What follows belongs to an exercise in optimizing a design on an open flow for a short achievable clock period and few clock cycles; a production flow would make more cautious choices. At most, simulation tests tie the RTL to the original design; equivalence was not proved. Some runs may be left out. An edit can pass the tests and still lose a function that they never use. The RTL of runs 2 to 4 was laid out without a check of its function. Power is estimated from default activity; no workload was simulated.

### flow/config.mk
export PLATFORM = sky130hd
export DESIGN_NAME = ARM
export DESIGN_NICKNAME = ARM
export VERILOG_FILES = /design/flow/design.v
export SDC_FILE = /design/flow/constraint.sdc
export NUM_CORES = 4
export LEC_CHECK = 0
export CAP_MARGIN = 20
export CORE_MARGIN = 2
export CORE_UTILIZATION = 40
export SLEW_MARGIN = 20
### flow/constraint.sdc
create_clock -name core_clock -period 11.0 [get_ports {clk}]
set_input_delay 2.2000 -clock core_clock [delete_from_list [all_inputs] [get_ports {clk}]]
set_output_delay 2.2000 -clock core_clock [all_outputs]
set_load 0.01 [all_outputs]
### flow/design.v
module pc_module(
    input [31:0] pc_in,
    input freeze,
    input clk,
    input rst,
    output reg [31:0] pc_out
);
always @(posedge clk, posedge rst) begin
    if (rst == 1) begin
        pc_out <= 0;
    end
    else if(freeze == 1) begin
        pc_out <= pc_out;
    end
    else begin
        pc_out <= pc_in;
    end
end
endmodule 
module adder(
    input [31:0] a,
    input [31:0] b,
    input rst,
    output [31:0] result
);
assign result = rst ? 32'b0: a+b;
endmodule  
module multiplexer(
    input [31:0] a,
    input [31:0] b,
    input select,
    output [31:0] out
);
assign out = select ? b : a;
endmodule  
module instruction_fetch(
    input clk,
    input rst,
    input freeze,
    input branch_taken,
    input [31:0] branch_adr,
    output [31:0] pc_out,
    output [31:0] imem_addr,
    input [31:0] imem_data,
    output [31:0] instruction 
);
wire [31:0] pc_wire;
wire [31:0] mux_out;
wire [31:0] pc_out_wire;
pc_module pcm(.pc_in    (mux_out),.freeze   (freeze && !branch_taken),.clk   (clk),.rst  (rst),.pc_out   (pc_wire));
multiplexer mux(.a  (pc_out_wire),.b    (branch_adr),.select    (branch_taken),.out     (mux_out));
adder adder(.a     (pc_wire),.b    (32'd4), .rst     (rst), .result    (pc_out_wire));
assign imem_addr = pc_wire;
assign instruction = rst ? 32'b0 : imem_data;
assign pc_out = rst ? 32'b0 : pc_out_wire;
endmodule
module instruction_fetch_register(
    input clk,
    input rst,
    input freeze,
    input flush,
    input [31:0] pc_in,
    input [31:0] instruction_in,
    output reg [31:0] pc,
    output reg [31:0] instruction
);
always@(posedge clk, posedge rst) begin
    if (rst) begin
        pc <= 32'b0;
        instruction <= 32'b0;			
    end else if (flush) begin
        pc <= 32'b0;
        instruction <= 32'b0;			
    end
    else if(freeze == 1'b0) begin
        pc <= pc_in;
        instruction <= instruction_in;
    end else begin
        pc <= pc;
        instruction <= instruction;
    end
end
endmodule  
module control_unit (
  input [1:0] mode,
  input [3:0] opcode,
  input s,
  output [3:0] execute_command,
  output mem_read, mem_write,
  output wb_enable,
  output b,
  output update_state
);
  assign update_state = s && mode == 2'b00;
  assign b = (opcode[3] == 1'b0 && mode == 2'b10) ? 1'b1 : 1'b0;
  assign wb_enable = ((mode == 2'b00 && (opcode == 4'b1101 || opcode == 4'b1111 || opcode == 4'b0100 || opcode == 4'b0101 || opcode == 4'b0010 || opcode == 4'b0110 || opcode == 4'b0000 || opcode == 4'b1100 || opcode == 4'b0001)) || (opcode == 4'b0100 && s == 1'b1 && mode == 2'b01)) ? 1'b1 : 0;
  assign mem_read = (opcode == 4'b0100 && mode == 2'b01 && s == 1'b1 ) ? 1 : 0;
  assign mem_write = (opcode == 4'b0100 && mode == 2'b01 && s == 1'b0 ) ? 1 : 0;
  assign execute_command = (opcode == 4'b1101 ? 4'b0001 : (opcode == 4'b1111 ? 4'b1001 : (opcode == 4'b0100 ? 4'b0010 :
   (opcode == 4'b0101 ? 4'b0011 : (opcode == 4'b0010 ? 4'b0100 : (opcode == 4'b0110 ?  4'b0101 : (opcode == 4'b0000 ? 4'b0110 : (opcode == 4'b1100 ? 4'b0111 :
   (opcode == 4'b0001 ? 4'b1000 : (opcode == 4'b1010 ? 4'b0100 : (opcode == 4'b1101 ? 4'b0110 : (opcode == 4'b1000 ? 4'b0110 : 4'b0))))))))))));
endmodule
module condition_check (
    input[3:0] condition,
    input[3:0] condState,
    output check
);
    assign check = ((condition == 4'b0000 && condState[2] == 1'b1) || (condition == 4'b0001 && condState[2] == 1'b0) || (condition == 4'b0010 && condState[1] == 1'b1)
    || (condition == 4'b0011 && condState[1] == 1'b0) || (condition == 4'b0100 && condState[3] == 1'b1) || (condition == 4'b0101 && condState[3] == 1'b0) 
    || (condition == 4'b0110 && condState[0] == 1'b1) || (condition == 4'b0111 && condState[0] == 1'b0) || (condition == 4'b1000 && condState[1] == 1'b1 && condState[2] == 1'b0)
    || (condition == 4'b1001 && (condState[1] == 1'b0 || condState[2] == 1'b1)) || (condition == 4'b1010 && condState[3] == condState[0]) || (condition == 4'b1011 && condState[3] != condState[0]) 
    || (condition == 4'b1100 && condState[2] == 1'b0 && condState[3] == condState[0]) || (condition == 4'b1101 && (condState[2] == 1'b1 || condState[3] != condState[0])) || (condition == 4'b1110) || (condition == 4'b1111)) ? 1'b1 : 1'b0;
endmodule
module register_file ( 
  input clk, rst,
  input[3:0] src1, src2, dest_wb, 
  input[31:0] result_wb, 
  input write_back_enable,
  output [31:0] reg1, reg2
);
  reg[31:0] regs[15:0];
  assign reg1 = (write_back_enable && dest_wb == src1) ? result_wb : regs[src1];
  assign reg2 = (write_back_enable && dest_wb == src2) ? result_wb : regs[src2];
  integer i;
	always @(posedge clk, posedge rst) begin
		if (rst) begin
			for (i = 0; i < 16; i = i + 1) begin
				regs[i] <= i;
			end
		end
		else if (write_back_enable) begin 
			regs[dest_wb] <= result_wb;
		end
	end
endmodule
module instrcution_decode(
    input clk,
    input rst,
    input [31:0] instruction,
    input [31:0] result_wb,
    input write_back_enable,
    input [3:0] dest_wb,
    input hazard,
    input [3:0] sr,
    input [31:0] pc_in,
    output wb_en,
    output mem_r_en,
    output mem_w_en,
    output b,
    output s,
    output [3:0] exec_cmd,
    output [31:0] val_rn,
    output [31:0] val_rm,
    output imm,
    output [11:0] shift_operand,
    output [23:0] signed_imm_24,
    output [3:0] dest,
    output [3:0] src1,
    output [3:0] src2,
    output two_src,
    output [31:0] pc_out
);
assign shift_operand = instruction[11:0];
assign imm = instruction[25];
assign signed_imm_24 = instruction[23:0];
assign pc_out = pc_in;
assign dest = instruction[15:12];
wire check;
wire[3:0] exec_cmd_wire;
wire mem_r_en_wire;
wire mem_w_en_wire;
wire wb_en_wire;
wire b_wire;
wire s_wire;
assign two_src = !instruction[25] || mem_w_en_wire;
control_unit cu(
    .mode   (instruction[27:26]),
    .opcode (instruction[24:21]),
    .s  (instruction[20]),
    .execute_command    (exec_cmd_wire),
    .mem_read   (mem_r_en_wire),
    .mem_write  (mem_w_en_wire),
    .wb_enable  (wb_en_wire),
    .b  (b_wire),
    .update_state   (s_wire)
);
condition_check cc(
    .condition  (instruction[31:28]),
    .condState  (sr),
    .check  (check)
);
wire cond_or_hazard;
assign cond_or_hazard = hazard || !check;
assign s = !cond_or_hazard ? s_wire : 0;
assign b = !cond_or_hazard ? b_wire : 0;
assign wb_en = !cond_or_hazard ? wb_en_wire : 0;
assign mem_w_en = !cond_or_hazard ? mem_w_en_wire : 0;
assign mem_r_en = !cond_or_hazard ? mem_r_en_wire : 0;
wire [3:0] src2_wire;
assign exec_cmd = !cond_or_hazard ? exec_cmd_wire : 0;
assign src1 = instruction[19:16];
assign src2 = src2_wire;
assign src2_wire = mem_w_en_wire ? dest : instruction[3:0];
register_file rf(
    .clk   (clk),
    .rst   (rst),
    .src1  (instruction[19:16]),
    .src2  (src2_wire),
    .dest_wb   (dest_wb),
    .result_wb (result_wb),
    .write_back_enable (write_back_enable),
    .reg1  (val_rn),
    .reg2  (val_rm)
);
endmodule  
module instruction_decode_register(
    input clk,
    input rst,
    input flush,
    input wb_en_in,
    input mem_r_en_in,
    input mem_w_en_in,
    input b_in,
    input s_in,
    input [3:0] exe_cmd_in,
    input [31:0] pc_in,
    input [31:0] val_rn_in,
    input [31:0] val_rm_in,
    input imm_in,
    input [11:0] shift_operand_in,
    input [23:0] signed_imm_24_in,
    input [3:0] dest_in,
    input [3:0] sr_in,
    input [3:0] src1_in,
    input [3:0] src2_in,
    output reg wb_en,
    output reg mem_r_en,
    output reg mem_w_en,
    output reg b,
    output reg s,
    output reg [3:0] exe_cmd,
    output reg [31:0] pc,
    output reg [31:0] val_rn,
    output reg [31:0] val_rm,
    output reg imm,
    output reg [11:0] shift_operand,
    output reg [23:0] signed_imm_24,
    output reg [3:0] dest,
    output reg [3:0] sr_out,
    output reg [3:0] src1_out,
    output reg [3:0] src2_out
);
always@(posedge clk, posedge rst) begin
    if (rst) begin
        wb_en <= 0;
        mem_r_en <= 0;
        mem_w_en <= 0;
        b <= 0;
        s <= 0;
        exe_cmd <= 0;
        pc <= 0;
        val_rm <= 0;
        val_rn <= 0;
        imm <= 0;
        shift_operand <= 0;
        signed_imm_24 <= 0;
        dest <= 0;
        src1_out <= 0;
        src2_out <= 0;
        sr_out <= 0;
    end else if (flush) begin
        wb_en <= 0;
        mem_r_en <= 0;
        mem_w_en <= 0;
        b <= 0;
        s <= 0;
        exe_cmd <= 0;
        pc <= 0;
        val_rm <= 0;
        val_rn <= 0;
        imm <= 0;
        shift_operand <= 0;
        signed_imm_24 <= 0;
        dest <= 0;
        src1_out <= 0;
        src2_out <= 0;
        sr_out <= 0;
    end else begin
        wb_en <= wb_en_in;
        mem_r_en <= mem_r_en_in;
        mem_w_en <= mem_w_en_in;
        b <= b_in;
        s <= s_in;
        exe_cmd <= exe_cmd_in;
        pc <= pc_in;
        val_rm <= val_rm_in;
        val_rn <= val_rn_in;
        imm <= imm_in;
        shift_operand <= shift_operand_in;
        signed_imm_24 <= signed_imm_24_in;
        dest <= dest_in;
        src1_out <= src1_in;
        src2_out <= src2_in;
        sr_out <= sr_in;
    end
end
endmodule  
module alu(
    input[3:0] exec_command,
    input[31:0] in1,
    input[31:0] in2,
    input carry_in,
    output[31:0] result,
    output c,
    output n,
    output z,
    output v
);
    wire [32:0] result_extend;
    wire [32:0] in1_extend;
    wire [32:0] in2_extend;
    assign in1_extend = {in1[31],in1};
    assign in2_extend = {in2[31],in2};
    assign result_extend = exec_command == 4'b0001 ? in2_extend : (exec_command == 4'b1001 ? ~in2_extend : (exec_command == 4'b0010 ? (in2_extend + in1_extend) : 
    (exec_command == 4'b0011 ? (in1_extend + in2_extend + carry_in) : (exec_command == 4'b0100 ? (in1_extend - in2_extend) : (exec_command == 4'b0101 ? (in1_extend - in2_extend - 1) : 
    (exec_command == 4'b0110 ? (in1_extend & in2_extend) : (exec_command == 4'b0111 ? (in1_extend | in2_extend) : (exec_command == 4'b1000 ? (in2_extend ^ in1_extend) : 
    (in1_extend))))))))) ;
    assign result = result_extend[31:0];
    assign c = result_extend[32] == 1'b1 && result_extend[31] == 1'b0;
    assign n = result[31];
    assign z = (result == 0);
    assign v = ((exec_command == 4'b0010 || exec_command == 4'b0011) && in1[31] == in2[31] && in1[31] != result[31]) || ((exec_command == 4'b0100 || exec_command == 4'b0101) && in1[31] == ~in2[31] && in1[31] != result[31]);
endmodule  
module val2_gen(
    input[31:0] val_rm,
    input imm,
    input mem_en,
    input [11:0] shift_operand,
    output reg [31:0] result
);
wire [31:0] imm8 = {24'b0, shift_operand[7:0]};
wire [4:0] imm_rot = {shift_operand[11:8], 1'b0};
wire [4:0] sh_amt = shift_operand[11:7];
wire [63:0] imm_dbl = {imm8, imm8} >> imm_rot;
wire [63:0] rm_dbl = {val_rm, val_rm} >> sh_amt;
always @(*) begin
    if(mem_en == 1) begin
       result = {20'b0, shift_operand};
    end
    else if (imm == 1) begin
        result = imm_dbl[31:0];
    end else if(imm == 0 && shift_operand[4] == 0) begin
        case (shift_operand[6:5])
            2'b00: result = val_rm << sh_amt;
            2'b01: result = val_rm >> sh_amt;
            2'b10: result = val_rm >>> sh_amt;
            default: result = rm_dbl[31:0];
        endcase
    end else begin
        result = val_rm;
    end
end
endmodule
module status_register(
    input clk,
    input rst,
    input n,
    input z,
    input c,
    input v,
    input s,
    output [3:0] cond
);
reg[3:0] cond_reg;
always @(posedge clk, posedge rst) begin
    if(rst == 1'b1) begin
        cond_reg <= 4'b0;
    end else if (s == 1'b1) begin
        cond_reg <= {n,z,c,v};
    end
end
assign cond = s == 1'b1 ? {n,z,c,v} : cond_reg;
endmodule
module execution(
    input clk,
    input rst,
    input s,
    input [3:0] exec_cmd,
    input mem_r_en, mem_w_en,
    input [31:0] pc,
    input [31:0] val_rn,val_rm,
    input imm,
    input [11:0] shift_operand,
    input [23:0] signed_imm_24,
    input [3:0] sr,
    output[31:0] alu_result,br_addr,
    output[3:0] status,
    output[31:0] val_rm_out
);
wire[31:0] signed_imm_24_extended;
assign signed_imm_24_extended = {signed_imm_24[23],signed_imm_24[23],signed_imm_24[23],signed_imm_24[23],signed_imm_24[23],signed_imm_24[23],signed_imm_24[23],signed_imm_24[23],signed_imm_24};
assign br_addr = pc + (signed_imm_24_extended << 2);
wire mem_en;
wire c,n,z,v;
assign mem_en = mem_r_en | mem_w_en;
wire [31:0] mux_before_alu_out_wire;
wire[31:0] val2_gen_wire;
val2_gen val2_gen(
    .val_rm (val_rm_out),
    .imm    (imm),
    .mem_en (mem_en),
    .shift_operand  (shift_operand),
    .result (val2_gen_wire)
);
alu alu(
    .exec_command (exec_cmd),
    .in1    (mux_before_alu_out_wire),
    .in2    (val2_gen_wire),
    .carry_in   (sr[1]),
    .result (alu_result),
    .c  (c),
    .n  (n),
    .z  (z),
    .v  (v)
);
status_register sreg(
    .clk   (clk),
    .rst   (rst),
    .n (n),
    .z (z),
    .c (c),
    .v (v),
    .s (s),
    .cond  (status)
);
assign val_rm_out = val_rm;
assign mux_before_alu_out_wire = val_rn;
endmodule 
module execution_register(
    input clk,
    input rst,
    input wb_en_in,
    input mem_r_en_in,
    input mem_w_en_in,
    input [31:0] alu_result_in,
    input [31:0] st_val_in,
    input [3:0] dest_in,
    output reg wb_en,
    output reg mem_r_en,
    output reg mem_w_en,
    output reg [31:0] alu_result,
    output reg [31:0] st_val,
    output reg [3:0] dest
);
always @(posedge clk, posedge rst) begin
    if (rst) begin
        wb_en <= 0;
        mem_r_en <= 0;
        mem_w_en <= 0;
        alu_result <= 0;
        st_val <= 0;
        dest <= 0;
    end else begin
        wb_en <= wb_en_in;
        mem_r_en <= mem_r_en_in;
        mem_w_en <= mem_w_en_in;
        alu_result <= alu_result_in;
        st_val <= st_val_in;
        dest <= dest_in;
    end
end
endmodule  
module memory_register(
    input clk,
    input rst,
    input wb_en_in,
    input mem_r_en_in,
    input [31:0] alu_result_in,
    input [31:0] mem_read_value_in,
    input [3:0] dest_in,
    output reg [31:0] alu_result,
    output reg [31:0] mem_read_value,
    output reg [3:0] dest,
    output reg wb_en,
    output reg mem_r_en
);
always @(posedge clk, posedge rst) begin
    if (rst) begin
        alu_result <= 0;
        mem_read_value <= 0;
        dest <= 0;
        wb_en <= 0;
        mem_r_en <= 0;
    end else begin
        dest <= dest_in;
        mem_read_value <= mem_read_value_in;
        alu_result <= alu_result_in;
        wb_en <= wb_en_in;
        mem_r_en <= mem_r_en_in;
    end
end
endmodule  
module write_back(
    input [31:0] alu_result,
    input [31:0] mem_result,
    input mem_r_en,
    output [31:0] out
);
assign out = mem_r_en ? mem_result : alu_result;
endmodule  
module hazard_detection_unit_old(
    input [3:0] src1,
    input [3:0] src2,
    input [3:0] exe_dest,
    input exe_wb_en,
    input mem_wb_en,
    input two_src,
    input [3:0] mem_dest,
    output reg hazard_detected
);
always @(*) begin
    if(mem_wb_en && src1 == mem_dest) begin
        hazard_detected <= 1;
    end else if(exe_wb_en && src1 == exe_dest) begin
        hazard_detected <= 1;
    end else if(two_src && mem_wb_en && src2 == mem_dest) begin
        hazard_detected <= 1;
    end else if(two_src && exe_wb_en && src2 == exe_dest) begin
        hazard_detected <= 1;
    end else begin
        hazard_detected <= 0;
    end
end
endmodule  
module ARM(
    input clk,
    input rst,
    output [31:0] imem_addr,
    input [31:0] imem_data,
    output [31:0] dmem_addr,
    output [31:0] dmem_wdata,
    output dmem_we,
    input [31:0] dmem_rdata
);
wire hazard;
wire branch_taken;
wire [31:0] branch_adr;
wire [31:0] pc_if_out;
wire [31:0] instruction_if_out;
instruction_fetch inst_fetch(
	.clk	(clk),
	.rst	(rst),
	.freeze	(hazard),
	.branch_taken	(branch_taken),
	.branch_adr	(branch_adr),
	.pc_out	(pc_if_out),
	.imem_addr	(imem_addr),
	.imem_data	(imem_data),
	.instruction	(instruction_if_out)
);
wire [31:0] pc_if_reg_out;
wire [31:0] instruction_if_reg_out;
instruction_fetch_register inst_fetch_reg(
	.clk	(clk),
	.rst	(rst),
	.freeze	(hazard),
	.flush	(branch_taken),
	.pc_in(pc_if_out),
	.instruction_in	(instruction_if_out),
	.pc	(pc_if_reg_out),
	.instruction	(instruction_if_reg_out)
);
wire[31:0] result_wb;
wire write_back_enable;
wire [3:0] dest_wb;
wire [3:0] sr;
wire wb_en_id_out;
wire mem_r_en_id_out;
wire mem_w_en_id_out;
wire b_id_out;
wire s_id_out;
wire [3:0] exec_cmd_id_out;
wire [31:0] val_rn_id_out;
wire [31:0] val_rm_id_out;
wire imm_id_out;
wire [11:0] shift_operand_id_out;
wire [23:0] signed_imm_24_id_out;
wire [3:0] dest_id_out;
wire [3:0] src1_id_out;
wire [3:0] src2_id_out;
wire two_src_id_out;
wire [31:0] pc_id_out;
instrcution_decode inst_decode(
	.clk	(clk),
	.rst	(rst),
	.instruction	(instruction_if_reg_out),
	.result_wb	(result_wb),
	.write_back_enable	(write_back_enable),
	.dest_wb	(dest_wb),
	.hazard	(hazard),
	.sr	(sr),
	.pc_in	(pc_if_reg_out),
	.wb_en	(wb_en_id_out),
	.mem_r_en	(mem_r_en_id_out),
	.mem_w_en	(mem_w_en_id_out),
	.b	(b_id_out),
	.s	(s_id_out),
	.exec_cmd	(exec_cmd_id_out),
	.val_rn	(val_rn_id_out),
	.val_rm	(val_rm_id_out),
	.imm		(imm_id_out),
	.shift_operand	(shift_operand_id_out),
	.signed_imm_24	(signed_imm_24_id_out),
	.dest	(dest_id_out),
	.src1	(src1_id_out),
	.src2	(src2_id_out),
	.two_src	(two_src_id_out),
	.pc_out	(pc_id_out)
);
wire wb_en_id_reg_out;
wire mem_r_en_id_reg_out;
wire mem_w_en_id_reg_out;
wire b_id_reg_out;
wire s_id_reg_out;
wire [3:0] exe_cmd_id_reg_out;
wire [31:0] pc_id_reg_out;
wire [31:0] val_rn_id_reg_out;
wire [31:0] val_rm_id_reg_out;
wire imm_id_reg_out;
wire [11:0] shift_operand_id_reg_out;
wire [23:0] signed_imm_24_id_reg_out;
wire [3:0] dest_id_reg_out;
wire [3:0] sr_id_reg_out;
wire [3:0] src1_id_reg_out;
wire [3:0] src2_id_reg_out;
instruction_decode_register inst_decode_reg(
	.clk	(clk),
	.rst	(rst),
	.flush	(branch_taken),
	.wb_en_in	(wb_en_id_out),
	.mem_r_en_in	(mem_r_en_id_out),
	.mem_w_en_in	(mem_w_en_id_out),
	.b_in	(b_id_out),
	.s_in	(s_id_out),
	.exe_cmd_in	(exec_cmd_id_out),
	.pc_in	(pc_id_out),
	.val_rn_in	(val_rn_id_out),
	.val_rm_in	(val_rm_id_out),
	.imm_in	(imm_id_out),
	.shift_operand_in	(shift_operand_id_out),
	.signed_imm_24_in	(signed_imm_24_id_out),
	.dest_in	(dest_id_out),
	.sr_in	(sr),
	.src1_in	(src1_id_out),
	.src2_in	(src2_id_out),
	.wb_en	(wb_en_id_reg_out),
	.mem_r_en	(mem_r_en_id_reg_out),
	.mem_w_en	(mem_w_en_id_reg_out),
	.b (branch_taken),
	.s (s_id_reg_out),
	.exe_cmd	(exe_cmd_id_reg_out),
	.pc	(pc_id_reg_out),
	.val_rn	(val_rn_id_reg_out),
	.val_rm	(val_rm_id_reg_out),
	.imm	(imm_id_reg_out),
	.shift_operand	(shift_operand_id_reg_out),
	.signed_imm_24	(signed_imm_24_id_reg_out),
	.dest	(dest_id_reg_out),
	.sr_out	(sr_id_reg_out),
	.src1_out	(src1_id_reg_out),
	.src2_out	(src2_id_reg_out)
);
wire [31:0] alu_result_exe_reg_out;
wire [31:0] alu_result_exe_out;
wire [31:0] val_rm_exe_out;
execution exe(
	.clk	(clk),
	.rst 	(rst),
	.s	(s_id_reg_out),
	.exec_cmd	(exe_cmd_id_reg_out),
	.mem_r_en	(mem_r_en_id_reg_out),
	.mem_w_en	(mem_w_en_id_reg_out),
	.pc	(pc_id_reg_out),
	.val_rn	(val_rn_id_reg_out),
	.val_rm	(val_rm_id_reg_out),
	.imm	(imm_id_reg_out),
	.shift_operand	(shift_operand_id_reg_out),
	.signed_imm_24	(signed_imm_24_id_reg_out),
	.sr	(sr_id_reg_out),
	.alu_result	(alu_result_exe_out),
	.br_addr	(branch_adr),
	.status	(sr),
	.val_rm_out	(val_rm_exe_out)
);
wire wb_en_exe_reg_out;
wire mem_r_en_exe_reg_out;
wire mem_w_en_exe_reg_out;
wire [3:0] dest_exe_reg_out;
wire [31:0] val_rm_exe_reg_out;
execution_register exe_reg(
	.clk	(clk),
	.rst	(rst),
	.wb_en_in	(wb_en_id_reg_out),
	.mem_r_en_in	(mem_r_en_id_reg_out),
	.mem_w_en_in	(mem_w_en_id_reg_out),
	.alu_result_in	(alu_result_exe_out),
	.st_val_in	(val_rm_exe_out),
	.dest_in	(dest_id_reg_out),
	.wb_en	(wb_en_exe_reg_out),
	.mem_r_en	(mem_r_en_exe_reg_out),
	.mem_w_en	(mem_w_en_exe_reg_out),
	.alu_result	(alu_result_exe_reg_out),
	.st_val	(val_rm_exe_reg_out),
	.dest	(dest_exe_reg_out)
);
wire [31:0] mem_result_out;
assign dmem_addr = alu_result_exe_reg_out;
assign dmem_wdata = val_rm_exe_reg_out;
assign dmem_we = mem_w_en_exe_reg_out;
assign mem_result_out = mem_r_en_exe_reg_out ? dmem_rdata : 32'b0;
wire [31:0] alu_result_mem_reg_out;
wire [31:0] mem_read_val_mem_reg_out;
wire mem_r_en_mem_reg_out;
memory_register mem_reg(
	.clk	(clk),
	.rst	(rst),
	.wb_en_in	(wb_en_exe_reg_out),
	.mem_r_en_in	(mem_r_en_exe_reg_out),
	.alu_result_in	(alu_result_exe_reg_out),
	.mem_read_value_in	(mem_result_out),
	.dest_in	(dest_exe_reg_out),
	.alu_result	(alu_result_mem_reg_out),
	.mem_read_value	(mem_read_val_mem_reg_out),
	.dest	(dest_wb),
	.wb_en	(write_back_enable),
	.mem_r_en	(mem_r_en_mem_reg_out)
);
write_back wb(
	.alu_result	(alu_result_mem_reg_out),
	.mem_result	(mem_read_val_mem_reg_out),
	.mem_r_en	(mem_r_en_mem_reg_out),
	.out	(result_wb)
);
hazard_detection_unit_old hdu(
	.src1	(src1_id_out),
	.src2	(src2_id_out),
	.exe_dest	(dest_id_reg_out),
	.exe_wb_en	(wb_en_id_reg_out),
	.mem_wb_en	(wb_en_exe_reg_out),
	.two_src	(two_src_id_out),
	.mem_dest	(dest_exe_reg_out),
	.hazard_detected	(hazard)
);
endmodule  
### flow/run.sh
#!/bin/bash
# synth_recipe.tcl (not shown) runs the flow's synth.tcl, then flattens the netlist and writes it again
# the make line also repeats each setting of config.mk as NAME=value (left out here)
make -C /OpenROAD-flow-scripts/flow DESIGN_CONFIG=/design/flow/config.mk WORK_HOME=/design/flow/orfs CLKGATE_MAP_FILE= SYNTH_SCRIPT=/design/flow/synth_recipe.tcl finish
Fig. 1: run 1, gate families picked out
The bar under the picture is 100 µm long.
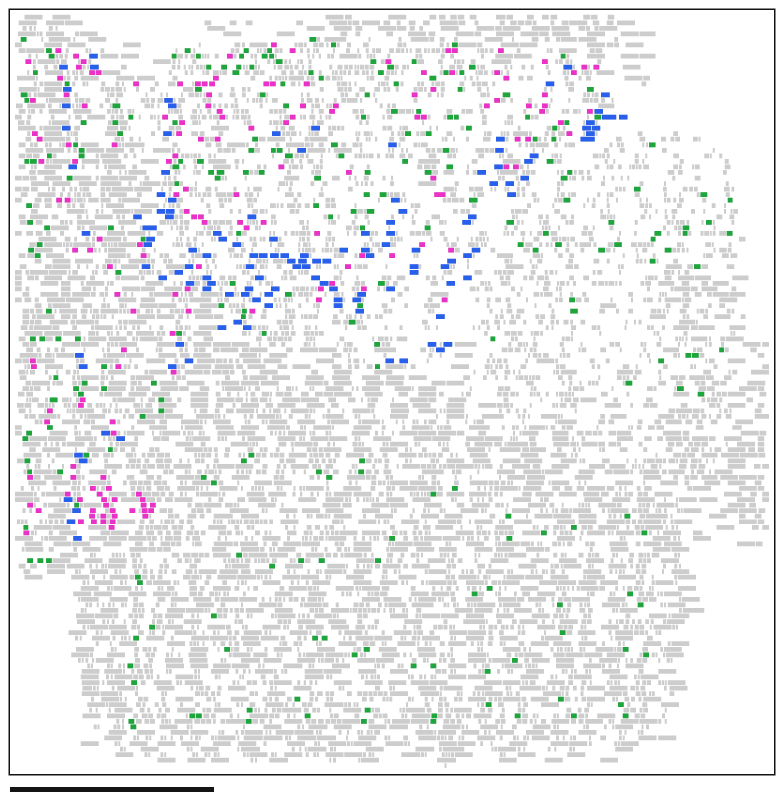
| colour | family | cells |
|---|---|---|
| magenta | XOR/XNOR gates | 160 |
| blue | adder and majority cells | 132 |
| green | AND-OR and OR-AND gates | 252 |

Fig. 2: run 1, full-chip view from the flow's report step
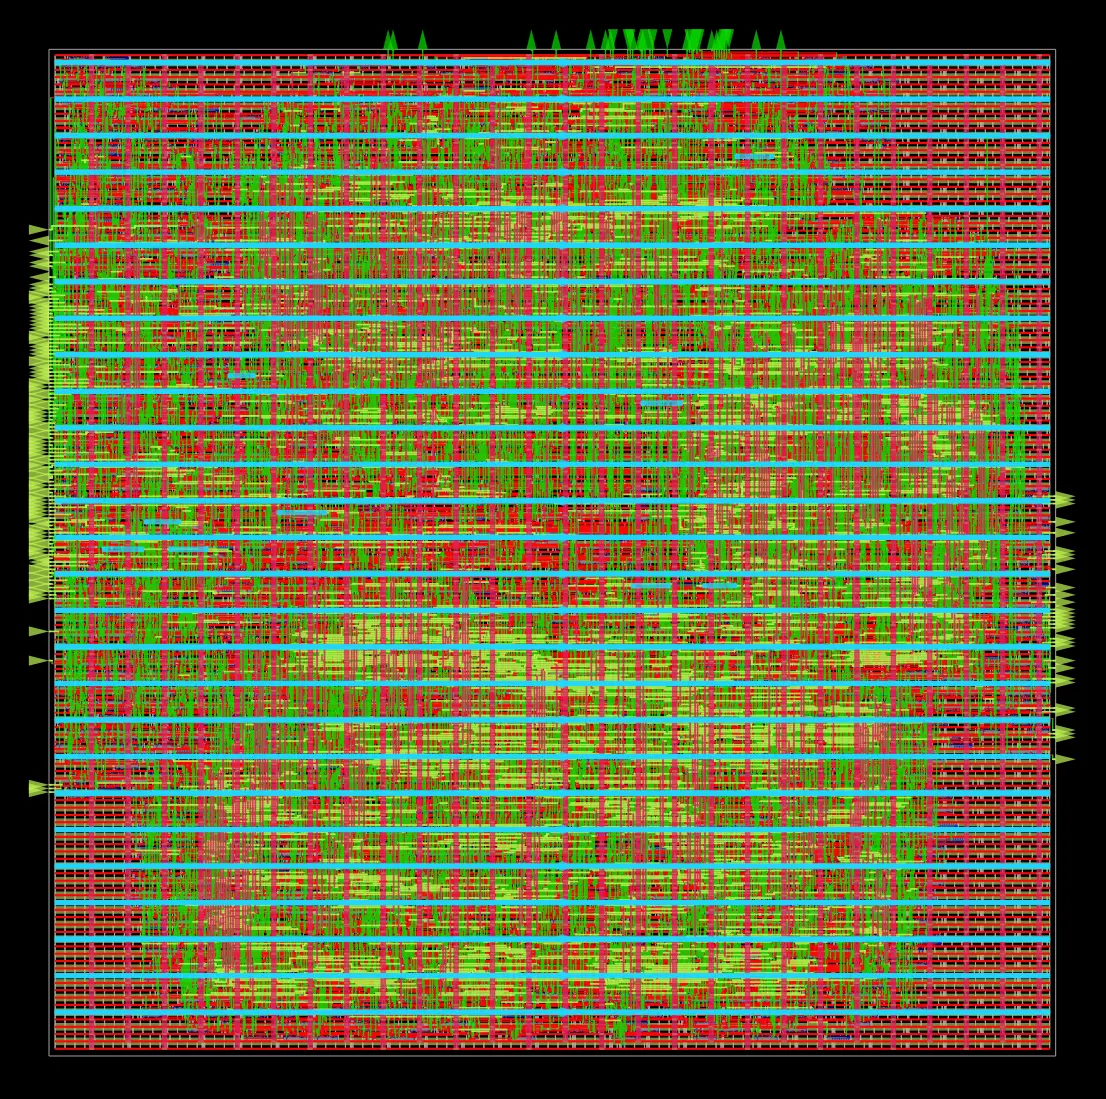
I/O pins: 163
Die Width: 375 µm
Core Util, Final: 45.7%
die height: 375 µm
die area: 141000 µm²

==> results_dict.tcl, run 1 <==
set metrics [dict create \
    hold_viol_final 0 \
    synth_adder_area_share_pct 3.04 \
    status "no timing/DRC/antenna violations" \
    syn_area_per_cell_um2 8.77 \
    grt_max_degree 160 \
    drc 0 \
    wl_met3_um 30100 \
    worst_pin_slew_ns 1.23 \
    synth_top_flop_cell "dfrtp_1" \
    use_met2_pct 54.8 \
    drt_iter0_markers 7630 \
    antenna_found_initial 22 \
    p_int_mw 11.8 \
    initial_core_util_pct 40.2 \
    dpl.hpwl_um 177000 \
    cts_inserted_buffers 97 \
    rsz0062_at_grt "false" \
    period_share_pct 92.1 \
    clkPwrFrac_pct 14.1 \
    p_sw_share_pct 54.1 \
    syn_nets 6473 \
    viasPerCell 6.70 \
    placed_area_um2 59000 \
    synth_compound_area_share_pct 25.6 \
    clock_latency_ns 0.76 \
    syn-cell-area_um2 55000 \
    irDropWorstVdd_mv 0.228 \
    synthMuxAreaShare_pct 6.51 \
    crit_fanout 46 \
    synth-edff-count 0 \
    start_kind "register" \
    synth_top_family_by_area "compound AO/OA/AOI/OAI gates" \
    path_delay_family "compound AO/OA/AOI/OAI gates" \
    crit_type "register to register" \
    hold_buffers 0 \
    finalNetCount 6439 \
    wl_um 267000 \
    io_buffers 162 \
    synth-seq-area-share_pct 40.3 \
    fill_cells 13254 \
    drv_slew 0 \
    grtUsageTotal_pct 37.1 \
    cts_tree "yes" \
    cts.sinks 884 \
    gp_congestion 1.06 \
    rows 136 \
    yosys.area_share.simple_pct 17.4 \
    max_stage_delay_ns 0.94 \
    rr_worst_depth 25 \
    clock_path_buffers 3 \
    wl_met2_um 114000 \
    cp-end-kind "register" \
    top_usage_layer "met2" \
    hold_path_class "register to register" \
    p_seq_mw 6.00 \
    maxPowerGroup "combinational cells" \
    power_clock_mw 3.63 \
    vias 54392 \
    p_sw_mw 13.9 \
    drive_gt1_share_pct 11.6 \
    top_register "inst_decode.rf.regs" \
    slew_headroom_pct 18.2 \
    overflow 0 \
    core_area_um2 137000 \
    cts-root-buf "clkbuf_16" \
    yosys.area_share.xor_xnor_pct 2.56 \
    cts.clk_slew.worst_paths_ns 0.07 \
    p_seq_share_pct 23.3 \
    largest_reg_flops 512 \
    power_leakage_nw 26.1 \
    cap_violations 0 \
    first_global_vias 52598 \
    final_cell_area_um2 62600 \
    power_mw 25.8 \
    whs_path_depth 0 \
    period_needed_ns 10.13 \
    wl_met1_um 105000 \
    yosys.cell_types.count 114 \
    pg_comb_mw 16.1 \
    cts_resized 0 \
    first_pass_iters 8 \
    fmax_ghz 0.0987 \
    async_flop_share_pct 100 \
    power_frac_comb_pct 62.6 \
    setup_viol 0 \
    highest_layer "met5" \
    antenna_left 0 \
    wl_per_cell_um 32.8 \
    powerDensity_nw_per_um2 412 \
    grt_util_met1_pct 49.4 \
    ys_ff_latch 884 \
    syn_to_final_growth_pct 13.8 \
    cpMaxStageDelayCell "nor4_2" \
    use_met3_pct 9.28 \
    worstSetupPathDepth 25 \
    grt_pass1_wl_um 380000 \
    post_cts_buffers 0 \
    arrival_ns 10.73 \
    path_buf_inv 3 \
    synthCells 6275 \
    worst_ep_required_time_ns 11.61 \
    ys_warn_count 10 \
    cts_max_level 3 \
    finalClockSkew_ns 0.0881 \
]
Testbench counts for the RTL of run 1, summed over its fixed seeds: cycles 105,820.
Fig. 3: run 1, a small window of the routed layout
Region (162, 237) to (212, 287) µm. Cells in grey, sequential cells in the stronger grey; small squares are vias.
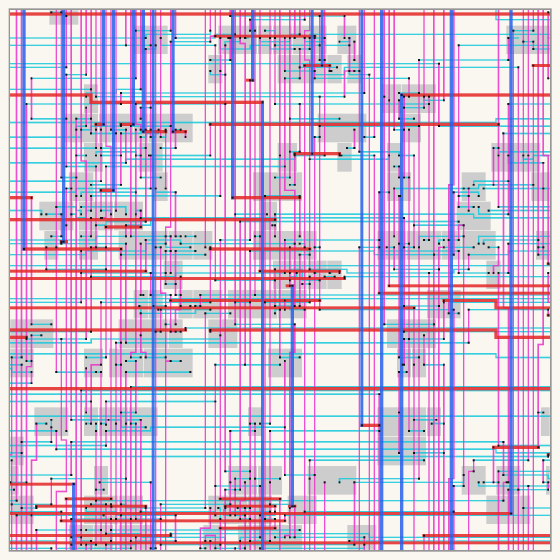
| colour | layer |
|---|---|
| blue | met4 |
| magenta | met2 |
| cyan | met1 |
| red | met3 |
most frequent: ha_1 (13), inv_1 (10), nor2_1 (9)
cells with their middle in the window: 104
sequential cells in the window: 0

-- run 1: synth_stat cells (all sizes together), types with 92 or more instances --
master	count	share of area, %
nand2	495	3.4
nor2b	92	1.0
inv	147	1.0
mux2	97	2.0
clkbuf	411	2.8
a22oi	341	4.7
nor2	706	4.8
o21ai	400	3.7
nor3	116	1.1
o22ai	98	1.1
a221oi	92	1.5
nand3	181	1.6
dfrtp	852	39
buf	93	0.79
a21oi	630	5.7
a22o	107	1.7
nand4	97	1.1
mux2i	125	2.3
ha	129	2.9
-- run 1: cell usage in the layout, fill, tap and decap left out, drive strengths merged, types with 98 or more instances in the layout --
cell type      Yosys  layout
a22o             107     107
mux2i            125     125
ha               129     129
nor2             706     706
clkbuf           411     128
a21oi            630     630
o21ai            400     400
o22ai             98      98
nor3             116     116
a22oi            341     341
dfrtp            852     852
buf               93     209
clkdlybuf4s50      0     162
nand2            495     495
nand3            181     181
inv              147     156
-- run 1: final cells by class --
cell class / instances / area, µm² / share of cell area [%]
clock buffers: 128 / 2730 / 4.35
well taps: 1794 / 2240 / 3.59
multi-input cells: 4736 / 30800 / 49.2
clock inverters: 55 / 806 / 1.29
inverters: 151 / 571 / 0.912
flip-flops and latches: 884 / 22200 / 35.4
repair buffers: 371 / 3270 / 5.22
diodes: 4 / 10.0 / 0.0160
-- run 1: final timing paths --
check,from,slack [ns],to
worst max register to register,inst_decode_reg.shift_operand[7],0.87,inst_decode_reg.mem_r_en
worst max-delay path,inst_decode_reg.shift_operand[7],0.87,inst_decode_reg.mem_r_en
worst min register to register,exe_reg.alu_result[28],0.38,mem_reg.alu_result[28]
worst min-delay path,exe_reg.alu_result[28],0.38,mem_reg.alu_result[28]
min in group asynchronous,rst,2.75,exe_reg.alu_result[4]
max in group asynchronous,rst,5.99,inst_decode.rf.regs[7][13]
-- run 1: metrics by stage --
stage / worst slack, ns / TNS, ns / utilization [%] / instances / hold WS [ns]
after floorplan: -6.63 / -3339.63 / - / 6275 / 0.352
after global placement: 1.18 / 0 / 43.1 / 7935 / 0.356
after detailed placement: 1.13 / 0 / 43.1 / 7936 / 0.363
after CTS: 1.06 / 0 / 45.7 / 8119 / 0.378
after global routing: 0.148 / 0 / 45.7 / 8119 / 0.387
final: 0.873 / 0 / 45.7 / 8123 / 0.376
--- run 2 (changed files replaced; the others as in run 1) ---
==> flow/design.v <==
module ARM(
    input clk,
    input rst,
    output [31:0] imem_addr,
    input [31:0] imem_data,
    output [31:0] dmem_addr,
    output [31:0] dmem_wdata,
    output dmem_we,
    input [31:0] dmem_rdata
);
reg [31:0] pc;
reg        d_valid;
reg [31:0] d_ins;
reg [31:0] d_pc4;
reg [31:0] d_tgt;
reg        d_pred;
reg        e_valid;
reg [3:0]  e_cond;
reg        e_wb, e_setf, e_ld, e_st, e_b, e_pred;
reg [3:0]  e_op;         
reg        e_dp;         
reg [3:0]  e_rd;
reg [31:0] e_a, e_m;
reg        e_fa, e_fm;   
reg        e_useimm;
reg [31:0] e_imm;
reg        e_shen;
reg [1:0]  e_shtype;
reg [4:0]  e_shamt;
reg [31:0] e_alt;
reg        m_wb, m_ld, m_st;
reg [3:0]  m_rd;
reg [31:0] m_res, m_sdata;
reg [3:0]  flags;        
reg [31:0] regs [0:15];
wire [31:0] w_val = m_ld ? dmem_rdata : m_res;
assign dmem_addr  = m_res;
assign dmem_wdata = m_sdata;
assign dmem_we    = m_st;
wire c_n = flags[3], c_z = flags[2], c_c = flags[1], c_v = flags[0];
reg cond_pass;
always @(*) begin
    case (e_cond)
        4'h0: cond_pass = c_z;
        4'h1: cond_pass = !c_z;
        4'h2: cond_pass = c_c;
        4'h3: cond_pass = !c_c;
        4'h4: cond_pass = c_n;
        4'h5: cond_pass = !c_n;
        4'h6: cond_pass = c_v;
        4'h7: cond_pass = !c_v;
        4'h8: cond_pass = c_c && !c_z;
        4'h9: cond_pass = !c_c || c_z;
        4'hA: cond_pass = c_n == c_v;
        4'hB: cond_pass = c_n != c_v;
        4'hC: cond_pass = !c_z && (c_n == c_v);
        4'hD: cond_pass = c_z || (c_n != c_v);
        default: cond_pass = 1'b1;
    endcase
end
wire [31:0] op_a = (e_fa && m_wb) ? m_res : e_a;
wire [31:0] op_m = (e_fm && m_wb) ? m_res : e_m;
wire [63:0] rm_dbl = {op_m, op_m} >> e_shamt;
reg [31:0] sh;
always @(*) begin
    if (!e_shen) sh = op_m;
    else case (e_shtype)
        2'b00: sh = op_m << e_shamt;
        2'b11: sh = rm_dbl[31:0];
        default: sh = op_m >> e_shamt;
    endcase
end
wire [31:0] op_b = e_useimm ? e_imm : sh;
wire is_add = e_op == 4'b0100;
wire is_adc = e_op == 4'b0101;
wire is_sub = e_op == 4'b0010 || e_op == 4'b1010;
wire is_sbc = e_op == 4'b0110;
wire arith  = is_add || is_adc || is_sub || is_sbc;
wire inv_b  = is_sub || is_sbc;
wire cin    = is_sub ? 1'b1 : (is_adc ? c_c : 1'b0);
wire [31:0] b_in = inv_b ? ~op_b : op_b;
wire [32:0] sum = {1'b0, op_a} + {1'b0, b_in} + {32'b0, cin};
wire sum33 = op_a[31] ^ b_in[31] ^ sum[32];
reg [31:0] lres;
always @(*) begin
    case (e_op)
        4'b1101: lres = op_b;
        4'b1111: lres = ~op_b;
        4'b0000, 4'b1000: lres = op_a & op_b;
        4'b1100: lres = op_a | op_b;
        4'b0001: lres = op_a ^ op_b;
        default: lres = op_a;
    endcase
end
wire [31:0] res = arith ? sum[31:0] : lres;
wire f_n = res[31];
wire f_z = (res == 32'b0);
wire f_c = arith && sum33 && !sum[31];
wire f_v = ((is_add || is_adc) && op_a[31] == op_b[31] && op_a[31] != sum[31]) ||
           ((is_sub || is_sbc) && op_a[31] != op_b[31] && op_a[31] != sum[31]);
wire e_go   = e_valid && cond_pass;
wire e_take = e_go && e_b;
wire mispredict = e_valid && e_b && (e_take != e_pred);
wire [3:0] i_cond = d_ins[31:28];
wire [1:0] i_mode = d_ins[27:26];
wire       i_I    = d_ins[25];
wire [3:0] i_op   = d_ins[24:21];
wire       i_S    = d_ins[20];
wire [3:0] i_rn   = d_ins[19:16];
wire [3:0] i_rd   = d_ins[15:12];
wire       i_dp   = i_mode == 2'b00;
wire       i_mem  = i_mode == 2'b01 && i_op == 4'b0100;
wire       i_ld   = i_mem && i_S;
wire       i_st   = i_mem && !i_S;
wire       i_b    = i_mode == 2'b10 && !i_op[3];
wire       i_dpwb = i_op == 4'b1101 || i_op == 4'b1111 || i_op == 4'b0100 || i_op == 4'b0101 ||
                    i_op == 4'b0010 || i_op == 4'b0110 || i_op == 4'b0000 || i_op == 4'b1100 ||
                    i_op == 4'b0001;
wire       i_wb   = (i_dp && i_dpwb) || i_ld;
wire       i_setf = i_dp && i_S;
wire [3:0] i_rm   = i_st ? i_rd : d_ins[3:0];
wire       i_use_n = i_mem || (i_dp && i_op != 4'b1101 && i_op != 4'b1111);
wire       i_use_m = i_st || (i_dp && !i_I);
wire [31:0] imm8 = {24'b0, d_ins[7:0]};
wire [63:0] imm_dbl = {imm8, imm8} >> {d_ins[11:8], 1'b0};
wire [31:0] i_imm = i_mem ? {20'b0, d_ins[11:0]} : imm_dbl[31:0];
wire [31:0] rd_a = (m_wb && m_rd == i_rn) ? w_val : regs[i_rn];
wire [31:0] rd_m = (m_wb && m_rd == i_rm) ? w_val : regs[i_rm];
wire stall = d_valid && e_valid && e_ld &&
             ((i_use_n && e_rd == i_rn) || (i_use_m && e_rd == i_rm));
wire [31:0] pc4 = pc + 32'd4;
wire        f_b = imem_data[27:26] == 2'b10 && !imem_data[24];
wire [31:0] f_tgt = pc4 + {{6{imem_data[23]}}, imem_data[23:0], 2'b00};
wire        f_pred = f_b && (imem_data[31:29] == 3'b111 || imem_data[23]);
assign imem_addr = pc;
always @(posedge clk, posedge rst) begin
    if (rst) begin
        pc <= 32'b0;
    end else if (mispredict) begin
        pc <= e_alt;
    end else if (!stall) begin
        pc <= f_pred ? f_tgt : pc4;
    end
end
always @(posedge clk, posedge rst) begin
    if (rst) begin
        d_valid <= 1'b0;
        d_ins <= 32'b0;
        d_pc4 <= 32'b0;
        d_tgt <= 32'b0;
        d_pred <= 1'b0;
    end else if (mispredict) begin
        d_valid <= 1'b0;
    end else if (!stall) begin
        d_valid <= 1'b1;
        d_ins <= imem_data;
        d_pc4 <= pc4;
        d_tgt <= f_tgt;
        d_pred <= f_pred;
    end
end
always @(posedge clk, posedge rst) begin
    if (rst) begin
        e_valid <= 1'b0;
        e_cond <= 4'b0;
        e_wb <= 1'b0; e_setf <= 1'b0; e_ld <= 1'b0; e_st <= 1'b0; e_b <= 1'b0; e_pred <= 1'b0;
        e_op <= 4'b0; e_dp <= 1'b0; e_rd <= 4'b0;
        e_a <= 32'b0; e_m <= 32'b0; e_fa <= 1'b0; e_fm <= 1'b0;
        e_useimm <= 1'b0; e_imm <= 32'b0;
        e_shen <= 1'b0; e_shtype <= 2'b0; e_shamt <= 5'b0;
        e_alt <= 32'b0;
    end else begin
        e_valid <= d_valid && !stall && !mispredict;
        e_cond <= i_cond;
        e_wb <= i_wb; e_setf <= i_setf; e_ld <= i_ld; e_st <= i_st; e_b <= i_b; e_pred <= d_pred;
        e_op <= i_op; e_dp <= i_dp; e_rd <= i_rd;
        e_a <= rd_a; e_m <= rd_m;
        e_fa <= e_valid && e_wb && e_rd == i_rn;
        e_fm <= e_valid && e_wb && e_rd == i_rm;
        e_useimm <= i_mem || i_I;
        e_imm <= i_imm;
        e_shen <= !d_ins[4];
        e_shtype <= d_ins[6:5];
        e_shamt <= d_ins[11:7];
        e_alt <= d_pred ? d_pc4 : d_tgt;
    end
end
always @(posedge clk, posedge rst) begin
    if (rst) begin
        m_wb <= 1'b0; m_ld <= 1'b0; m_st <= 1'b0;
        m_rd <= 4'b0; m_res <= 32'b0; m_sdata <= 32'b0;
    end else begin
        m_wb <= e_go && e_wb;
        m_ld <= e_go && e_ld;
        m_st <= e_go && e_st;
        m_rd <= e_rd;
        m_res <= res;
        m_sdata <= op_m;
    end
end
always @(posedge clk, posedge rst) begin
    if (rst) begin
        flags <= 4'b0;
    end else if (e_go && e_setf) begin
        flags <= {f_n, f_z, f_c, f_v};
    end
end
integer i;
always @(posedge clk, posedge rst) begin
    if (rst) begin
        for (i = 0; i < 16; i = i + 1) regs[i] <= i;
    end else if (m_wb) begin
        regs[m_rd] <= w_val;
    end
end
endmodule
Fig. 4: run 2, a small window of the routed layout
Region (155, 226) to (205, 276) µm. Cells in grey, sequential cells in the stronger grey; small squares are vias.
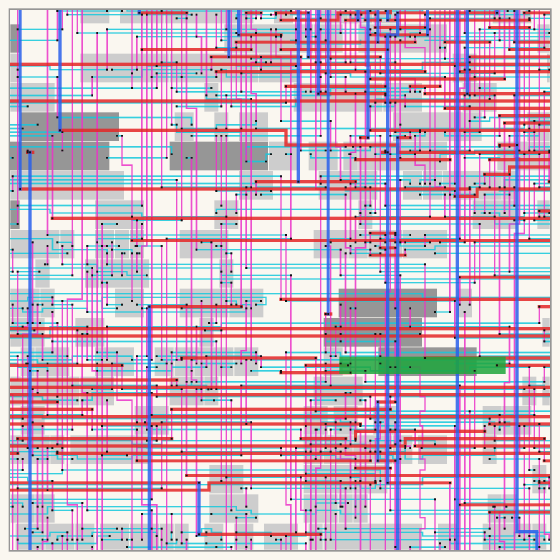
| colour | layer |
|---|---|
| red | met3 |
| cyan | met1 |
| blue | met4 |
| magenta | met2 |
| green | met5 |
netlist names of flops here include: m_res (4)
sequential cells in the window: 6
cells with their middle in the window: 119
most frequent: inv_1 (12), nor2_1 (10), ha_1 (10)

Fig. 5: run 2, CTS result over the die
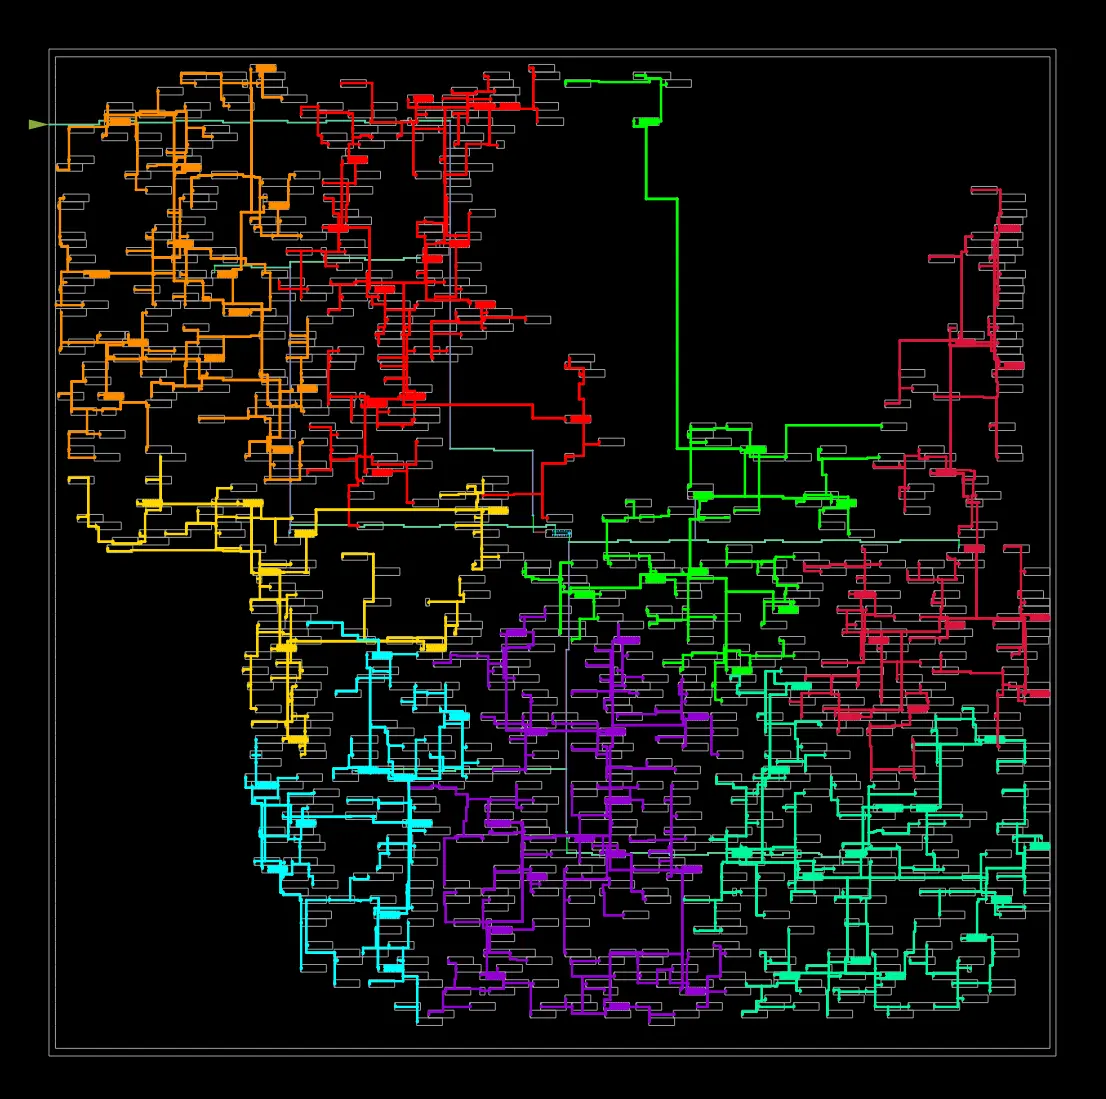
Inserted Clock Buffers: 95
Root Driver: clkbuf_16

Fig. 6: run 2, gate families picked out
The bar under the picture is 100 µm long.
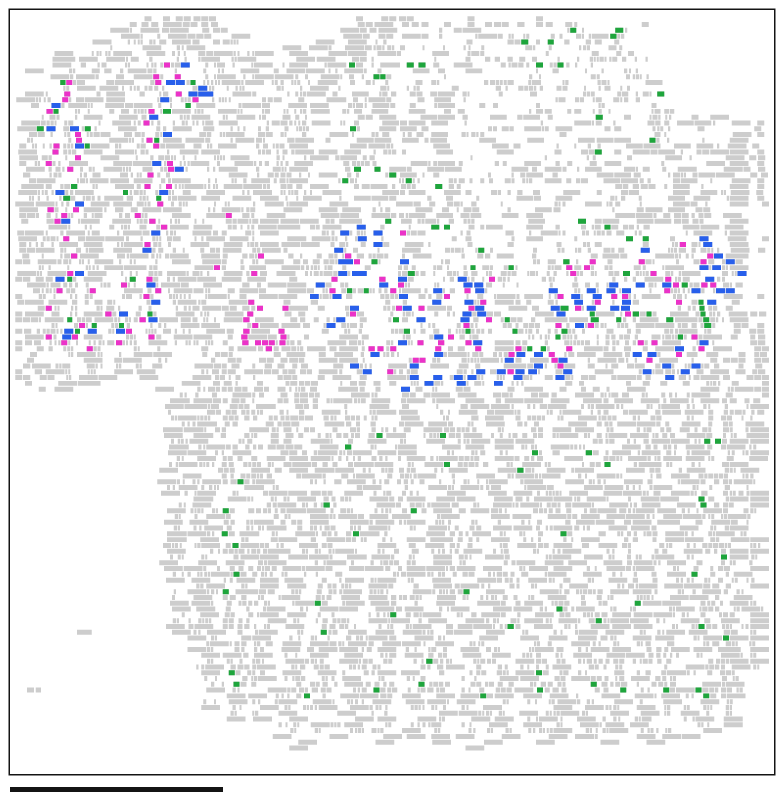
| colour | family | cells |
|---|---|---|
| magenta | XOR/XNOR gates | 141 |
| green | AND-OR and OR-AND gates | 130 |
| blue | adder and majority cells | 130 |

Fig. 7: run 2, placement density heat map
The die is cut into 36 by 36 equal tiles; black is low, pale yellow is high, 0 to 100% covered.
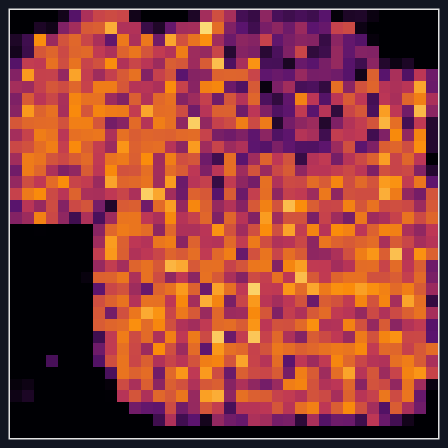
emptiest ninth of the die: bottom left
mean over tiles: 43%
tiles over 75% full: 5.7%
nearly empty tiles: 16%
fullest tile: 92%

==> run 2 against run 1 <==
Net effect: setup slack gained 1.1 ns; critical path depth decreased by 1; clock power shrank 3%; count of clock-buffer cells in the layout grew 6; non-clock buffer count is 49 lower; utilization grew 0.17 points; clock skew decreased by 0.037 ns; die area down 8.2%; sequential share of layout area is 2.6 points higher; largest power group unchanged; still clean.
==> results_dict.tcl, run 2 <==
set metrics [dict create \
    grt_max_degree 183 \
    post-route-util_pct 45.9 \
    worst_pin_slew_ns 1.15 \
    fin_setup_tns_ns 0 \
    hold_ws_ns 0.378 \
    antenna_found_initial 17 \
    antenna_left 0 \
    ys_warn_count 2 \
    place_ws_ns 2.32 \
    drt_iter0_markers 7124 \
    die-height_um 359 \
    finalClockSkew_ns 0.0512 \
    drive_gt1_share_pct 11.3 \
    synth-edff-count 0 \
    dp.cells 7002 \
    synth_top_area_share_pct 41.7 \
    first_global_vias 45921 \
    synth.most_common_cell "dfrtp_1" \
    synth_top_flop_cell "dfrtp_1" \
    fill_cells 11963 \
    initial_core_util_pct 40.2 \
    drc 0 \
    status "no timing/DRC/antenna violations" \
    cap_violations 0 \
    drv_slew 0 \
    cts_tree "yes" \
    crit_fanout 24 \
    ys_ff_latch 873 \
    arrival_ns 9.74 \
    setup_slack_ns 1.93 \
    worst_ep_required_time_ns 11.66 \
    wl_um 221000 \
    start_kind "register" \
    cpMaxStageDelayCell "dfrtp_1" \
    first_pass_iters 8 \
    clock_path_buffers 3 \
    cts.sinks 873 \
    syn_nets 5651 \
    hold_viol_final 0 \
    final_cell_mix "dfrtp_1, a21oi_1, nor2_1" \
    synth_top_cells_by_count "dfrtp_1, nor2_1, a21oi_1" \
    syn-cell-area_um2 50400 \
    post_cts_buffers 0 \
    io_buffers 162 \
    clock_latency_ns 0.74 \
    grt_pass1_wl_um 320000 \
    power_leakage_nw 22.8 \
    grtUsageTotal_pct 33.5 \
    async_flop_share_pct 100 \
    yosys.cell_types.count 93 \
    cts.clk_slew.worst_paths_ns 0.06 \
    irDropWorstVdd_mv 0.212 \
    final_common_cell "dfrtp_1" \
    max_stage_delay_ns 0.92 \
    yosysTopAreaCell "dfrtp_1" \
    finalNonFillerCells 7189 \
    rows 130 \
    hold_buffers 0 \
    vias 46993 \
    synth_area_leaders "dfrtp_1, a21oi_1, a22oi_1" \
    synthCells 5455 \
    period_share_pct 82.5 \
    hold_path_class "register to register" \
    fmax_ghz 0.110 \
    cts_resized 0 \
    rsz0062_at_grt "false" \
    overflow 0 \
    syn_to_final_growth_pct 14.0 \
    path_delay_family "compound AO/OA/AOI/OAI gates" \
    cts_max_level 3 \
    top_register "regs" \
    gp_congestion 1.06 \
    largest_reg_flops 512 \
    die_x_um 359 \
    period_needed_ns 9.07 \
    synth-seq-area-share_pct 43.4 \
    ios 163 \
    syn_area_per_cell_um2 9.25 \
    path_buf_inv 2 \
    cp-end-kind "register" \
]
run 2: changes by cell type after synthesis, sizes merged, moves of 39 or more:
| cell | delta |
|---|---|
| nor2b | -79 |
| nor3 | -58 |
| mux4 | +55 |
| o21ai | -133 |
| nor2 | -77 |
| a211oi | -39 |
| a22o | -52 |
| nand3 | -51 |
| clkbuf | -58 |
| nand2 | +62 |
| a22oi | +42 |
| mux2 | -45 |
| mux2i | +89 |
run 2: kinds of logic (layout without fill, tap and decap cells):
group / Yosys count / in the layout / share of synthesized area [%]
multiplexers: 376 / 376 / 10.3
AND/OR/NAND/NOR: 1626 / 1626 / 13.9
XOR/XNOR: 141 / 141 / 2.45
buffers and inverters: 558 / 634 / 4.36
adder cells (fa/ha/maj): 130 / 130 / 3.27
other: 0 / 8 / 0
flip-flops: 873 / 873 / 43.4
AO/OA/AOI/OAI: 1751 / 1751 / 22.3
run 2: cell type report:
type / instances / area, µm² / share of cell area, %
inverter: 133 / 503 / 0.874
timing repair buffer: 322 / 2870 / 4.99
sequential: 873 / 21900 / 38.1
clock inverter: 45 / 756 / 1.31
multi-input combinational: 4024 / 26700 / 46.5
tap: 1650 / 2060 / 3.59
clock buffer: 134 / 2680 / 4.65
antenna: 8 / 20.0 / 0.0348
run 2: where the power goes:
group          switching [mW]  internal, mW  leakage (nW)
Sequential               1.47          4.52          9.16
Clock                    1.45          2.09          1.66
Combinational            4.67          3.13          12.0
run 2: layer usage:
metal / part of all wire [%] / up-vias / wire length (µm) / global-route usage [%]
li1: - / 19989 / - / -
met1: 40 / 23061 / 87700 / 44.9
met2: 42 / 3151 / 92300 / 48.1
met3: 13 / 772 / 27700 / 11.0
met4: 5.9 / 20 / 13100 / 17.2
met5: 0.064 / - / 141 / 0.185
run 2: final timing paths:
path,start,end,slack (ns),cells past startpoint
setup / recovery,m_wb,flags[2],1.93,24
hold / removal,d_ins[30],e_cond[2],0.38,0
setup reg to reg,m_wb,flags[2],1.93,24
hold reg to reg,d_ins[30],e_cond[2],0.38,0
max in group asynchronous,rst,m_ld,6.64,4
min in group asynchronous,rst,regs[8][13],1.96,2
run 2: per-stage QoR:
step | cell area, µm² | power [mW]
after floorplan | 50400 | 10.5
after global placement | 54100 | 13.4
after detailed placement | 54100 | 13.5
after CTS | 57500 | 17.1
after global routing | 57500 | 18.2
final | 57500 | 17.3
--- run 3 (diff from run 2) ---
--- a/flow/config.mk
+++ b/flow/config.mk
@@ -5,7 +5,10 @@
 export SDC_FILE = /design/flow/constraint.sdc
 export NUM_CORES = 4
 export LEC_CHECK = 0
+export ABC_CLOCK_PERIOD_IN_PS = 3000
 export CAP_MARGIN = 20
 export CORE_MARGIN = 2
 export CORE_UTILIZATION = 40
+export SETUP_SLACK_MARGIN = 5
 export SLEW_MARGIN = 20
+export TNS_END_PERCENT = 100
Fig. 8: run 3, CTS result over the die
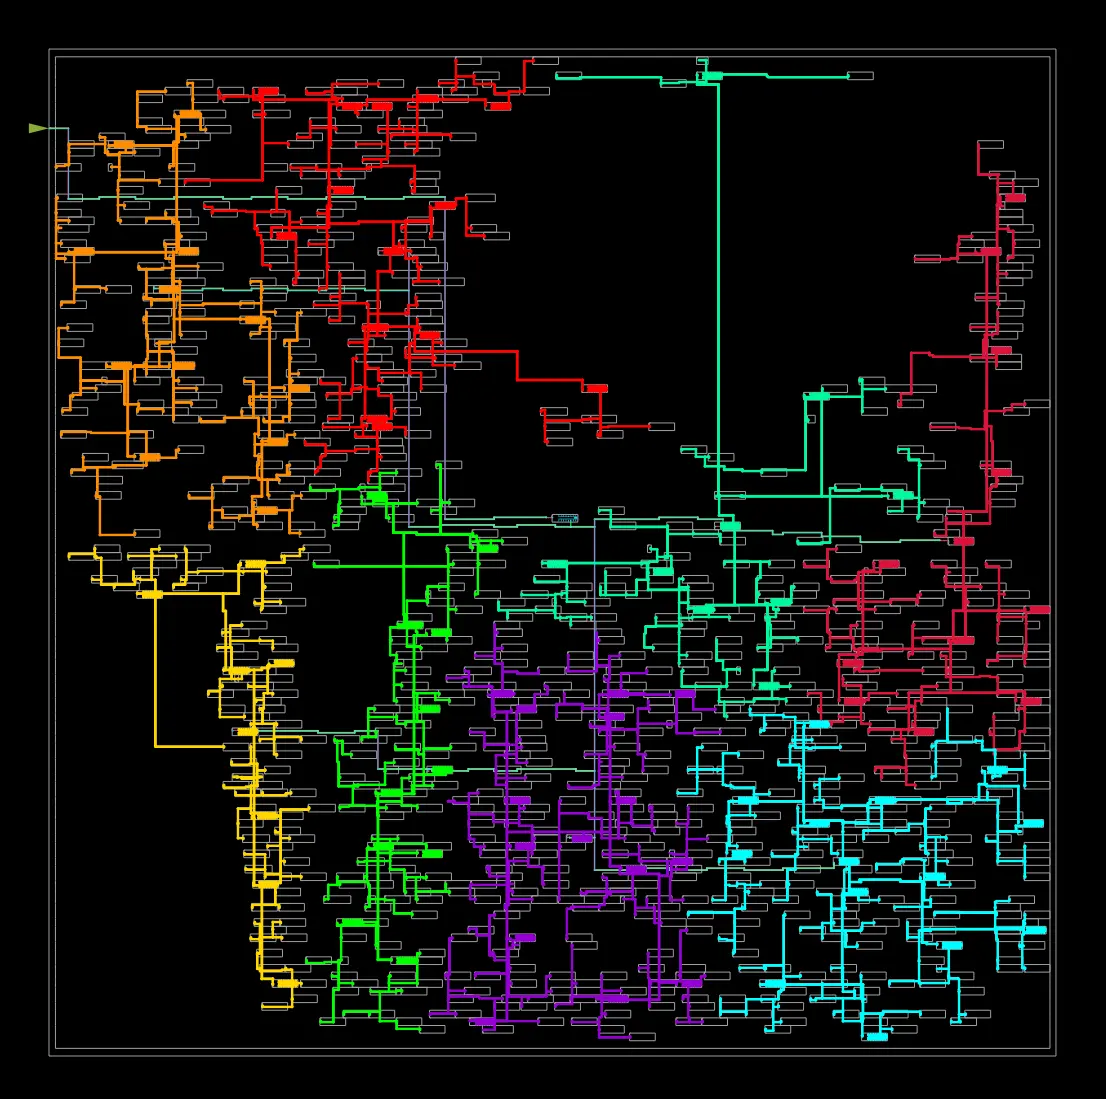
FF+latch count: 873
# clock sinks: 873

Fig. 9: run 3, placement density heat map
The die is cut into 36 by 36 equal tiles; black is low, pale yellow is high, 0 to 100% covered.
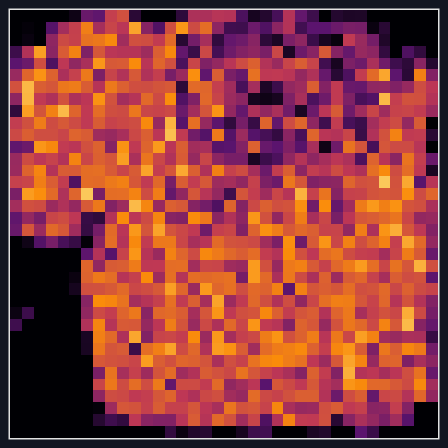
emptiest ninth of the die: bottom left
nearly empty tiles: 12%
fullest tile: 88%

Fig. 10: run 3, a small window of the routed layout
Region (155, 226) to (205, 276) µm. Cells in grey, sequential cells in the stronger grey; small squares are vias.
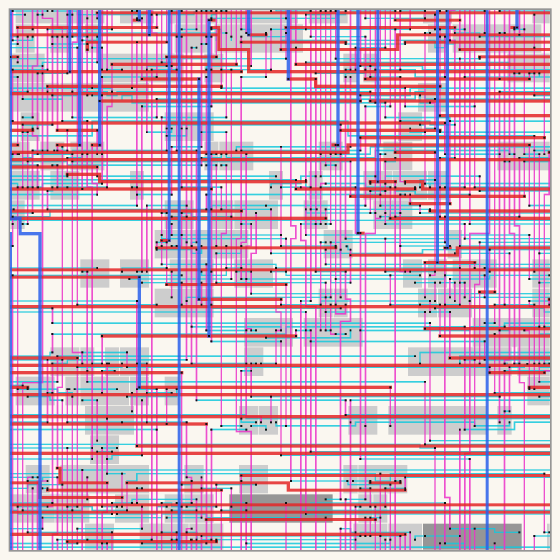
| colour | layer |
|---|---|
| red | met3 |
| magenta | met2 |
| blue | met4 |
| cyan | met1 |
sequential cells in the window: 2
cells with their middle in the window: 103
netlist names of flops here include: m_res (2)
most frequent: buf_4 (13), nand2_1 (10), nand3_1 (6)

Fig. 11: run 3, full-chip view from the flow's report step
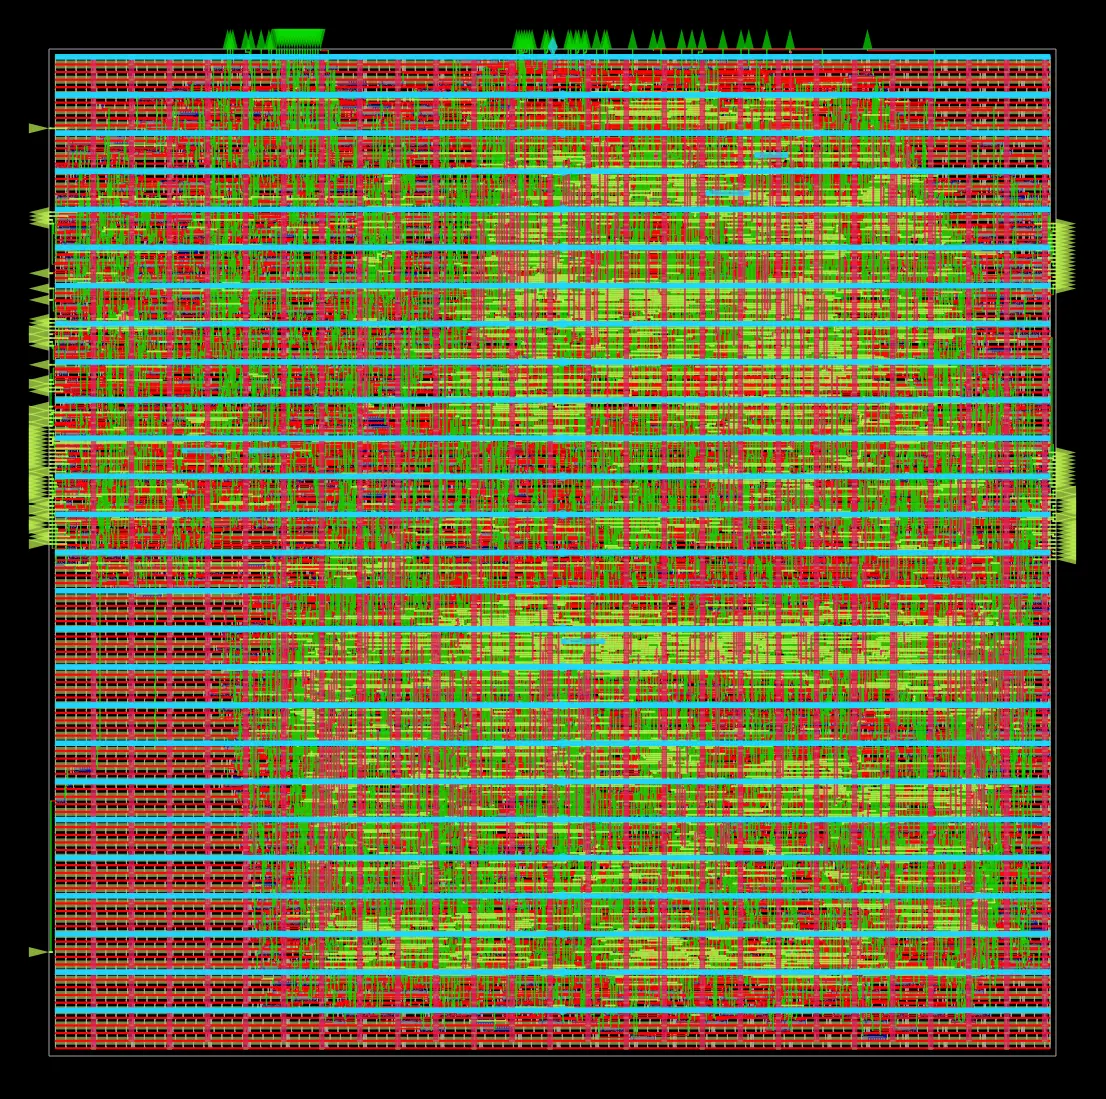
row cnt: 130
drt total wl: 228000 µm
post-route cell area: 58700 µm²
die height: 359 µm
Core Util, Final: 46.8%

==> run 3 against run 2 <==
Net effect: register-to-register slack improved by 2.4 ns; utilization up 0.97 points; combinational power up 5.9%; global-route usage increased by 1.1 points; clock skew increased by 0.0046 ns; synthesized cell count unchanged; sequential share of layout area is 0.77 points lower; power increased by 2.5%; count of clock-buffer cells in the layout up 3; first-iteration DRC count shrank 0.31%; final area rose by 2.1%; critical path type unchanged; largest power group unchanged.
==> results_dict.tcl, run 3 <==
set metrics [dict create \
    status "no timing/DRC/antenna violations" \
    syn_area_per_cell_um2 9.25 \
    dpl.hpwl_um 142000 \
    fin_setup_tns_ns 0 \
    rsz0062_at_grt "true" \
    whs_path_depth 0 \
    slew_headroom_pct 25.9 \
    overflow 0 \
    gp_congestion 1.01 \
    cts.clk_slew.worst_paths_ns 0.06 \
    crit_fanout 7 \
    async_flop_share_pct 100 \
    syn_nets 5651 \
    ys_ff_latch 873 \
    hold_viol_final 0 \
    finalNetCount 5703 \
    first_pass_iters 8 \
    initial_core_util_pct 40.2 \
    seqCellArea_um2 21900 \
    top_register "regs" \
    hold_buffers 0 \
    wl_per_cell_um 31.5 \
    grt_max_degree 148 \
    clock_latency_ns 0.74 \
    synth_area_leaders "dfrtp_1, a21oi_1, a22oi_1" \
    cp-end-kind "register" \
    rr_worst_depth 25 \
    drive_gt1_share_pct 14.0 \
    io_buffers 162 \
    synth_top_flop_cell "dfrtp_1" \
    syn_to_final_growth_pct 16.5 \
    final_cell_mix "dfrtp_1, a21oi_1, nor2_1" \
    hold_ws_ns 0.373 \
    die_x_um 359 \
    drv_slew 0 \
    core_area_um2 125000 \
    antenna_found_initial 7 \
    period_share_pct 60.5 \
    cts-root-buf "clkbuf_16" \
    period_needed_ns 6.66 \
    finalNonFillerCells 7242 \
    placed_area_um2 54100 \
    synthCells 5455 \
    power_mw 17.8 \
    powerDensity_nw_per_um2 302 \
    synth-edff-count 0 \
    setup_slack_ns 4.34 \
    synth_top_area_share_pct 41.7 \
    vias 47450 \
    grtUsageTotal_pct 34.6 \
    ys_warn_count 2 \
    arrival_ns 7.33 \
    worst_pin_slew_ns 1.11 \
    synth-seq-area-share_pct 43.4 \
    crit_type "register to register" \
    start_kind "register" \
    power_leakage_nw 23.3 \
    grt_pass1_wl_um 329000 \
    cts_max_level 3 \
    multi_input_area_um2 27400 \
    synth_top_cells_by_count "dfrtp_1, nor2_1, a21oi_1" \
    ios 163 \
    setup_viol 0 \
    fill_cells 11865 \
    antenna_left 0 \
    dp.cells 7000 \
    syn-cell-area_um2 50400 \
    drc 0 \
    clock_path_buffers 3 \
    r2r_slack_ns 4.34 \
    hold_path_class "register to register" \
    place_ws_ns 2.60 \
    yosysTopAreaCell "dfrtp_1" \
    fmax_ghz 0.150 \
    drt_iter0_markers 7102 \
    cts_inserted_buffers 96 \
    final_common_cell "dfrtp_1" \
    irDropWorstVdd_mv 0.171 \
    finalClockSkew_ns 0.0558 \
    cts_tree "yes" \
    first_global_vias 45598 \
    viasPerCell 6.55 \
    largest_reg_flops 512 \
    yosys.cell_types.count 93 \
    worst_ep_required_time_ns 11.68 \
    cap_violations 0 \
    die-area_um2 129000 \
    synth.most_common_cell "dfrtp_1" \
]
-- run 3: cell count changes in the layout (fill, tap and decap cells not counted), sizes merged --
| cell | change |
|---|---|
| buf | +52 |
| bufinv | -6 |
| clkbuf | +3 |
| diode | -6 |
| bufbuf | +2 |
| clkinv | +7 |
| nand2 | +2 |
| clkinvlp | -1 |
-- run 3: power by group --
| group | total, mW | internal [mW] | switching, mW |
|---|---|---|---|
| Clock | 3.47 | 2.02 | 1.46 |
| Combinational | 8.26 | 3.37 | 4.90 |
| Sequential | 6.02 | 4.52 | 1.50 |
-- run 3: worst paths after layout --
check	startpoint	to
worst max-delay path	e_fm	flags[2]
worst min-delay path	d_ins[28]	e_cond[0]
worst max register to register	e_fm	flags[2]
worst min register to register	d_ins[28]	e_cond[0]
max in group asynchronous	rst	regs[1][12]
min in group asynchronous	rst	d_pc4[22]
-- run 3: layout make-up --
type	instances	area share [%]
clock buffers	137	4.75
inverters	133	0.899
flip-flops and latches	873	37.3
repair buffers	376	5.88
well taps	1650	3.51
clock inverters	44	1.02
multi-input cells	4026	46.6
diodes	2	0.00852
repair inverters	1	0.0149
-- run 3: critical path, stage by stage (launching register included) --
cell	delay, ns
dfrtp_4	0.56
nand2_8	0.16
buf_16	0.15
buf_4	0.14
mux4_2	0.54
o22ai_1	0.53
nor2_1	0.12
mux4_2	0.50
mux2i_2	0.46
a21o_1	0.19
and2_1	0.20
xnor2_1	0.10
ha_1	0.37
a21oi_1	0.08
nor2b_1	0.28
inv_1	0.14
a31oi_1	0.28
buf_4	0.16
o211ai_1	0.07
o211ai_1	0.11
a31oi_1	0.11
or4b_4	0.59
nor4_4	0.26
nand4b_1	0.18
nor4_1	0.20
a21o_1	0.11
-- run 3: kinds of logic after synthesis --
group,Yosys count,share of synthesized area (%)
fa+ha+maj,130,3.27
compound gates,1751,22.3
buf+inv,558,4.36
mux,376,10.3
flops,873,43.4
simple gates,1626,13.9
xor+xnor,141,2.45
-- run 3: repair_timing --
item | CTS | global route
cloned | 5 | 0
resized for setup | 118 | 44
pin swaps | 33 | 17
buffers inserted | 49 | 5
setup endpoints to repair | 32 | 16
-- run 3: metal layers --
layer  part of all wire [%]  global-route usage (%)  wire [µm]  up-vias
met5                  0.028                       0         65        -
met4                    5.4                    15.8      12300       10
met3                     13                    11.6      28800      757
met2                     42                    49.7      95600     3087
met1                     40                    47.0      91500    23460
li1                       -                       -          -    20136
## Run 4: files that changed since run 3, shown whole
removed: flow/run.sh
==> flow/design.v <==
module ARM(
    input clk,
    input rst,
    output [31:0] imem_addr,
    input [31:0] imem_data,
    output [31:0] dmem_addr,
    output [31:0] dmem_wdata,
    output dmem_we,
    input [31:0] dmem_rdata
);
reg [31:0] pc;
reg        d_valid;
reg [31:0] d_ins;
reg [31:0] d_pc4;
reg [31:0] d_tgt;
reg        d_pred;
reg        e_valid;
reg [3:0]  e_cond;
reg        e_wb, e_setf, e_ld, e_st, e_b, e_pred;
reg [3:0]  e_op;         
reg        e_dp;         
reg [3:0]  e_rd;
reg [31:0] e_a, e_op2, e_sd;    
reg        e_fa, e_fb, e_fsd;  
reg [31:0] e_alt;
reg        m_wb, m_ld, m_st;
reg [3:0]  m_rd;
reg [31:0] m_res, m_sdata;
reg [3:0]  flags;        
reg [31:0] regs [0:15];
wire [31:0] w_val = m_ld ? dmem_rdata : m_res;
assign dmem_addr  = m_res;
assign dmem_wdata = m_sdata;
assign dmem_we    = m_st;
wire c_n = flags[3], c_z = flags[2], c_c = flags[1], c_v = flags[0];
reg cond_pass;
always @(*) begin
    case (e_cond)
        4'h0: cond_pass = c_z;
        4'h1: cond_pass = !c_z;
        4'h2: cond_pass = c_c;
        4'h3: cond_pass = !c_c;
        4'h4: cond_pass = c_n;
        4'h5: cond_pass = !c_n;
        4'h6: cond_pass = c_v;
        4'h7: cond_pass = !c_v;
        4'h8: cond_pass = c_c && !c_z;
        4'h9: cond_pass = !c_c || c_z;
        4'hA: cond_pass = c_n == c_v;
        4'hB: cond_pass = c_n != c_v;
        4'hC: cond_pass = !c_z && (c_n == c_v);
        4'hD: cond_pass = c_z || (c_n != c_v);
        default: cond_pass = 1'b1;
    endcase
end
wire [31:0] op_a = e_fa ? m_res : e_a;
wire [31:0] op_b = e_fb ? m_res : e_op2;
wire [31:0] op_sd = e_fsd ? m_res : e_sd;
wire is_add = e_op == 4'b0100;
wire is_adc = e_op == 4'b0101;
wire is_sub = e_op == 4'b0010 || e_op == 4'b1010;
wire is_sbc = e_op == 4'b0110;
wire arith  = is_add || is_adc || is_sub || is_sbc;
wire inv_b  = is_sub || is_sbc;
wire cin    = is_sub ? 1'b1 : (is_adc ? c_c : 1'b0);
wire [31:0] b_in = inv_b ? ~op_b : op_b;
wire [32:0] sum = {1'b0, op_a} + {1'b0, b_in} + {32'b0, cin};
wire sum33 = op_a[31] ^ b_in[31] ^ sum[32];
reg [31:0] lres;
always @(*) begin
    case (e_op)
        4'b1101: lres = op_b;
        4'b1111: lres = ~op_b;
        4'b0000, 4'b1000: lres = op_a & op_b;
        4'b1100: lres = op_a | op_b;
        4'b0001: lres = op_a ^ op_b;
        default: lres = op_a;
    endcase
end
wire [31:0] res = arith ? sum[31:0] : lres;
wire f_n = res[31];
wire [31:0] zx = (op_a ^ b_in) ^ {op_a[30:0] | b_in[30:0], cin};
wire f_z = arith ? (zx == 32'b0) : (lres == 32'b0);
wire f_c = arith && sum33 && !sum[31];
wire f_v = ((is_add || is_adc) && op_a[31] == op_b[31] && op_a[31] != sum[31]) ||
           ((is_sub || is_sbc) && op_a[31] != op_b[31] && op_a[31] != sum[31]);
wire e_go   = e_valid && cond_pass;
wire e_take = e_go && e_b;
wire mispredict = e_valid && e_b && (e_take != e_pred);
wire [3:0] i_cond = d_ins[31:28];
wire [1:0] i_mode = d_ins[27:26];
wire       i_I    = d_ins[25];
wire [3:0] i_op   = d_ins[24:21];
wire       i_S    = d_ins[20];
wire [3:0] i_rn   = d_ins[19:16];
wire [3:0] i_rd   = d_ins[15:12];
wire       i_dp   = i_mode == 2'b00;
wire       i_mem  = i_mode == 2'b01 && i_op == 4'b0100;
wire       i_ld   = i_mem && i_S;
wire       i_st   = i_mem && !i_S;
wire       i_b    = i_mode == 2'b10 && !i_op[3];
wire       i_dpwb = i_op == 4'b1101 || i_op == 4'b1111 || i_op == 4'b0100 || i_op == 4'b0101 ||
                    i_op == 4'b0010 || i_op == 4'b0110 || i_op == 4'b0000 || i_op == 4'b1100 ||
                    i_op == 4'b0001;
wire       i_wb   = (i_dp && i_dpwb) || i_ld;
wire       i_setf = i_dp && i_S;
wire [3:0] i_rm   = i_st ? i_rd : d_ins[3:0];
wire       i_use_n = i_mem || (i_dp && i_op != 4'b1101 && i_op != 4'b1111);
wire       i_use_m = i_st || (i_dp && !i_I);
wire [31:0] imm8 = {24'b0, d_ins[7:0]};
wire [63:0] imm_dbl = {imm8, imm8} >> {d_ins[11:8], 1'b0};
wire [31:0] i_imm = i_mem ? {20'b0, d_ins[11:0]} : imm_dbl[31:0];
wire [31:0] rd_a = (m_wb && m_rd == i_rn) ? w_val : regs[i_rn];
wire [31:0] rd_m = (m_wb && m_rd == i_rm) ? w_val : regs[i_rm];
wire       i_useimm = i_mem || i_I;
wire [4:0] i_shamt  = d_ins[11:7];
wire       i_shift  = !i_useimm && !d_ins[4] && i_shamt != 5'd0;
wire [63:0] rm_dbl = {rd_m, rd_m} >> i_shamt;
reg [31:0] sh;
always @(*) begin
    case (d_ins[6:5])
        2'b00: sh = rd_m << i_shamt;
        2'b11: sh = rm_dbl[31:0];
        default: sh = rd_m >> i_shamt;
    endcase
end
wire [31:0] i_op2 = i_useimm ? i_imm : (i_shift ? sh : rd_m);
wire e_hit_n = e_valid && e_wb && e_rd == i_rn;
wire e_hit_m = e_valid && e_wb && e_rd == i_rm;
wire stall = d_valid && ((e_ld && ((i_use_n && e_hit_n) || (i_use_m && e_hit_m))) ||
                         (i_shift && e_hit_m));
wire [31:0] pc4 = pc + 32'd4;
wire        f_b = imem_data[27:26] == 2'b10 && !imem_data[24];
wire [31:0] f_tgt = pc4 + {{6{imem_data[23]}}, imem_data[23:0], 2'b00};
wire        f_pred = f_b && (imem_data[31:29] == 3'b111 || imem_data[23]);
assign imem_addr = pc;
always @(posedge clk, posedge rst) begin
    if (rst) begin
        pc <= 32'b0;
    end else if (mispredict) begin
        pc <= e_alt;
    end else if (!stall) begin
        pc <= f_pred ? f_tgt : pc4;
    end
end
always @(posedge clk, posedge rst) begin
    if (rst) begin
        d_valid <= 1'b0;
        d_ins <= 32'b0;
        d_pc4 <= 32'b0;
        d_tgt <= 32'b0;
        d_pred <= 1'b0;
    end else if (mispredict) begin
        d_valid <= 1'b0;
    end else if (!stall) begin
        d_valid <= 1'b1;
        d_ins <= imem_data;
        d_pc4 <= pc4;
        d_tgt <= f_tgt;
        d_pred <= f_pred;
    end
end
always @(posedge clk, posedge rst) begin
    if (rst) begin
        e_valid <= 1'b0;
        e_cond <= 4'b0;
        e_wb <= 1'b0; e_setf <= 1'b0; e_ld <= 1'b0; e_st <= 1'b0; e_b <= 1'b0; e_pred <= 1'b0;
        e_op <= 4'b0; e_dp <= 1'b0; e_rd <= 4'b0;
        e_a <= 32'b0; e_op2 <= 32'b0; e_sd <= 32'b0;
        e_fa <= 1'b0; e_fb <= 1'b0; e_fsd <= 1'b0;
        e_alt <= 32'b0;
    end else begin
        e_valid <= d_valid && !stall && !mispredict;
        e_cond <= i_cond;
        e_wb <= i_wb; e_setf <= i_setf; e_ld <= i_ld; e_st <= i_st; e_b <= i_b; e_pred <= d_pred;
        e_op <= i_op; e_dp <= i_dp; e_rd <= i_rd;
        e_a <= rd_a; e_op2 <= i_op2; e_sd <= rd_m;
        e_fa <= e_hit_n && cond_pass;
        e_fb <= e_hit_m && cond_pass && !i_useimm;
        e_fsd <= e_hit_m && cond_pass;
        e_alt <= d_pred ? d_pc4 : d_tgt;
    end
end
always @(posedge clk, posedge rst) begin
    if (rst) begin
        m_wb <= 1'b0; m_ld <= 1'b0; m_st <= 1'b0;
        m_rd <= 4'b0; m_res <= 32'b0; m_sdata <= 32'b0;
    end else begin
        m_wb <= e_go && e_wb;
        m_ld <= e_go && e_ld;
        m_st <= e_go && e_st;
        m_rd <= e_rd;
        m_res <= res;
        m_sdata <= op_sd;
    end
end
always @(posedge clk, posedge rst) begin
    if (rst) begin
        flags <= 4'b0;
    end else if (e_go && e_setf) begin
        flags <= {f_n, f_z, f_c, f_v};
    end
end
integer i;
always @(posedge clk, posedge rst) begin
    if (rst) begin
        for (i = 0; i < 16; i = i + 1) regs[i] <= i;
    end else if (m_wb) begin
        regs[m_rd] <= w_val;
    end
end
endmodule
==> flow/flow/run.sh <==
#!/bin/bash
# The standard layout (standard.sh), with timing repair aiming for
# setup slack well beyond the 11 ns clock so that the achieved period shrinks.
set -uo pipefail
bash standard.sh SETUP_SLACK_MARGIN=7.5 finish > standard_flow.log 2>&1
==> flow/standard.sh <==
#!/bin/bash
# synth_recipe.tcl (not shown) runs the flow's synth.tcl, then flattens the netlist and writes it again
# the make line also repeats each setting of config.mk as NAME=value (left out here)
make -C /OpenROAD-flow-scripts/flow DESIGN_CONFIG=/design/flow/config.mk WORK_HOME=/design/flow/orfs CLKGATE_MAP_FILE= SYNTH_SCRIPT=/design/flow/synth_recipe.tcl "${@:-finish}"
==> flow/config.mk <==
export PLATFORM = sky130hd
export DESIGN_NAME = ARM
export DESIGN_NICKNAME = ARM
export VERILOG_FILES = /design/flow/design.v
export SDC_FILE = /design/flow/constraint.sdc
export NUM_CORES = 4
export LEC_CHECK = 0
export ABC_CLOCK_PERIOD_IN_PS = 3000
export CAP_MARGIN = 20
export CORE_MARGIN = 2
export CORE_UTILIZATION = 40
export SLEW_MARGIN = 20
export TNS_END_PERCENT = 100
Fig. 12: run 4, a small window of the routed layout
Region (166, 242) to (216, 292) µm. Cells in grey, sequential cells in the stronger grey; small squares are vias.
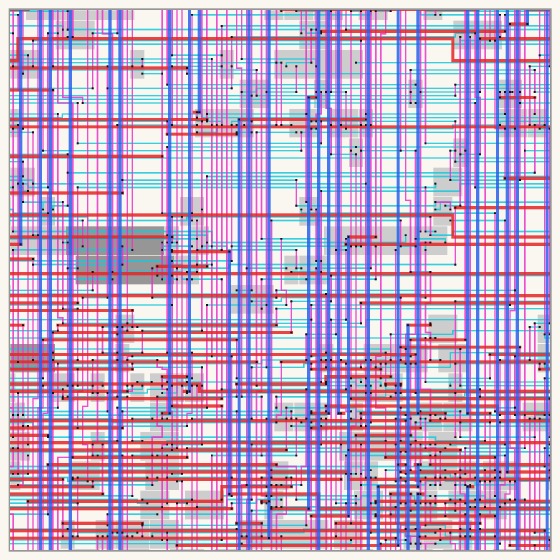
| colour | layer |
|---|---|
| red | met3 |
| magenta | met2 |
| cyan | met1 |
| blue | met4 |
most frequent: buf_4 (14), nand2_1 (13), nor2_1 (10)
cells with their middle in the window: 93
netlist names of flops here include: e_op2 (2)
sequential cells in the window: 2

Fig. 13: run 4, CTS result over the die
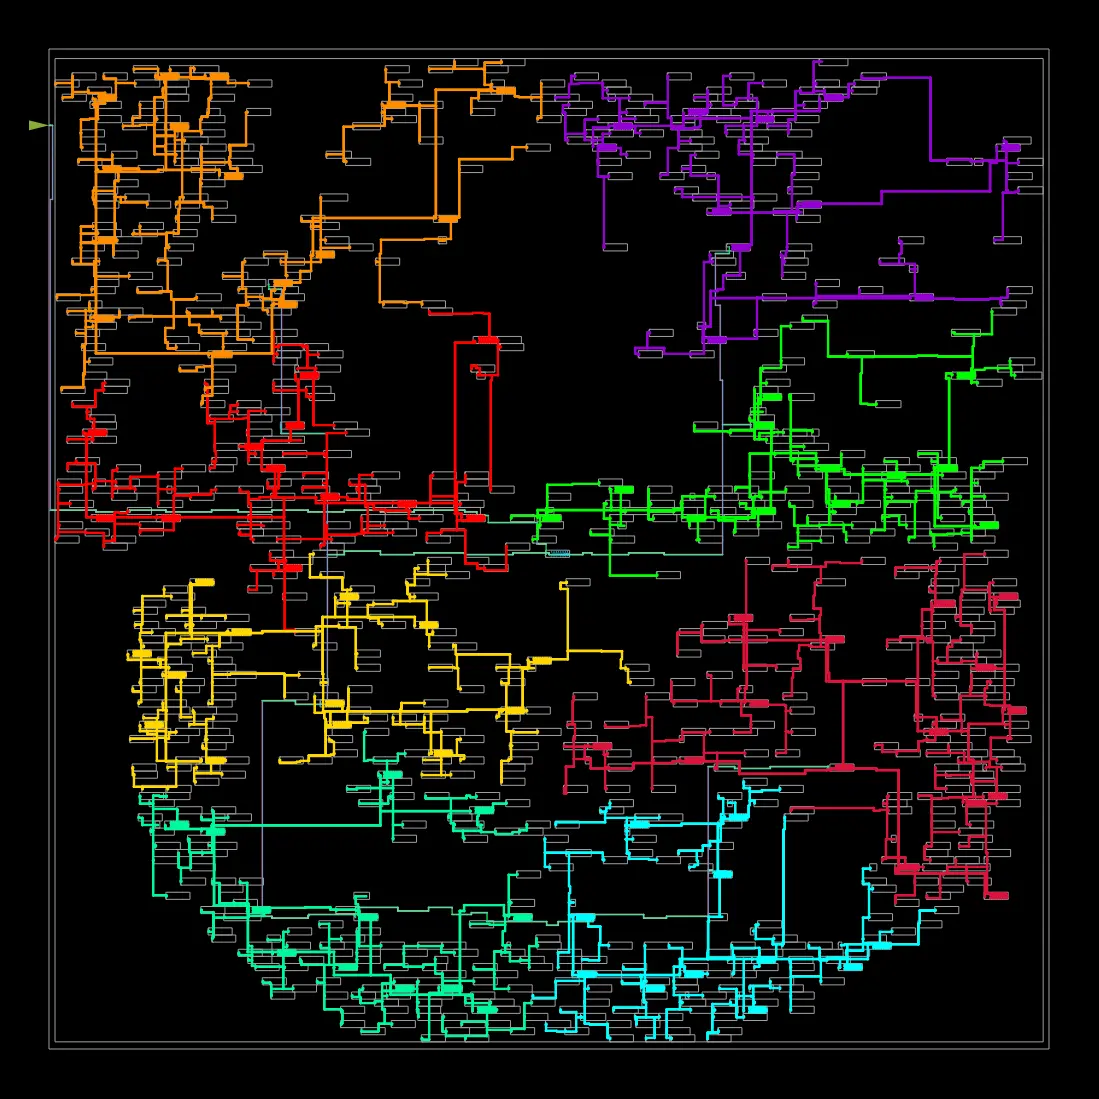
H-Tree Depth: 3
Inserted Clock Buffers: 102
# clock sinks: 865
FF+latch count: 865

Fig. 14: run 4, gate families picked out
The bar under the picture is 100 µm long.
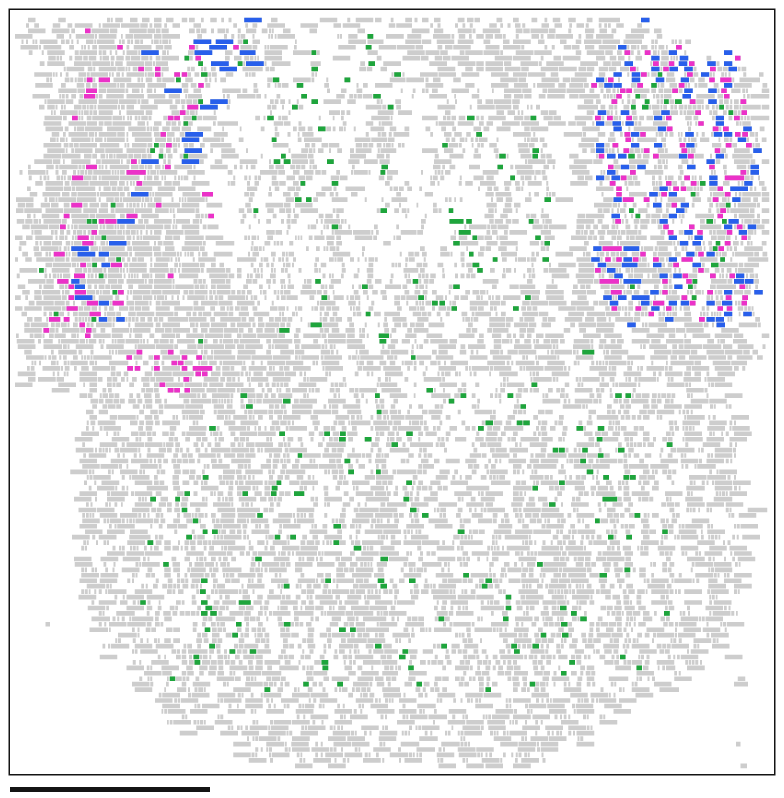
| colour | family | cells |
|---|---|---|
| green | AND-OR and OR-AND gates | 266 |
| magenta | XOR/XNOR gates | 201 |
| blue | adder and majority cells | 159 |

Fig. 15: run 4, placement density heat map
The die is cut into 38 by 38 equal tiles; black is low, pale yellow is high, 0 to 100% covered.
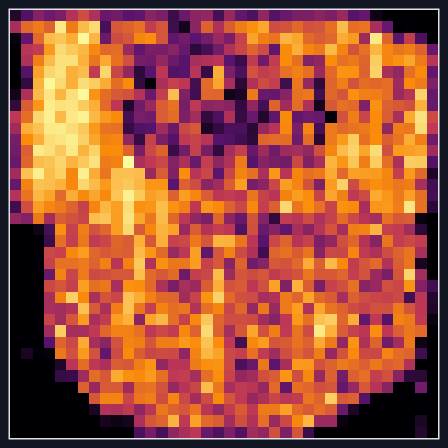
fullest tile: 99%
tiles over 75% full: 19%
emptiest ninth of the die: bottom left
mean over tiles: 52%

==> run 4 against run 3 <==
Net effect: highest routed layer unchanged; worst hold slack better by 0.0012 ns; final area up 32%; via count up 41%; critical path type unchanged; final cell count up 27%.
==> results_dict.tcl, run 4 <==
set metrics [dict create \
    clock_latency_ns 0.83 \
    yosysTopAreaCell "dfrtp_1" \
    viasPerCell 7.28 \
    finalNetCount 7404 \
    final_cell_area_um2 77500 \
    drv_slew 0 \
    crit_path_end "e_op2[4]" \
    seqCellArea_um2 21800 \
    cap_violations 0 \
    grt_max_degree 163 \
    setup_slack_ns 6.41 \
    r2r_slack_ns 6.41 \
    synthCells 6598 \
    largest_reg_flops 512 \
    cp-end-kind "register" \
    crit_type "register to register" \
    fin_setup_tns_ns 0 \
    start_kind "register" \
    synth_top_cells_by_count "dfrtp_1, nand2_1, a21oi_1" \
    first_global_vias 60790 \
    cpMaxStageDelayCell "a222oi_1" \
    yosys.area_share.simple_pct 15.7 \
    multi_input_area_um2 37300 \
    syn_to_final_growth_pct 35.8 \
    slew_headroom_pct 13.3 \
    die_x_um 382 \
    drc 0 \
    final_common_cell "dfrtp_1" \
    drive_gt1_share_pct 30.5 \
    reg2reg_from "d_ins[27]" \
    finalNonFillerCells 9202 \
    power_leakage_nw 31.6 \
    gp_congestion 1.12 \
    arrival_ns 5.25 \
    worst_ep_required_time_ns 11.66 \
    power_mw 23.8 \
    powerDensity_nw_per_um2 308 \
    dpl.hpwl_um 212000 \
    ys_warn_count 2 \
    syn_area_per_cell_um2 8.65 \
    synthMuxAreaShare_pct 8.86 \
    fmax_ghz 0.218 \
    die-height_um 382 \
    core_area_um2 142000 \
    synth-seq-area-share_pct 38.0 \
    vias 66946 \
    die-area_um2 146000 \
    yosys.cell_types.count 115 \
    top_register "regs" \
    cts_tree "yes" \
    hold_path_class "register to register" \
    syn-cell-area_um2 57100 \
    status "no timing/DRC/antenna violations" \
    final_cell_mix "dfrtp_1, nand2_1, buf_4" \
    clock_path_buffers 3 \
    synth_top_flop_cell "dfrtp_1" \
    max_stage_delay_ns 0.69 \
    wl_per_cell_um 39.4 \
    post-route-util_pct 54.7 \
    io_buffers 162 \
    ys_ff_latch 865 \
    grt_pass1_wl_um 490000 \
    period_needed_ns 4.59 \
    antenna_left 0 \
    period_share_pct 41.7 \
    worst_pin_slew_ns 1.30 \
    synth-edff-count 0 \
    finalClockSkew_ns 0.0868 \
    first_pass_iters 14 \
    crit_start "d_ins[27]" \
    synth_compound_area_share_pct 25.5 \
    ios 163 \
    synth_adder_area_share_pct 3.53 \
    post_cts_buffers 480 \
    rr_worst_depth 16 \
    hold_buffers 0 \
    hold_ws_ns 0.374 \
    rows 138 \
    overflow 0 \
    synth_top_family_by_area "compound AO/OA/AOI/OAI gates" \
    rsz0062_at_grt "true" \
    drt_iter0_markers 13774 \
    placed_area_um2 61300 \
    antenna_found_initial 29 \
    crit_fanout 7 \
    grtUsageTotal_pct 47.6 \
    synth_top_area_share_pct 36.5 \
    cts_resized 1460 \
    initial_core_util_pct 40.3 \
    synth_area_leaders "dfrtp_1, a21oi_1, mux2i_1" \
    irDropWorstVdd_mv 0.208 \
    dp.cells 8287 \
    syn_nets 6823 \
    async_flop_share_pct 100 \
    place_ws_ns 4.91 \
    fill_cells 12395 \
    synth.most_common_cell "dfrtp_1" \
    wl_um 363000 \
    yosys.area_share.xor_xnor_pct 3.08 \
    setup_viol 0 \
    r2r-end "e_op2[4]" \
    cts.clk_slew.worst_paths_ns 0.07 \
    cts-root-buf "clkbuf_16" \
    cp_cell_sequence "nor4b_4 -> buf_12 -> nand2_8 -> buf_16 -> buf_12 -> buf_16 -> a21o_4 -> a222oi_1 -> a41o_1 -> mux2i_1 -> buf_4 -> mux2i_4 -> mux2i_2 -> mux2_4 -> a221o_1 -> a221o_1" \
    hold_viol_final 0 \
]
run 4: cell types whose count changed after synthesis, sizes merged, moves of 33 or more:
cell    before  now
o21ai      267  493
xor2        36   85
nand3b       3   43
mux4       110   30
inv        129  164
buf         72  171
nand3      130  163
nor2       629  596
mux2        52  131
a211oi      23   67
nand2      557  684
a22oi      383  302
mux2i      214  290
clkbuf     353  409
run 4: routing by layer:
| layer | vias to the layer above | global-route usage (%) | routed length, µm | share of wire (%) |
|---|---|---|---|---|
| li1 | 25513 | - | - | - |
| met5 | - | 6.12 | 1090 | 0.30 |
| met1 | 32451 | 57.6 | 129000 | 36 |
| met3 | 2297 | 26.3 | 59200 | 16 |
| met4 | 35 | 34.2 | 37800 | 10 |
| met2 | 6650 | 62.3 | 136000 | 37 |
run 4: worst min path at each step:
stage | startpoint | endpoint | slack, ns | cells past startpoint
2_1_floorplan | d_ins[24] | e_op[3] | 0.35 | 0
6_report | d_ins[30] | e_cond[2] | 0.37 | 0
4_1_cts | d_ins[30] | e_cond[2] | 0.37 | 0
3_5_place_dp | d_ins[30] | e_cond[2] | 0.36 | 0
5_1_grt | d_ins[29] | e_cond[1] | 0.39 | 0
3_3_place_gp | d_pc4[1] | e_alt[1] | 0.36 | 0
run 4: worst max-delay path, delay by kind of cell (launching register included):
kind | cells | cell delay (ns)
compound gates | 5 | 2.02
mux | 4 | 0.76
flops | 1 | 0.44
simple gates | 2 | 0.45
buf+inv | 5 | 0.81
run 4: cell type report:
| cell class | instances | share of cell area (%) |
|---|---|---|
| antenna | 50 | 0.161 |
| timing repair inverter | 1 | 0.0210 |
| clock buffer | 136 | 3.63 |
| multi-input combinational | 4994 | 48.1 |
| tap | 1890 | 3.05 |
| clock inverter | 51 | 0.827 |
| timing repair buffer | 1049 | 15.2 |
| inverter | 166 | 0.896 |
| sequential | 865 | 28.2 |
run 4: kinds of logic (layout without fill, tap and decap cells):
kind of cell             Yosys count  count (layout)
AO/OA/AOI/OAI                   2225            2225
AND/OR/NAND/NOR                 1951            1958
flip-flops                       865             865
buffers and inverters            746            1403
multiplexers                     451             451
XOR/XNOR                         201             201
adder cells (fa/ha/maj)          159             159
other                              0              50
run 4: report_power, final:
group / internal (mW) / switching [mW]
Clock: 2.04 / 1.58
Sequential: 4.52 / 1.72
Combinational: 5.72 / 8.24
## Run 5: files that changed since run 4, shown whole
removed: flow/flow/run.sh
removed: flow/standard.sh
==> flow/design.v <==
module ks_add #(parameter W = 32) (
    input  [W-1:0] a,
    input  [W-1:0] b,
    input          cin,
    output [W-1:0] s,
    output         cout
);
localparam LV = (W > 16) ? 5 : (W > 8) ? 4 : (W > 4) ? 3 : (W > 2) ? 2 : 1;
wire [W-1:0] p = a ^ b;
wire [W-1:0] g = a & b;
wire [W-1:0] gg [0:LV];
wire [W-1:0] pp [0:LV];
assign gg[0] = {g[W-1:1], g[0] | (p[0] & cin)};
assign pp[0] = p;
genvar l, i;
generate
    for (l = 0; l < LV; l = l + 1) begin : lvl
        for (i = 0; i < W; i = i + 1) begin : bit_
            if (i >= (1 << l)) begin : comb
                assign gg[l+1][i] = gg[l][i] | (pp[l][i] & gg[l][i - (1 << l)]);
                assign pp[l+1][i] = pp[l][i] & pp[l][i - (1 << l)];
            end else begin : pass
                assign gg[l+1][i] = gg[l][i];
                assign pp[l+1][i] = pp[l][i];
            end
        end
    end
endgenerate
assign s = p ^ {gg[LV][W-2:0], cin};
assign cout = gg[LV][W-1];
endmodule
module ARM(
    input clk,
    input rst,
    output [31:0] imem_addr,
    input [31:0] imem_data,
    output [31:0] dmem_addr,
    output [31:0] dmem_wdata,
    output dmem_we,
    input [31:0] dmem_rdata
);
reg [31:0] pc;
reg        d_valid;
reg [31:0] d_ins;
reg [31:0] d_a, d_m, d_d;        
reg        d_mh_a, d_mh_m, d_mh_d;  
reg        d_wh_a, d_wh_m, d_wh_d;  
reg [31:0] d_pc4;
reg [31:0] d_tgt;
reg        d_pred;
reg        e_valid;
reg [3:0]  e_cond;
reg        e_wb, e_setf, e_ld, e_st, e_b, e_pred;
reg [3:0]  e_op;         
reg [3:0]  e_rd;
reg [31:0] e_a, e_op2, e_sd;   
reg        e_fa, e_fb, e_fsd;  
reg [31:0] e_alt;
reg        m_wb, m_ld, m_st;
reg [3:0]  m_rd;
reg [31:0] m_res, m_sdata;
reg [31:0] w_q;          
reg [3:0]  flags;        
reg [31:0] regs [0:15];
wire [31:0] w_val = m_ld ? dmem_rdata : m_res;
assign dmem_addr  = m_res;
assign dmem_wdata = m_sdata;
assign dmem_we    = m_st;
wire c_n = flags[3], c_z = flags[2], c_c = flags[1], c_v = flags[0];
reg cond_pass;
always @(*) begin
    case (e_cond)
        4'h0: cond_pass = c_z;
        4'h1: cond_pass = !c_z;
        4'h2: cond_pass = c_c;
        4'h3: cond_pass = !c_c;
        4'h4: cond_pass = c_n;
        4'h5: cond_pass = !c_n;
        4'h6: cond_pass = c_v;
        4'h7: cond_pass = !c_v;
        4'h8: cond_pass = c_c && !c_z;
        4'h9: cond_pass = !c_c || c_z;
        4'hA: cond_pass = c_n == c_v;
        4'hB: cond_pass = c_n != c_v;
        4'hC: cond_pass = !c_z && (c_n == c_v);
        4'hD: cond_pass = c_z || (c_n != c_v);
        default: cond_pass = 1'b1;
    endcase
end
wire [31:0] op_a  = e_fa  ? m_res : e_a;
wire [31:0] op_b  = e_fb  ? m_res : e_op2;
wire [31:0] op_sd = e_fsd ? m_res : e_sd;
wire is_add = e_op == 4'b0100;
wire is_adc = e_op == 4'b0101;
wire is_sub = e_op == 4'b0010 || e_op == 4'b1010;
wire is_sbc = e_op == 4'b0110;
wire arith  = is_add || is_adc || is_sub || is_sbc;
wire inv_b  = is_sub || is_sbc;
wire cin    = is_sub ? 1'b1 : (is_adc ? c_c : 1'b0);
wire [31:0] b_in = inv_b ? ~op_b : op_b;
wire [32:0] sum;
ks_add #(32) alu_add (.a(op_a), .b(b_in), .cin(cin), .s(sum[31:0]), .cout(sum[32]));
wire sum33 = op_a[31] ^ b_in[31] ^ sum[32];
reg [31:0] lres;
always @(*) begin
    case (e_op)
        4'b1101: lres = op_b;
        4'b1111: lres = ~op_b;
        4'b0000, 4'b1000: lres = op_a & op_b;
        4'b1100: lres = op_a | op_b;
        4'b0001: lres = op_a ^ op_b;
        default: lres = op_a;
    endcase
end
wire [31:0] res = arith ? sum[31:0] : lres;
wire [31:0] zx = (op_a ^ b_in) ^ {op_a[30:0] | b_in[30:0], cin};
wire f_n = res[31];
wire f_z = arith ? (zx == 32'b0) : (lres == 32'b0);
wire f_c = arith && sum33 && !sum[31];
wire f_v = ((is_add || is_adc) && op_a[31] == op_b[31] && op_a[31] != sum[31]) ||
           ((is_sub || is_sbc) && op_a[31] != op_b[31] && op_a[31] != sum[31]);
wire e_go   = e_valid && cond_pass;
wire e_take = e_go && e_b;
wire mispredict = e_valid && e_b && (e_take != e_pred);
wire [3:0] i_cond = d_ins[31:28];
wire [1:0] i_mode = d_ins[27:26];
wire       i_I    = d_ins[25];
wire [3:0] i_op   = d_ins[24:21];
wire       i_S    = d_ins[20];
wire [3:0] i_rn   = d_ins[19:16];
wire [3:0] i_rd   = d_ins[15:12];
wire [3:0] i_rm   = d_ins[3:0];
wire       i_dp   = i_mode == 2'b00;
wire       i_mem  = i_mode == 2'b01 && i_op == 4'b0100;
wire       i_ld   = i_mem && i_S;
wire       i_st   = i_mem && !i_S;
wire       i_b    = i_mode == 2'b10 && !i_op[3];
wire       i_dpwb = i_op == 4'b1101 || i_op == 4'b1111 || i_op == 4'b0100 || i_op == 4'b0101 ||
                    i_op == 4'b0010 || i_op == 4'b0110 || i_op == 4'b0000 || i_op == 4'b1100 ||
                    i_op == 4'b0001;
wire       i_wb   = (i_dp && i_dpwb) || i_ld;
wire       i_setf = i_dp && i_S;
wire       i_use_n = i_mem || (i_dp && i_op != 4'b1101 && i_op != 4'b1111);
wire       i_use_m = i_dp && !i_I;
wire       i_use_d = i_st;
wire [31:0] imm8 = {24'b0, d_ins[7:0]};
wire [63:0] imm_dbl = {imm8, imm8} >> {d_ins[11:8], 1'b0};
wire [31:0] i_imm = i_mem ? {20'b0, d_ins[11:0]} : imm_dbl[31:0];
wire [31:0] id_a = d_mh_a ? w_val : (d_wh_a ? w_q : d_a);
wire [31:0] id_m = d_mh_m ? w_val : (d_wh_m ? w_q : d_m);
wire [31:0] id_d = d_mh_d ? w_val : (d_wh_d ? w_q : d_d);
wire       i_useimm = i_mem || i_I;
wire [4:0] i_shamt  = d_ins[11:7];
wire       i_shift  = i_dp && !i_I && !d_ins[4] && i_shamt != 5'd0;
wire [31:0] sh_in = d_mh_m ? m_res : (d_wh_m ? w_q : d_m);
wire [63:0] rm_dbl = {sh_in, sh_in} >> i_shamt;
reg [31:0] sh;
always @(*) begin
    case (d_ins[6:5])
        2'b00: sh = sh_in << i_shamt;
        2'b11: sh = rm_dbl[31:0];
        default: sh = sh_in >> i_shamt;
    endcase
end
wire [31:0] i_op2 = i_useimm ? i_imm : (i_shift ? sh : id_m);
wire e_hit_n = e_valid && e_wb && e_rd == i_rn;
wire e_hit_m = e_valid && e_wb && e_rd == i_rm;
wire e_hit_d = e_valid && e_wb && e_rd == i_rd;
wire stall = d_valid && ((e_ld && ((i_use_n && e_hit_n) || (i_use_m && e_hit_m) ||
                                   (i_use_d && e_hit_d))) ||
                         (i_shift && (e_hit_m || (m_ld && d_mh_m))));
wire e_wr = e_go && e_wb;
wire [31:0] pc4 = pc + 32'd4;
wire [31:0] f_ins = imem_data;
wire        f_b = f_ins[27:26] == 2'b10 && !f_ins[24];
wire [31:0] f_tgt;
ks_add #(32) tgt_add (.a(pc4), .b({{6{f_ins[23]}}, f_ins[23:0], 2'b00}), .cin(1'b0),
                      .s(f_tgt), .cout());
wire        f_pred = f_b && (f_ins[31:29] == 3'b111 || f_ins[23]);
wire [3:0]  f_rn = f_ins[19:16];
wire [3:0]  f_rd = f_ins[15:12];
wire [3:0]  f_rm = f_ins[3:0];
assign imem_addr = pc;
always @(posedge clk, posedge rst) begin
    if (rst) begin
        pc <= 32'b0;
    end else if (mispredict) begin
        pc <= e_alt;
    end else if (!stall) begin
        pc <= f_pred ? f_tgt : pc4;
    end
end
always @(posedge clk, posedge rst) begin
    if (rst) begin
        d_valid <= 1'b0;
        d_ins <= 32'b0;
        d_a <= 32'b0; d_m <= 32'b0; d_d <= 32'b0;
        d_mh_a <= 1'b0; d_mh_m <= 1'b0; d_mh_d <= 1'b0;
        d_wh_a <= 1'b0; d_wh_m <= 1'b0; d_wh_d <= 1'b0;
        d_pc4 <= 32'b0;
        d_tgt <= 32'b0;
        d_pred <= 1'b0;
    end else if (mispredict) begin
        d_valid <= 1'b0;
    end else if (stall) begin
        d_a <= id_a; d_m <= id_m; d_d <= id_d;
        d_mh_a <= e_wr && e_rd == i_rn;
        d_mh_m <= e_wr && e_rd == i_rm;
        d_mh_d <= e_wr && e_rd == i_rd;
        d_wh_a <= 1'b0; d_wh_m <= 1'b0; d_wh_d <= 1'b0;
    end else begin
        d_valid <= 1'b1;
        d_ins <= f_ins;
        d_a <= regs[f_rn]; d_m <= regs[f_rm]; d_d <= regs[f_rd];
        d_mh_a <= e_wr && e_rd == f_rn;
        d_mh_m <= e_wr && e_rd == f_rm;
        d_mh_d <= e_wr && e_rd == f_rd;
        d_wh_a <= m_wb && m_rd == f_rn;
        d_wh_m <= m_wb && m_rd == f_rm;
        d_wh_d <= m_wb && m_rd == f_rd;
        d_pc4 <= pc4;
        d_tgt <= f_tgt;
        d_pred <= f_pred;
    end
end
always @(posedge clk, posedge rst) begin
    if (rst) begin
        e_valid <= 1'b0;
        e_cond <= 4'b0;
        e_wb <= 1'b0; e_setf <= 1'b0; e_ld <= 1'b0; e_st <= 1'b0; e_b <= 1'b0; e_pred <= 1'b0;
        e_op <= 4'b0; e_rd <= 4'b0;
        e_a <= 32'b0; e_op2 <= 32'b0; e_sd <= 32'b0;
        e_fa <= 1'b0; e_fb <= 1'b0; e_fsd <= 1'b0;
        e_alt <= 32'b0;
    end else begin
        e_valid <= d_valid && !stall && !mispredict;
        e_cond <= i_cond;
        e_wb <= i_wb; e_setf <= i_setf; e_ld <= i_ld; e_st <= i_st; e_b <= i_b; e_pred <= d_pred;
        e_op <= i_op; e_rd <= i_rd;
        e_a <= id_a; e_op2 <= i_op2; e_sd <= id_d;
        e_fa <= e_hit_n && cond_pass;
        e_fb <= e_hit_m && cond_pass && !i_useimm;
        e_fsd <= e_hit_d && cond_pass;
        e_alt <= d_pred ? d_pc4 : d_tgt;
    end
end
always @(posedge clk, posedge rst) begin
    if (rst) begin
        m_wb <= 1'b0; m_ld <= 1'b0; m_st <= 1'b0;
        m_rd <= 4'b0; m_res <= 32'b0; m_sdata <= 32'b0;
    end else begin
        m_wb <= e_go && e_wb;
        m_ld <= e_go && e_ld;
        m_st <= e_go && e_st;
        m_rd <= e_rd;
        m_res <= res;
        m_sdata <= op_sd;
    end
end
always @(posedge clk, posedge rst) begin
    if (rst) begin
        w_q <= 32'b0;
    end else begin
        w_q <= w_val;
    end
end
always @(posedge clk, posedge rst) begin
    if (rst) begin
        flags <= 4'b0;
    end else if (e_go && e_setf) begin
        flags <= {f_n, f_z, f_c, f_v};
    end
end
integer i;
always @(posedge clk, posedge rst) begin
    if (rst) begin
        for (i = 0; i < 16; i = i + 1) regs[i] <= i;
    end else if (m_wb) begin
        regs[m_rd] <= w_val;
    end
end
endmodule
==> flow/run.sh <==
#!/bin/bash
# synth_recipe.tcl (not shown) runs the flow's synth.tcl, then flattens the netlist and writes it again
# the make line also repeats each setting of config.mk as NAME=value (left out here)
make -C /OpenROAD-flow-scripts/flow DESIGN_CONFIG=/design/flow/config.mk WORK_HOME=/design/flow/orfs CLKGATE_MAP_FILE= SYNTH_SCRIPT=/design/flow/synth_recipe.tcl finish
==> flow/config.mk <==
export PLATFORM = sky130hd
export DESIGN_NAME = ARM
export DESIGN_NICKNAME = ARM
export VERILOG_FILES = /design/flow/design.v
export SDC_FILE = /design/flow/constraint.sdc
export NUM_CORES = 4
export LEC_CHECK = 0
export ABC_CLOCK_PERIOD_IN_PS = 3000
export CAP_MARGIN = 20
export CORE_MARGIN = 2
export CORE_UTILIZATION = 40
export SETUP_SLACK_MARGIN = 5
export SLEW_MARGIN = 20
export TNS_END_PERCENT = 100
Fig. 16: run 5, placement density heat map
The die is cut into 39 by 39 equal tiles; black is low, pale yellow is high, 0 to 100% covered.
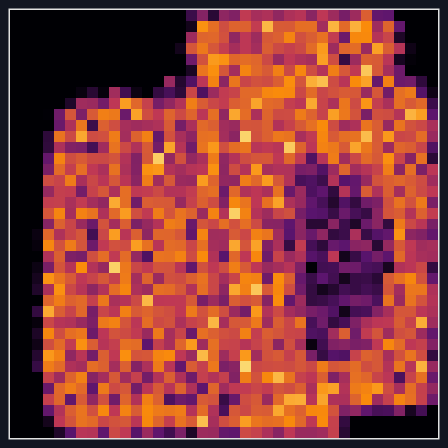
nearly empty tiles: 16%
mean over tiles: 42%
emptiest ninth of the die: top left

Fig. 17: run 5, full-chip view from the flow's report step
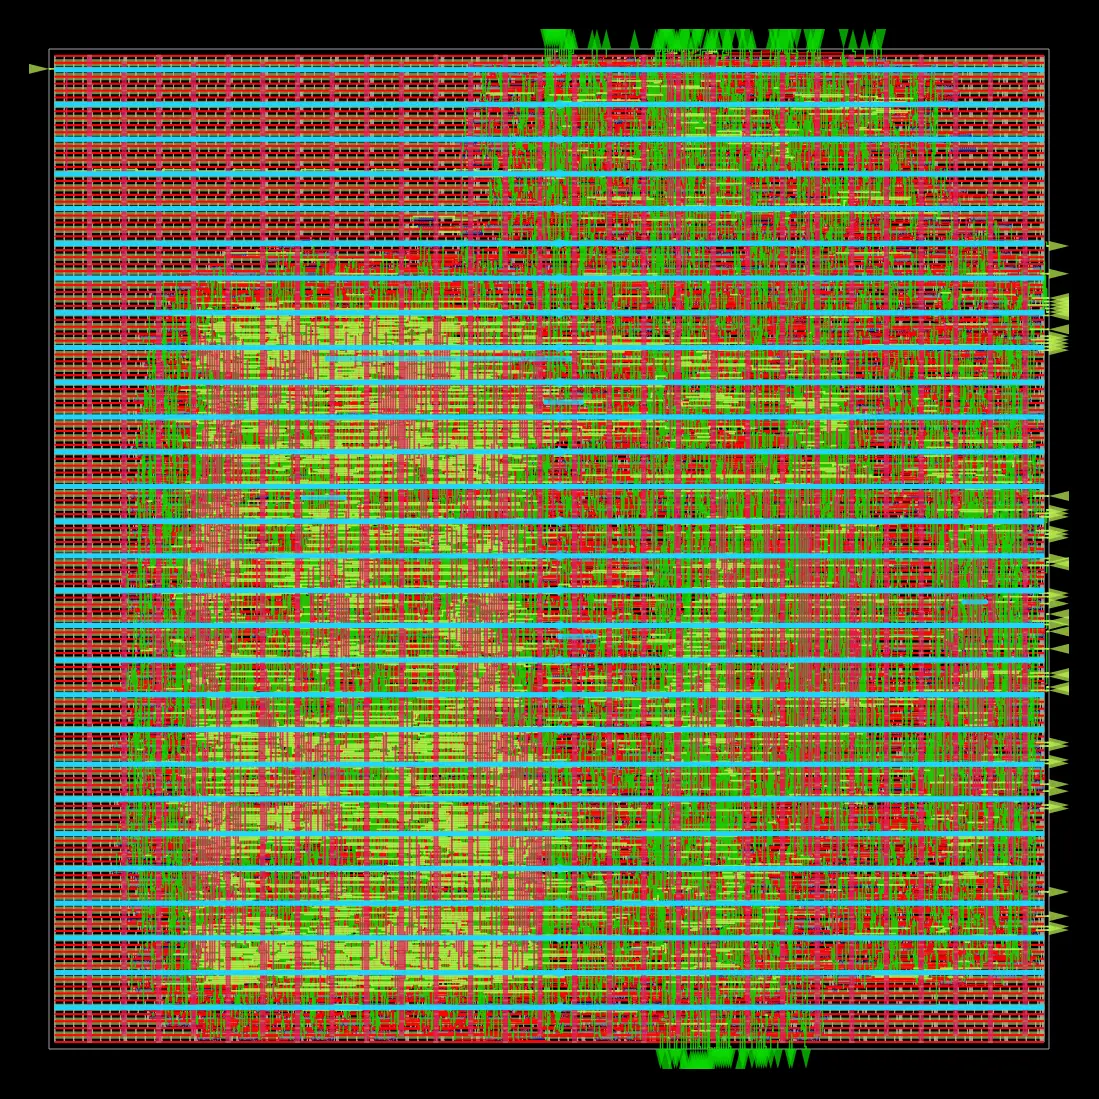
die area: 153000 µm²
Die Width: 392 µm
post-route cell area: 67600 µm²
Core Util, Final: 45.2%
row cnt: 142

Fig. 18: run 5, I/O pins on the die edge
Pins as bars across the die edge, other pins in grey.
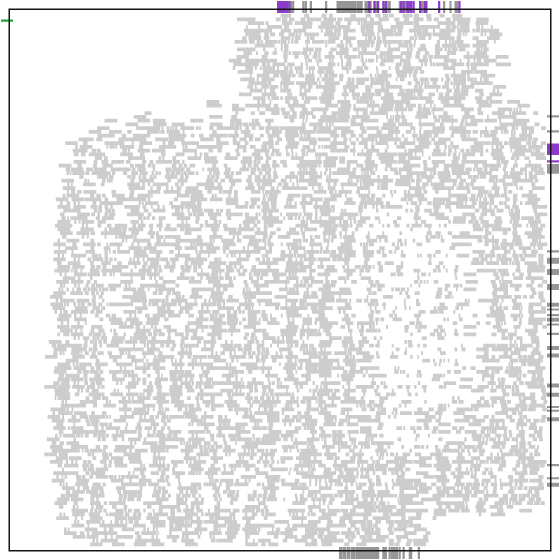
| colour | port | pins | direction | edge |
|---|---|---|---|---|
| purple | imem_data | 32 | input | 25 top, 7 right |
| green | clk | 1 | input | left |
all pins by edge: 73 top, 48 right, 41 bottom, 1 left

Fig. 19: run 5, CTS result over the die
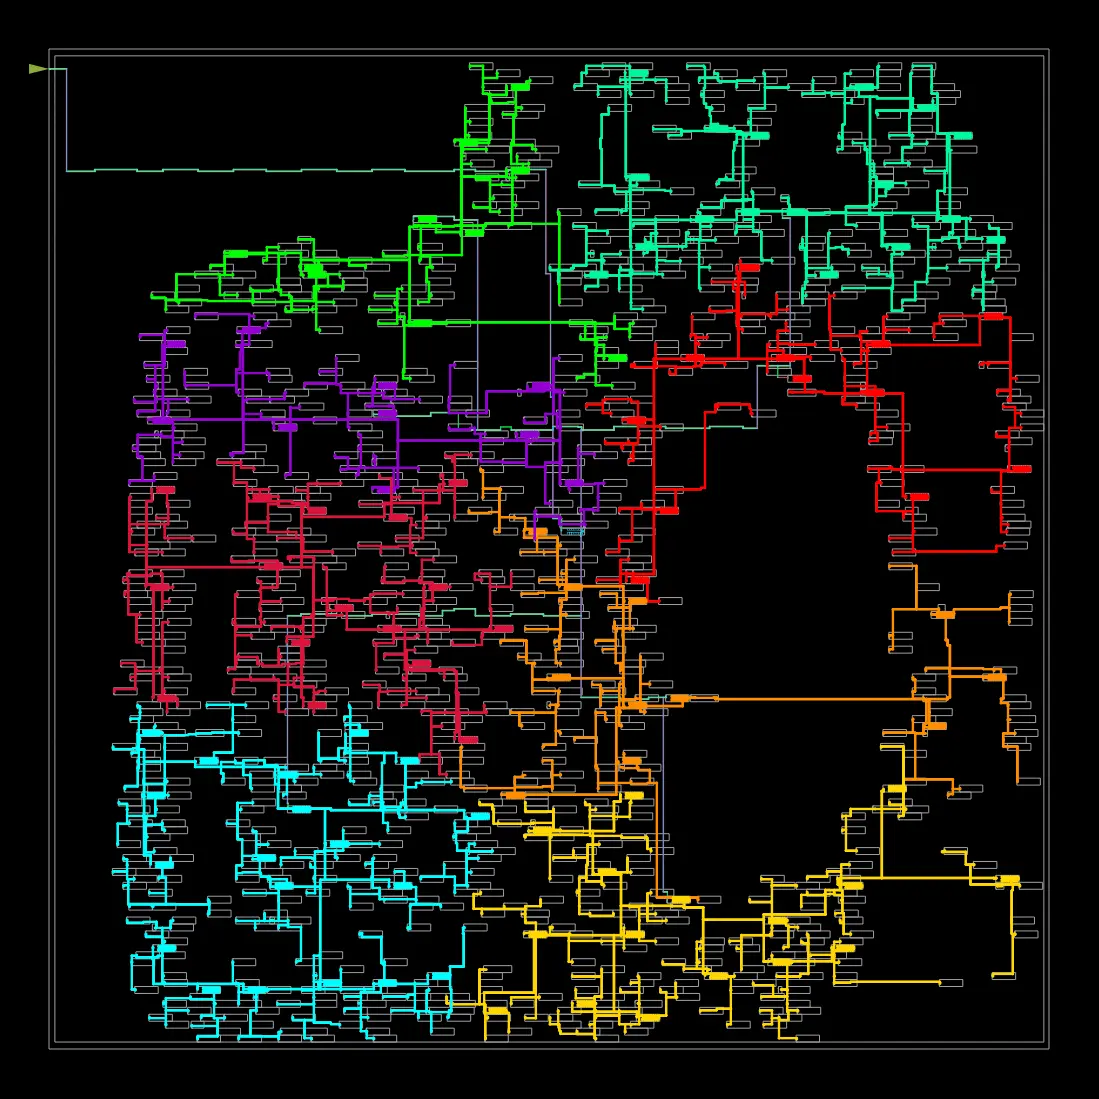
# clock sinks: 999
FF+latch count: 999
Inserted Clock Buffers: 112

==> run 5 against run 4 <==
Net effect: worst hold slack lost 0.0013 ns; highest routed layer unchanged; die area grew 5.3%; critical endpoint is now d_tgt[28]; sequential power grew 18%; first-iteration DRC count shrank 32%; largest cell class unchanged; power shrank 15%; final cell count shrank 3.8%; via count shrank 13%; utilization shrank 9.5 points; still clean on timing, DRC and antenna; routed wire length shrank 25%.
==> results_dict.tcl, run 5 <==
set metrics [dict create \
    drv_slew 0 \
    ys_ff_latch 999 \
    cap_violations 0 \
    wl_um 272000 \
    hold_ws_ns 0.372 \
    finalNonFillerCells 8853 \
    worst_ep_required_time_ns 11.66 \
    dpl.hpwl_um 168000 \
    yosys.cell_types.count 91 \
    wl_met1_um 106000 \
    rsz0062_at_grt "false" \
    path_buf_inv 1 \
    hold_viol_final 0 \
    fill_cells 14585 \
    power_leakage_nw 26.8 \
    crit_type "input port to register" \
    period_needed_ns 5.57 \
    syn_area_per_cell_um2 8.73 \
    antenna_left 0 \
    final_cell_mix "dfrtp_1, nand2_1, a21oi_1" \
    syn_to_final_growth_pct 12.5 \
    clk_share_pct 5.67 \
    nMultiInputCombCells 5113 \
    overflow 0 \
    wl_per_cell_um 30.8 \
    ios 163 \
    synth_top_cells_by_count "dfrtp_1, nand2_1, a21oi_1" \
    final_common_cell "dfrtp_1" \
    irDropWorstVdd_mv 0.168 \
    drive_gt1_share_pct 9.64 \
    finalNetCount 6961 \
    top_usage_layer "met2" \
    setup_viol 0 \
    path_delay_family "compound AO/OA/AOI/OAI gates" \
    grt_max_degree 178 \
    multi_input_area_um2 32500 \
    worst_pin_slew_ns 1.20 \
    gp_congestion 1.03 \
    period_share_pct 50.6 \
    synth.most_common_cell "dfrtp_1" \
    use_met3_pct 12.2 \
    synth_top_area_share_pct 40.3 \
    layout.nonclk_buf_share_pct 4.29 \
    slew_headroom_pct 19.2 \
    cts_tree "yes" \
    max_stage_delay_ns 0.76 \
    cp-end-kind "register" \
    clock_path_buffers 3 \
    syn_nets 7108 \
    num-nonclk-inverters 188 \
    wl_met2_um 113000 \
    top_register "regs" \
    first_global_vias 54870 \
    wl_met3_um 34200 \
    async_flop_share_pct 100 \
    cts_max_level 3 \
    grt_util_met1_pct 45.2 \
    largestClassByArea "multi-input gates" \
    antenna_found_initial 23 \
    multi_input_area_share_pct 48.1 \
    crit_fanout 12 \
    synthCells 6883 \
    syn-cell-area_um2 60100 \
    yosysTopAreaCell "dfrtp_1" \
    synth-seq-area-share_pct 41.7 \
    synth_area_leaders "dfrtp_1, a22oi_1, a21oi_1" \
    viasPerCell 6.56 \
    largest_reg_flops 512 \
    synth-edff-count 0 \
    highest_layer "met5" \
    cts.clk_slew.worst_paths_ns 0.06 \
    hold_buffers 0 \
    synth_top_flop_cell "dfrtp_1" \
    grt_pass1_wl_um 391000 \
    post_cts_buffers 0 \
    ys_warn_count 3 \
    initial_core_util_pct 40.2 \
    finalClockSkew_ns 0.0702 \
    clock_latency_ns 0.79 \
    cp_cell_sequence "clkdlybuf4s50_1 -> ha_1 -> fa_1 -> a21oi_1 -> o211ai_1 -> a221oi_2 -> o221ai_1 -> a2111oi_0 -> nor3_1 -> xor2_1 -> mux2_2" \
    status "no timing/DRC/antenna violations" \
    diodes 11 \
    use_met2_pct 50.5 \
    clock_buffers 160 \
    first_pass_iters 11 \
    fmax_ghz 0.180 \
    powerDensity_nw_per_um2 300 \
    io_buffers 162 \
    start_kind "input port" \
    core_area_um2 150000 \
    drc 0 \
    seqCellArea_um2 25100 \
    n_all_buffers 322 \
    arrival_ns 6.22 \
    dp.cells 8638 \
    cts_resized 0 \
    well_tap_count 2016 \
    grtUsageTotal_pct 34.8 \
    vias 58033 \
    drt_iter0_markers 9371 \
    seq_share_pct 37.1 \
    cpMaxStageDelayCell "clkdlybuf4s50_1" \
    hold_path_class "register to register" \
    cts-root-buf "clkbuf_16" \
]
Testbench counts for the RTL of run 5, summed over its fixed seeds: cycles 79,639.
==> run 5: changes by cell type after synthesis, sizes merged, moves of 40 or more <==
cell    before  now
nand3      163  113
o21ai      493  621
o22ai       96  140
a21oi      620  683
dfrtp      833  967
a22oi      302  591
nor2       596  643
clkbuf     409  451
nand4       75  156
mux2i      290  243
nand2      684  807
nor3        88   48
==> run 5: final timing paths <==
path,from,cells past startpoint,endpoint,slack [ns]
setup / recovery,imem_data[0],11,d_tgt[28],5.43
setup reg to reg,e_fb,14,flags[0],5.63
min in group asynchronous,rst,2,m_sdata[21],1.71
hold reg to reg,d_pc4[1],0,e_alt[1],0.37
max in group asynchronous,rst,4,regs[3][5],7.25
hold / removal,d_pc4[1],0,e_alt[1],0.37
==> run 5: where the power goes <==
group          switching (mW)  total [mW]  internal (mW)
clock                    1.67        3.96           2.29
sequential               1.93        7.35           5.42
combinational            5.64        8.99           3.35
total                    9.24        20.3           11.1
==> run 5: logic make-up (layout without fill, tap and decap cells) <==
| family | Yosys count | count (layout) | share of synthesized area (%) |
|---|---|---|---|
| and+or+nand+nor | 1898 | 1898 | 13.6 |
| AOI/OAI and AO/OA | 2443 | 2443 | 25.4 |
| buffers and inverters | 771 | 714 | 5.08 |
| xor gates and xnor gates | 216 | 216 | 3.17 |
| DFF | 999 | 999 | 41.7 |
| other | 0 | 11 | 0 |
| muxes | 397 | 397 | 7.80 |
| adders and majority gates | 159 | 159 | 3.35 |
==> run 5: metrics by stage <==
stage | setup WS (ns) | util [%] | power (mW) | setup TNS, ns | cell area [µm²]
finish | 5.43 | 45.2 | 20.3 | 0 | 67600
CTS | 5.51 | 45.2 | 20.0 | 0 | 67600
floorplan | -4.94 | - | 12.4 | -4807.14 | 60100
global placement | 4.69 | 42.6 | 15.8 | 0 | 63700
detailed placement | 4.73 | 42.6 | 16.0 | 0 | 63700
global route | 5.22 | 45.2 | 21.4 | 0 | 67600
==> run 5: worst reg2reg max path: stages (launching register included) <==
cell      delay (ns)
dfrtp_2         0.34
buf_4           0.47
mux2i_1         0.40
inv_1           0.13
xnor2_1         0.19
fa_1            0.50
a211oi_1        0.30
o21bai_1        0.15
a21oi_1         0.26
o21ai_0         0.25
a21oi_1         0.79
nand3_1         0.15
a21oi_1         0.79
xnor3_1         0.36
o31ai_1         0.19

==> gallery <==
I/O pins on the die edge.
Pins as bars across the die edge, other pins in grey.
panel A
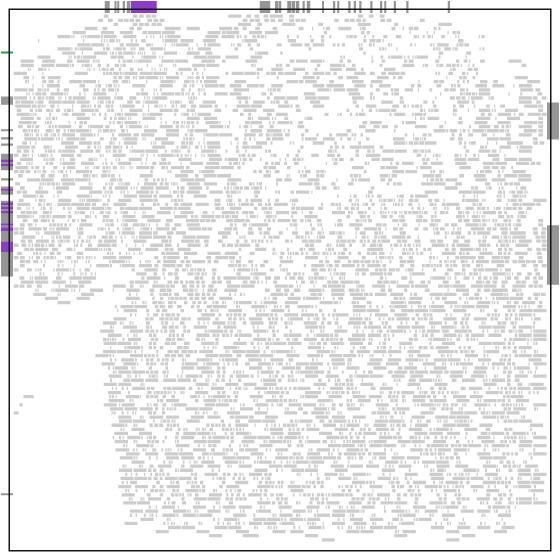
panel B
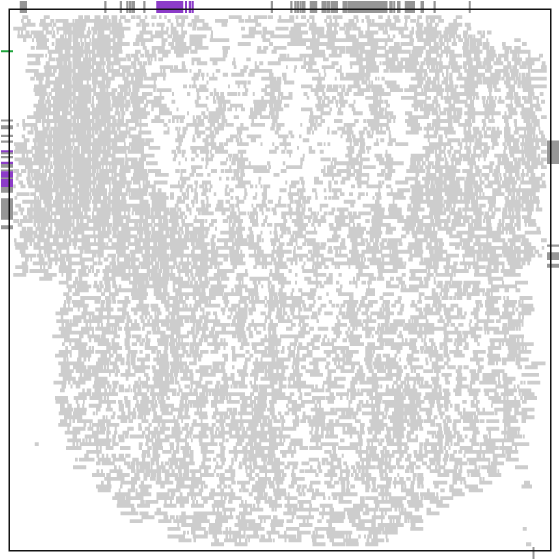
run 4 -> panel B
run 3 -> panel A

afterwards: timing with drivers on the ports:
No port has a modelled driver above. Below, the same layouts with a new extraction and two added sets of constraints. Step 1 sets driving cells, clkbuf_16 on the clock port and buf_2 on the other inputs (assumed; they add their load-dependent delay and slew). Step 2 times the ports against the registers' clock, not the clock port: input delays grow and output delays shrink by t, the midpoint of the rising clock arrivals with the driver on. a / b / c = no drivers / after step 1 / after step 2; a / b = the first two.
| run | t (ns) | setup slack, ns | pins driven straight from the clock port |
|---|---|---|---|
| run 1 | 0.802 | 0.873 / 0.873 / 0.873 | 1 |
| run 2 | 0.788 | 1.926 / 1.926 / 1.926 | 1 |
| run 3 | 0.791 | 4.344 / 4.344 / 4.344 | 1 |
| run 4 | 0.869 | 6.410 / 6.410 / 5.624 | 1 |
| run 5 | 0.845 | 5.435 / 5.454 / 4.609 | 1 |
After both steps every run listed still meets setup and hold. The setup slack of run 5, which loses most, moves by +0.019 ns with the drivers and by -0.826 ns with both steps.
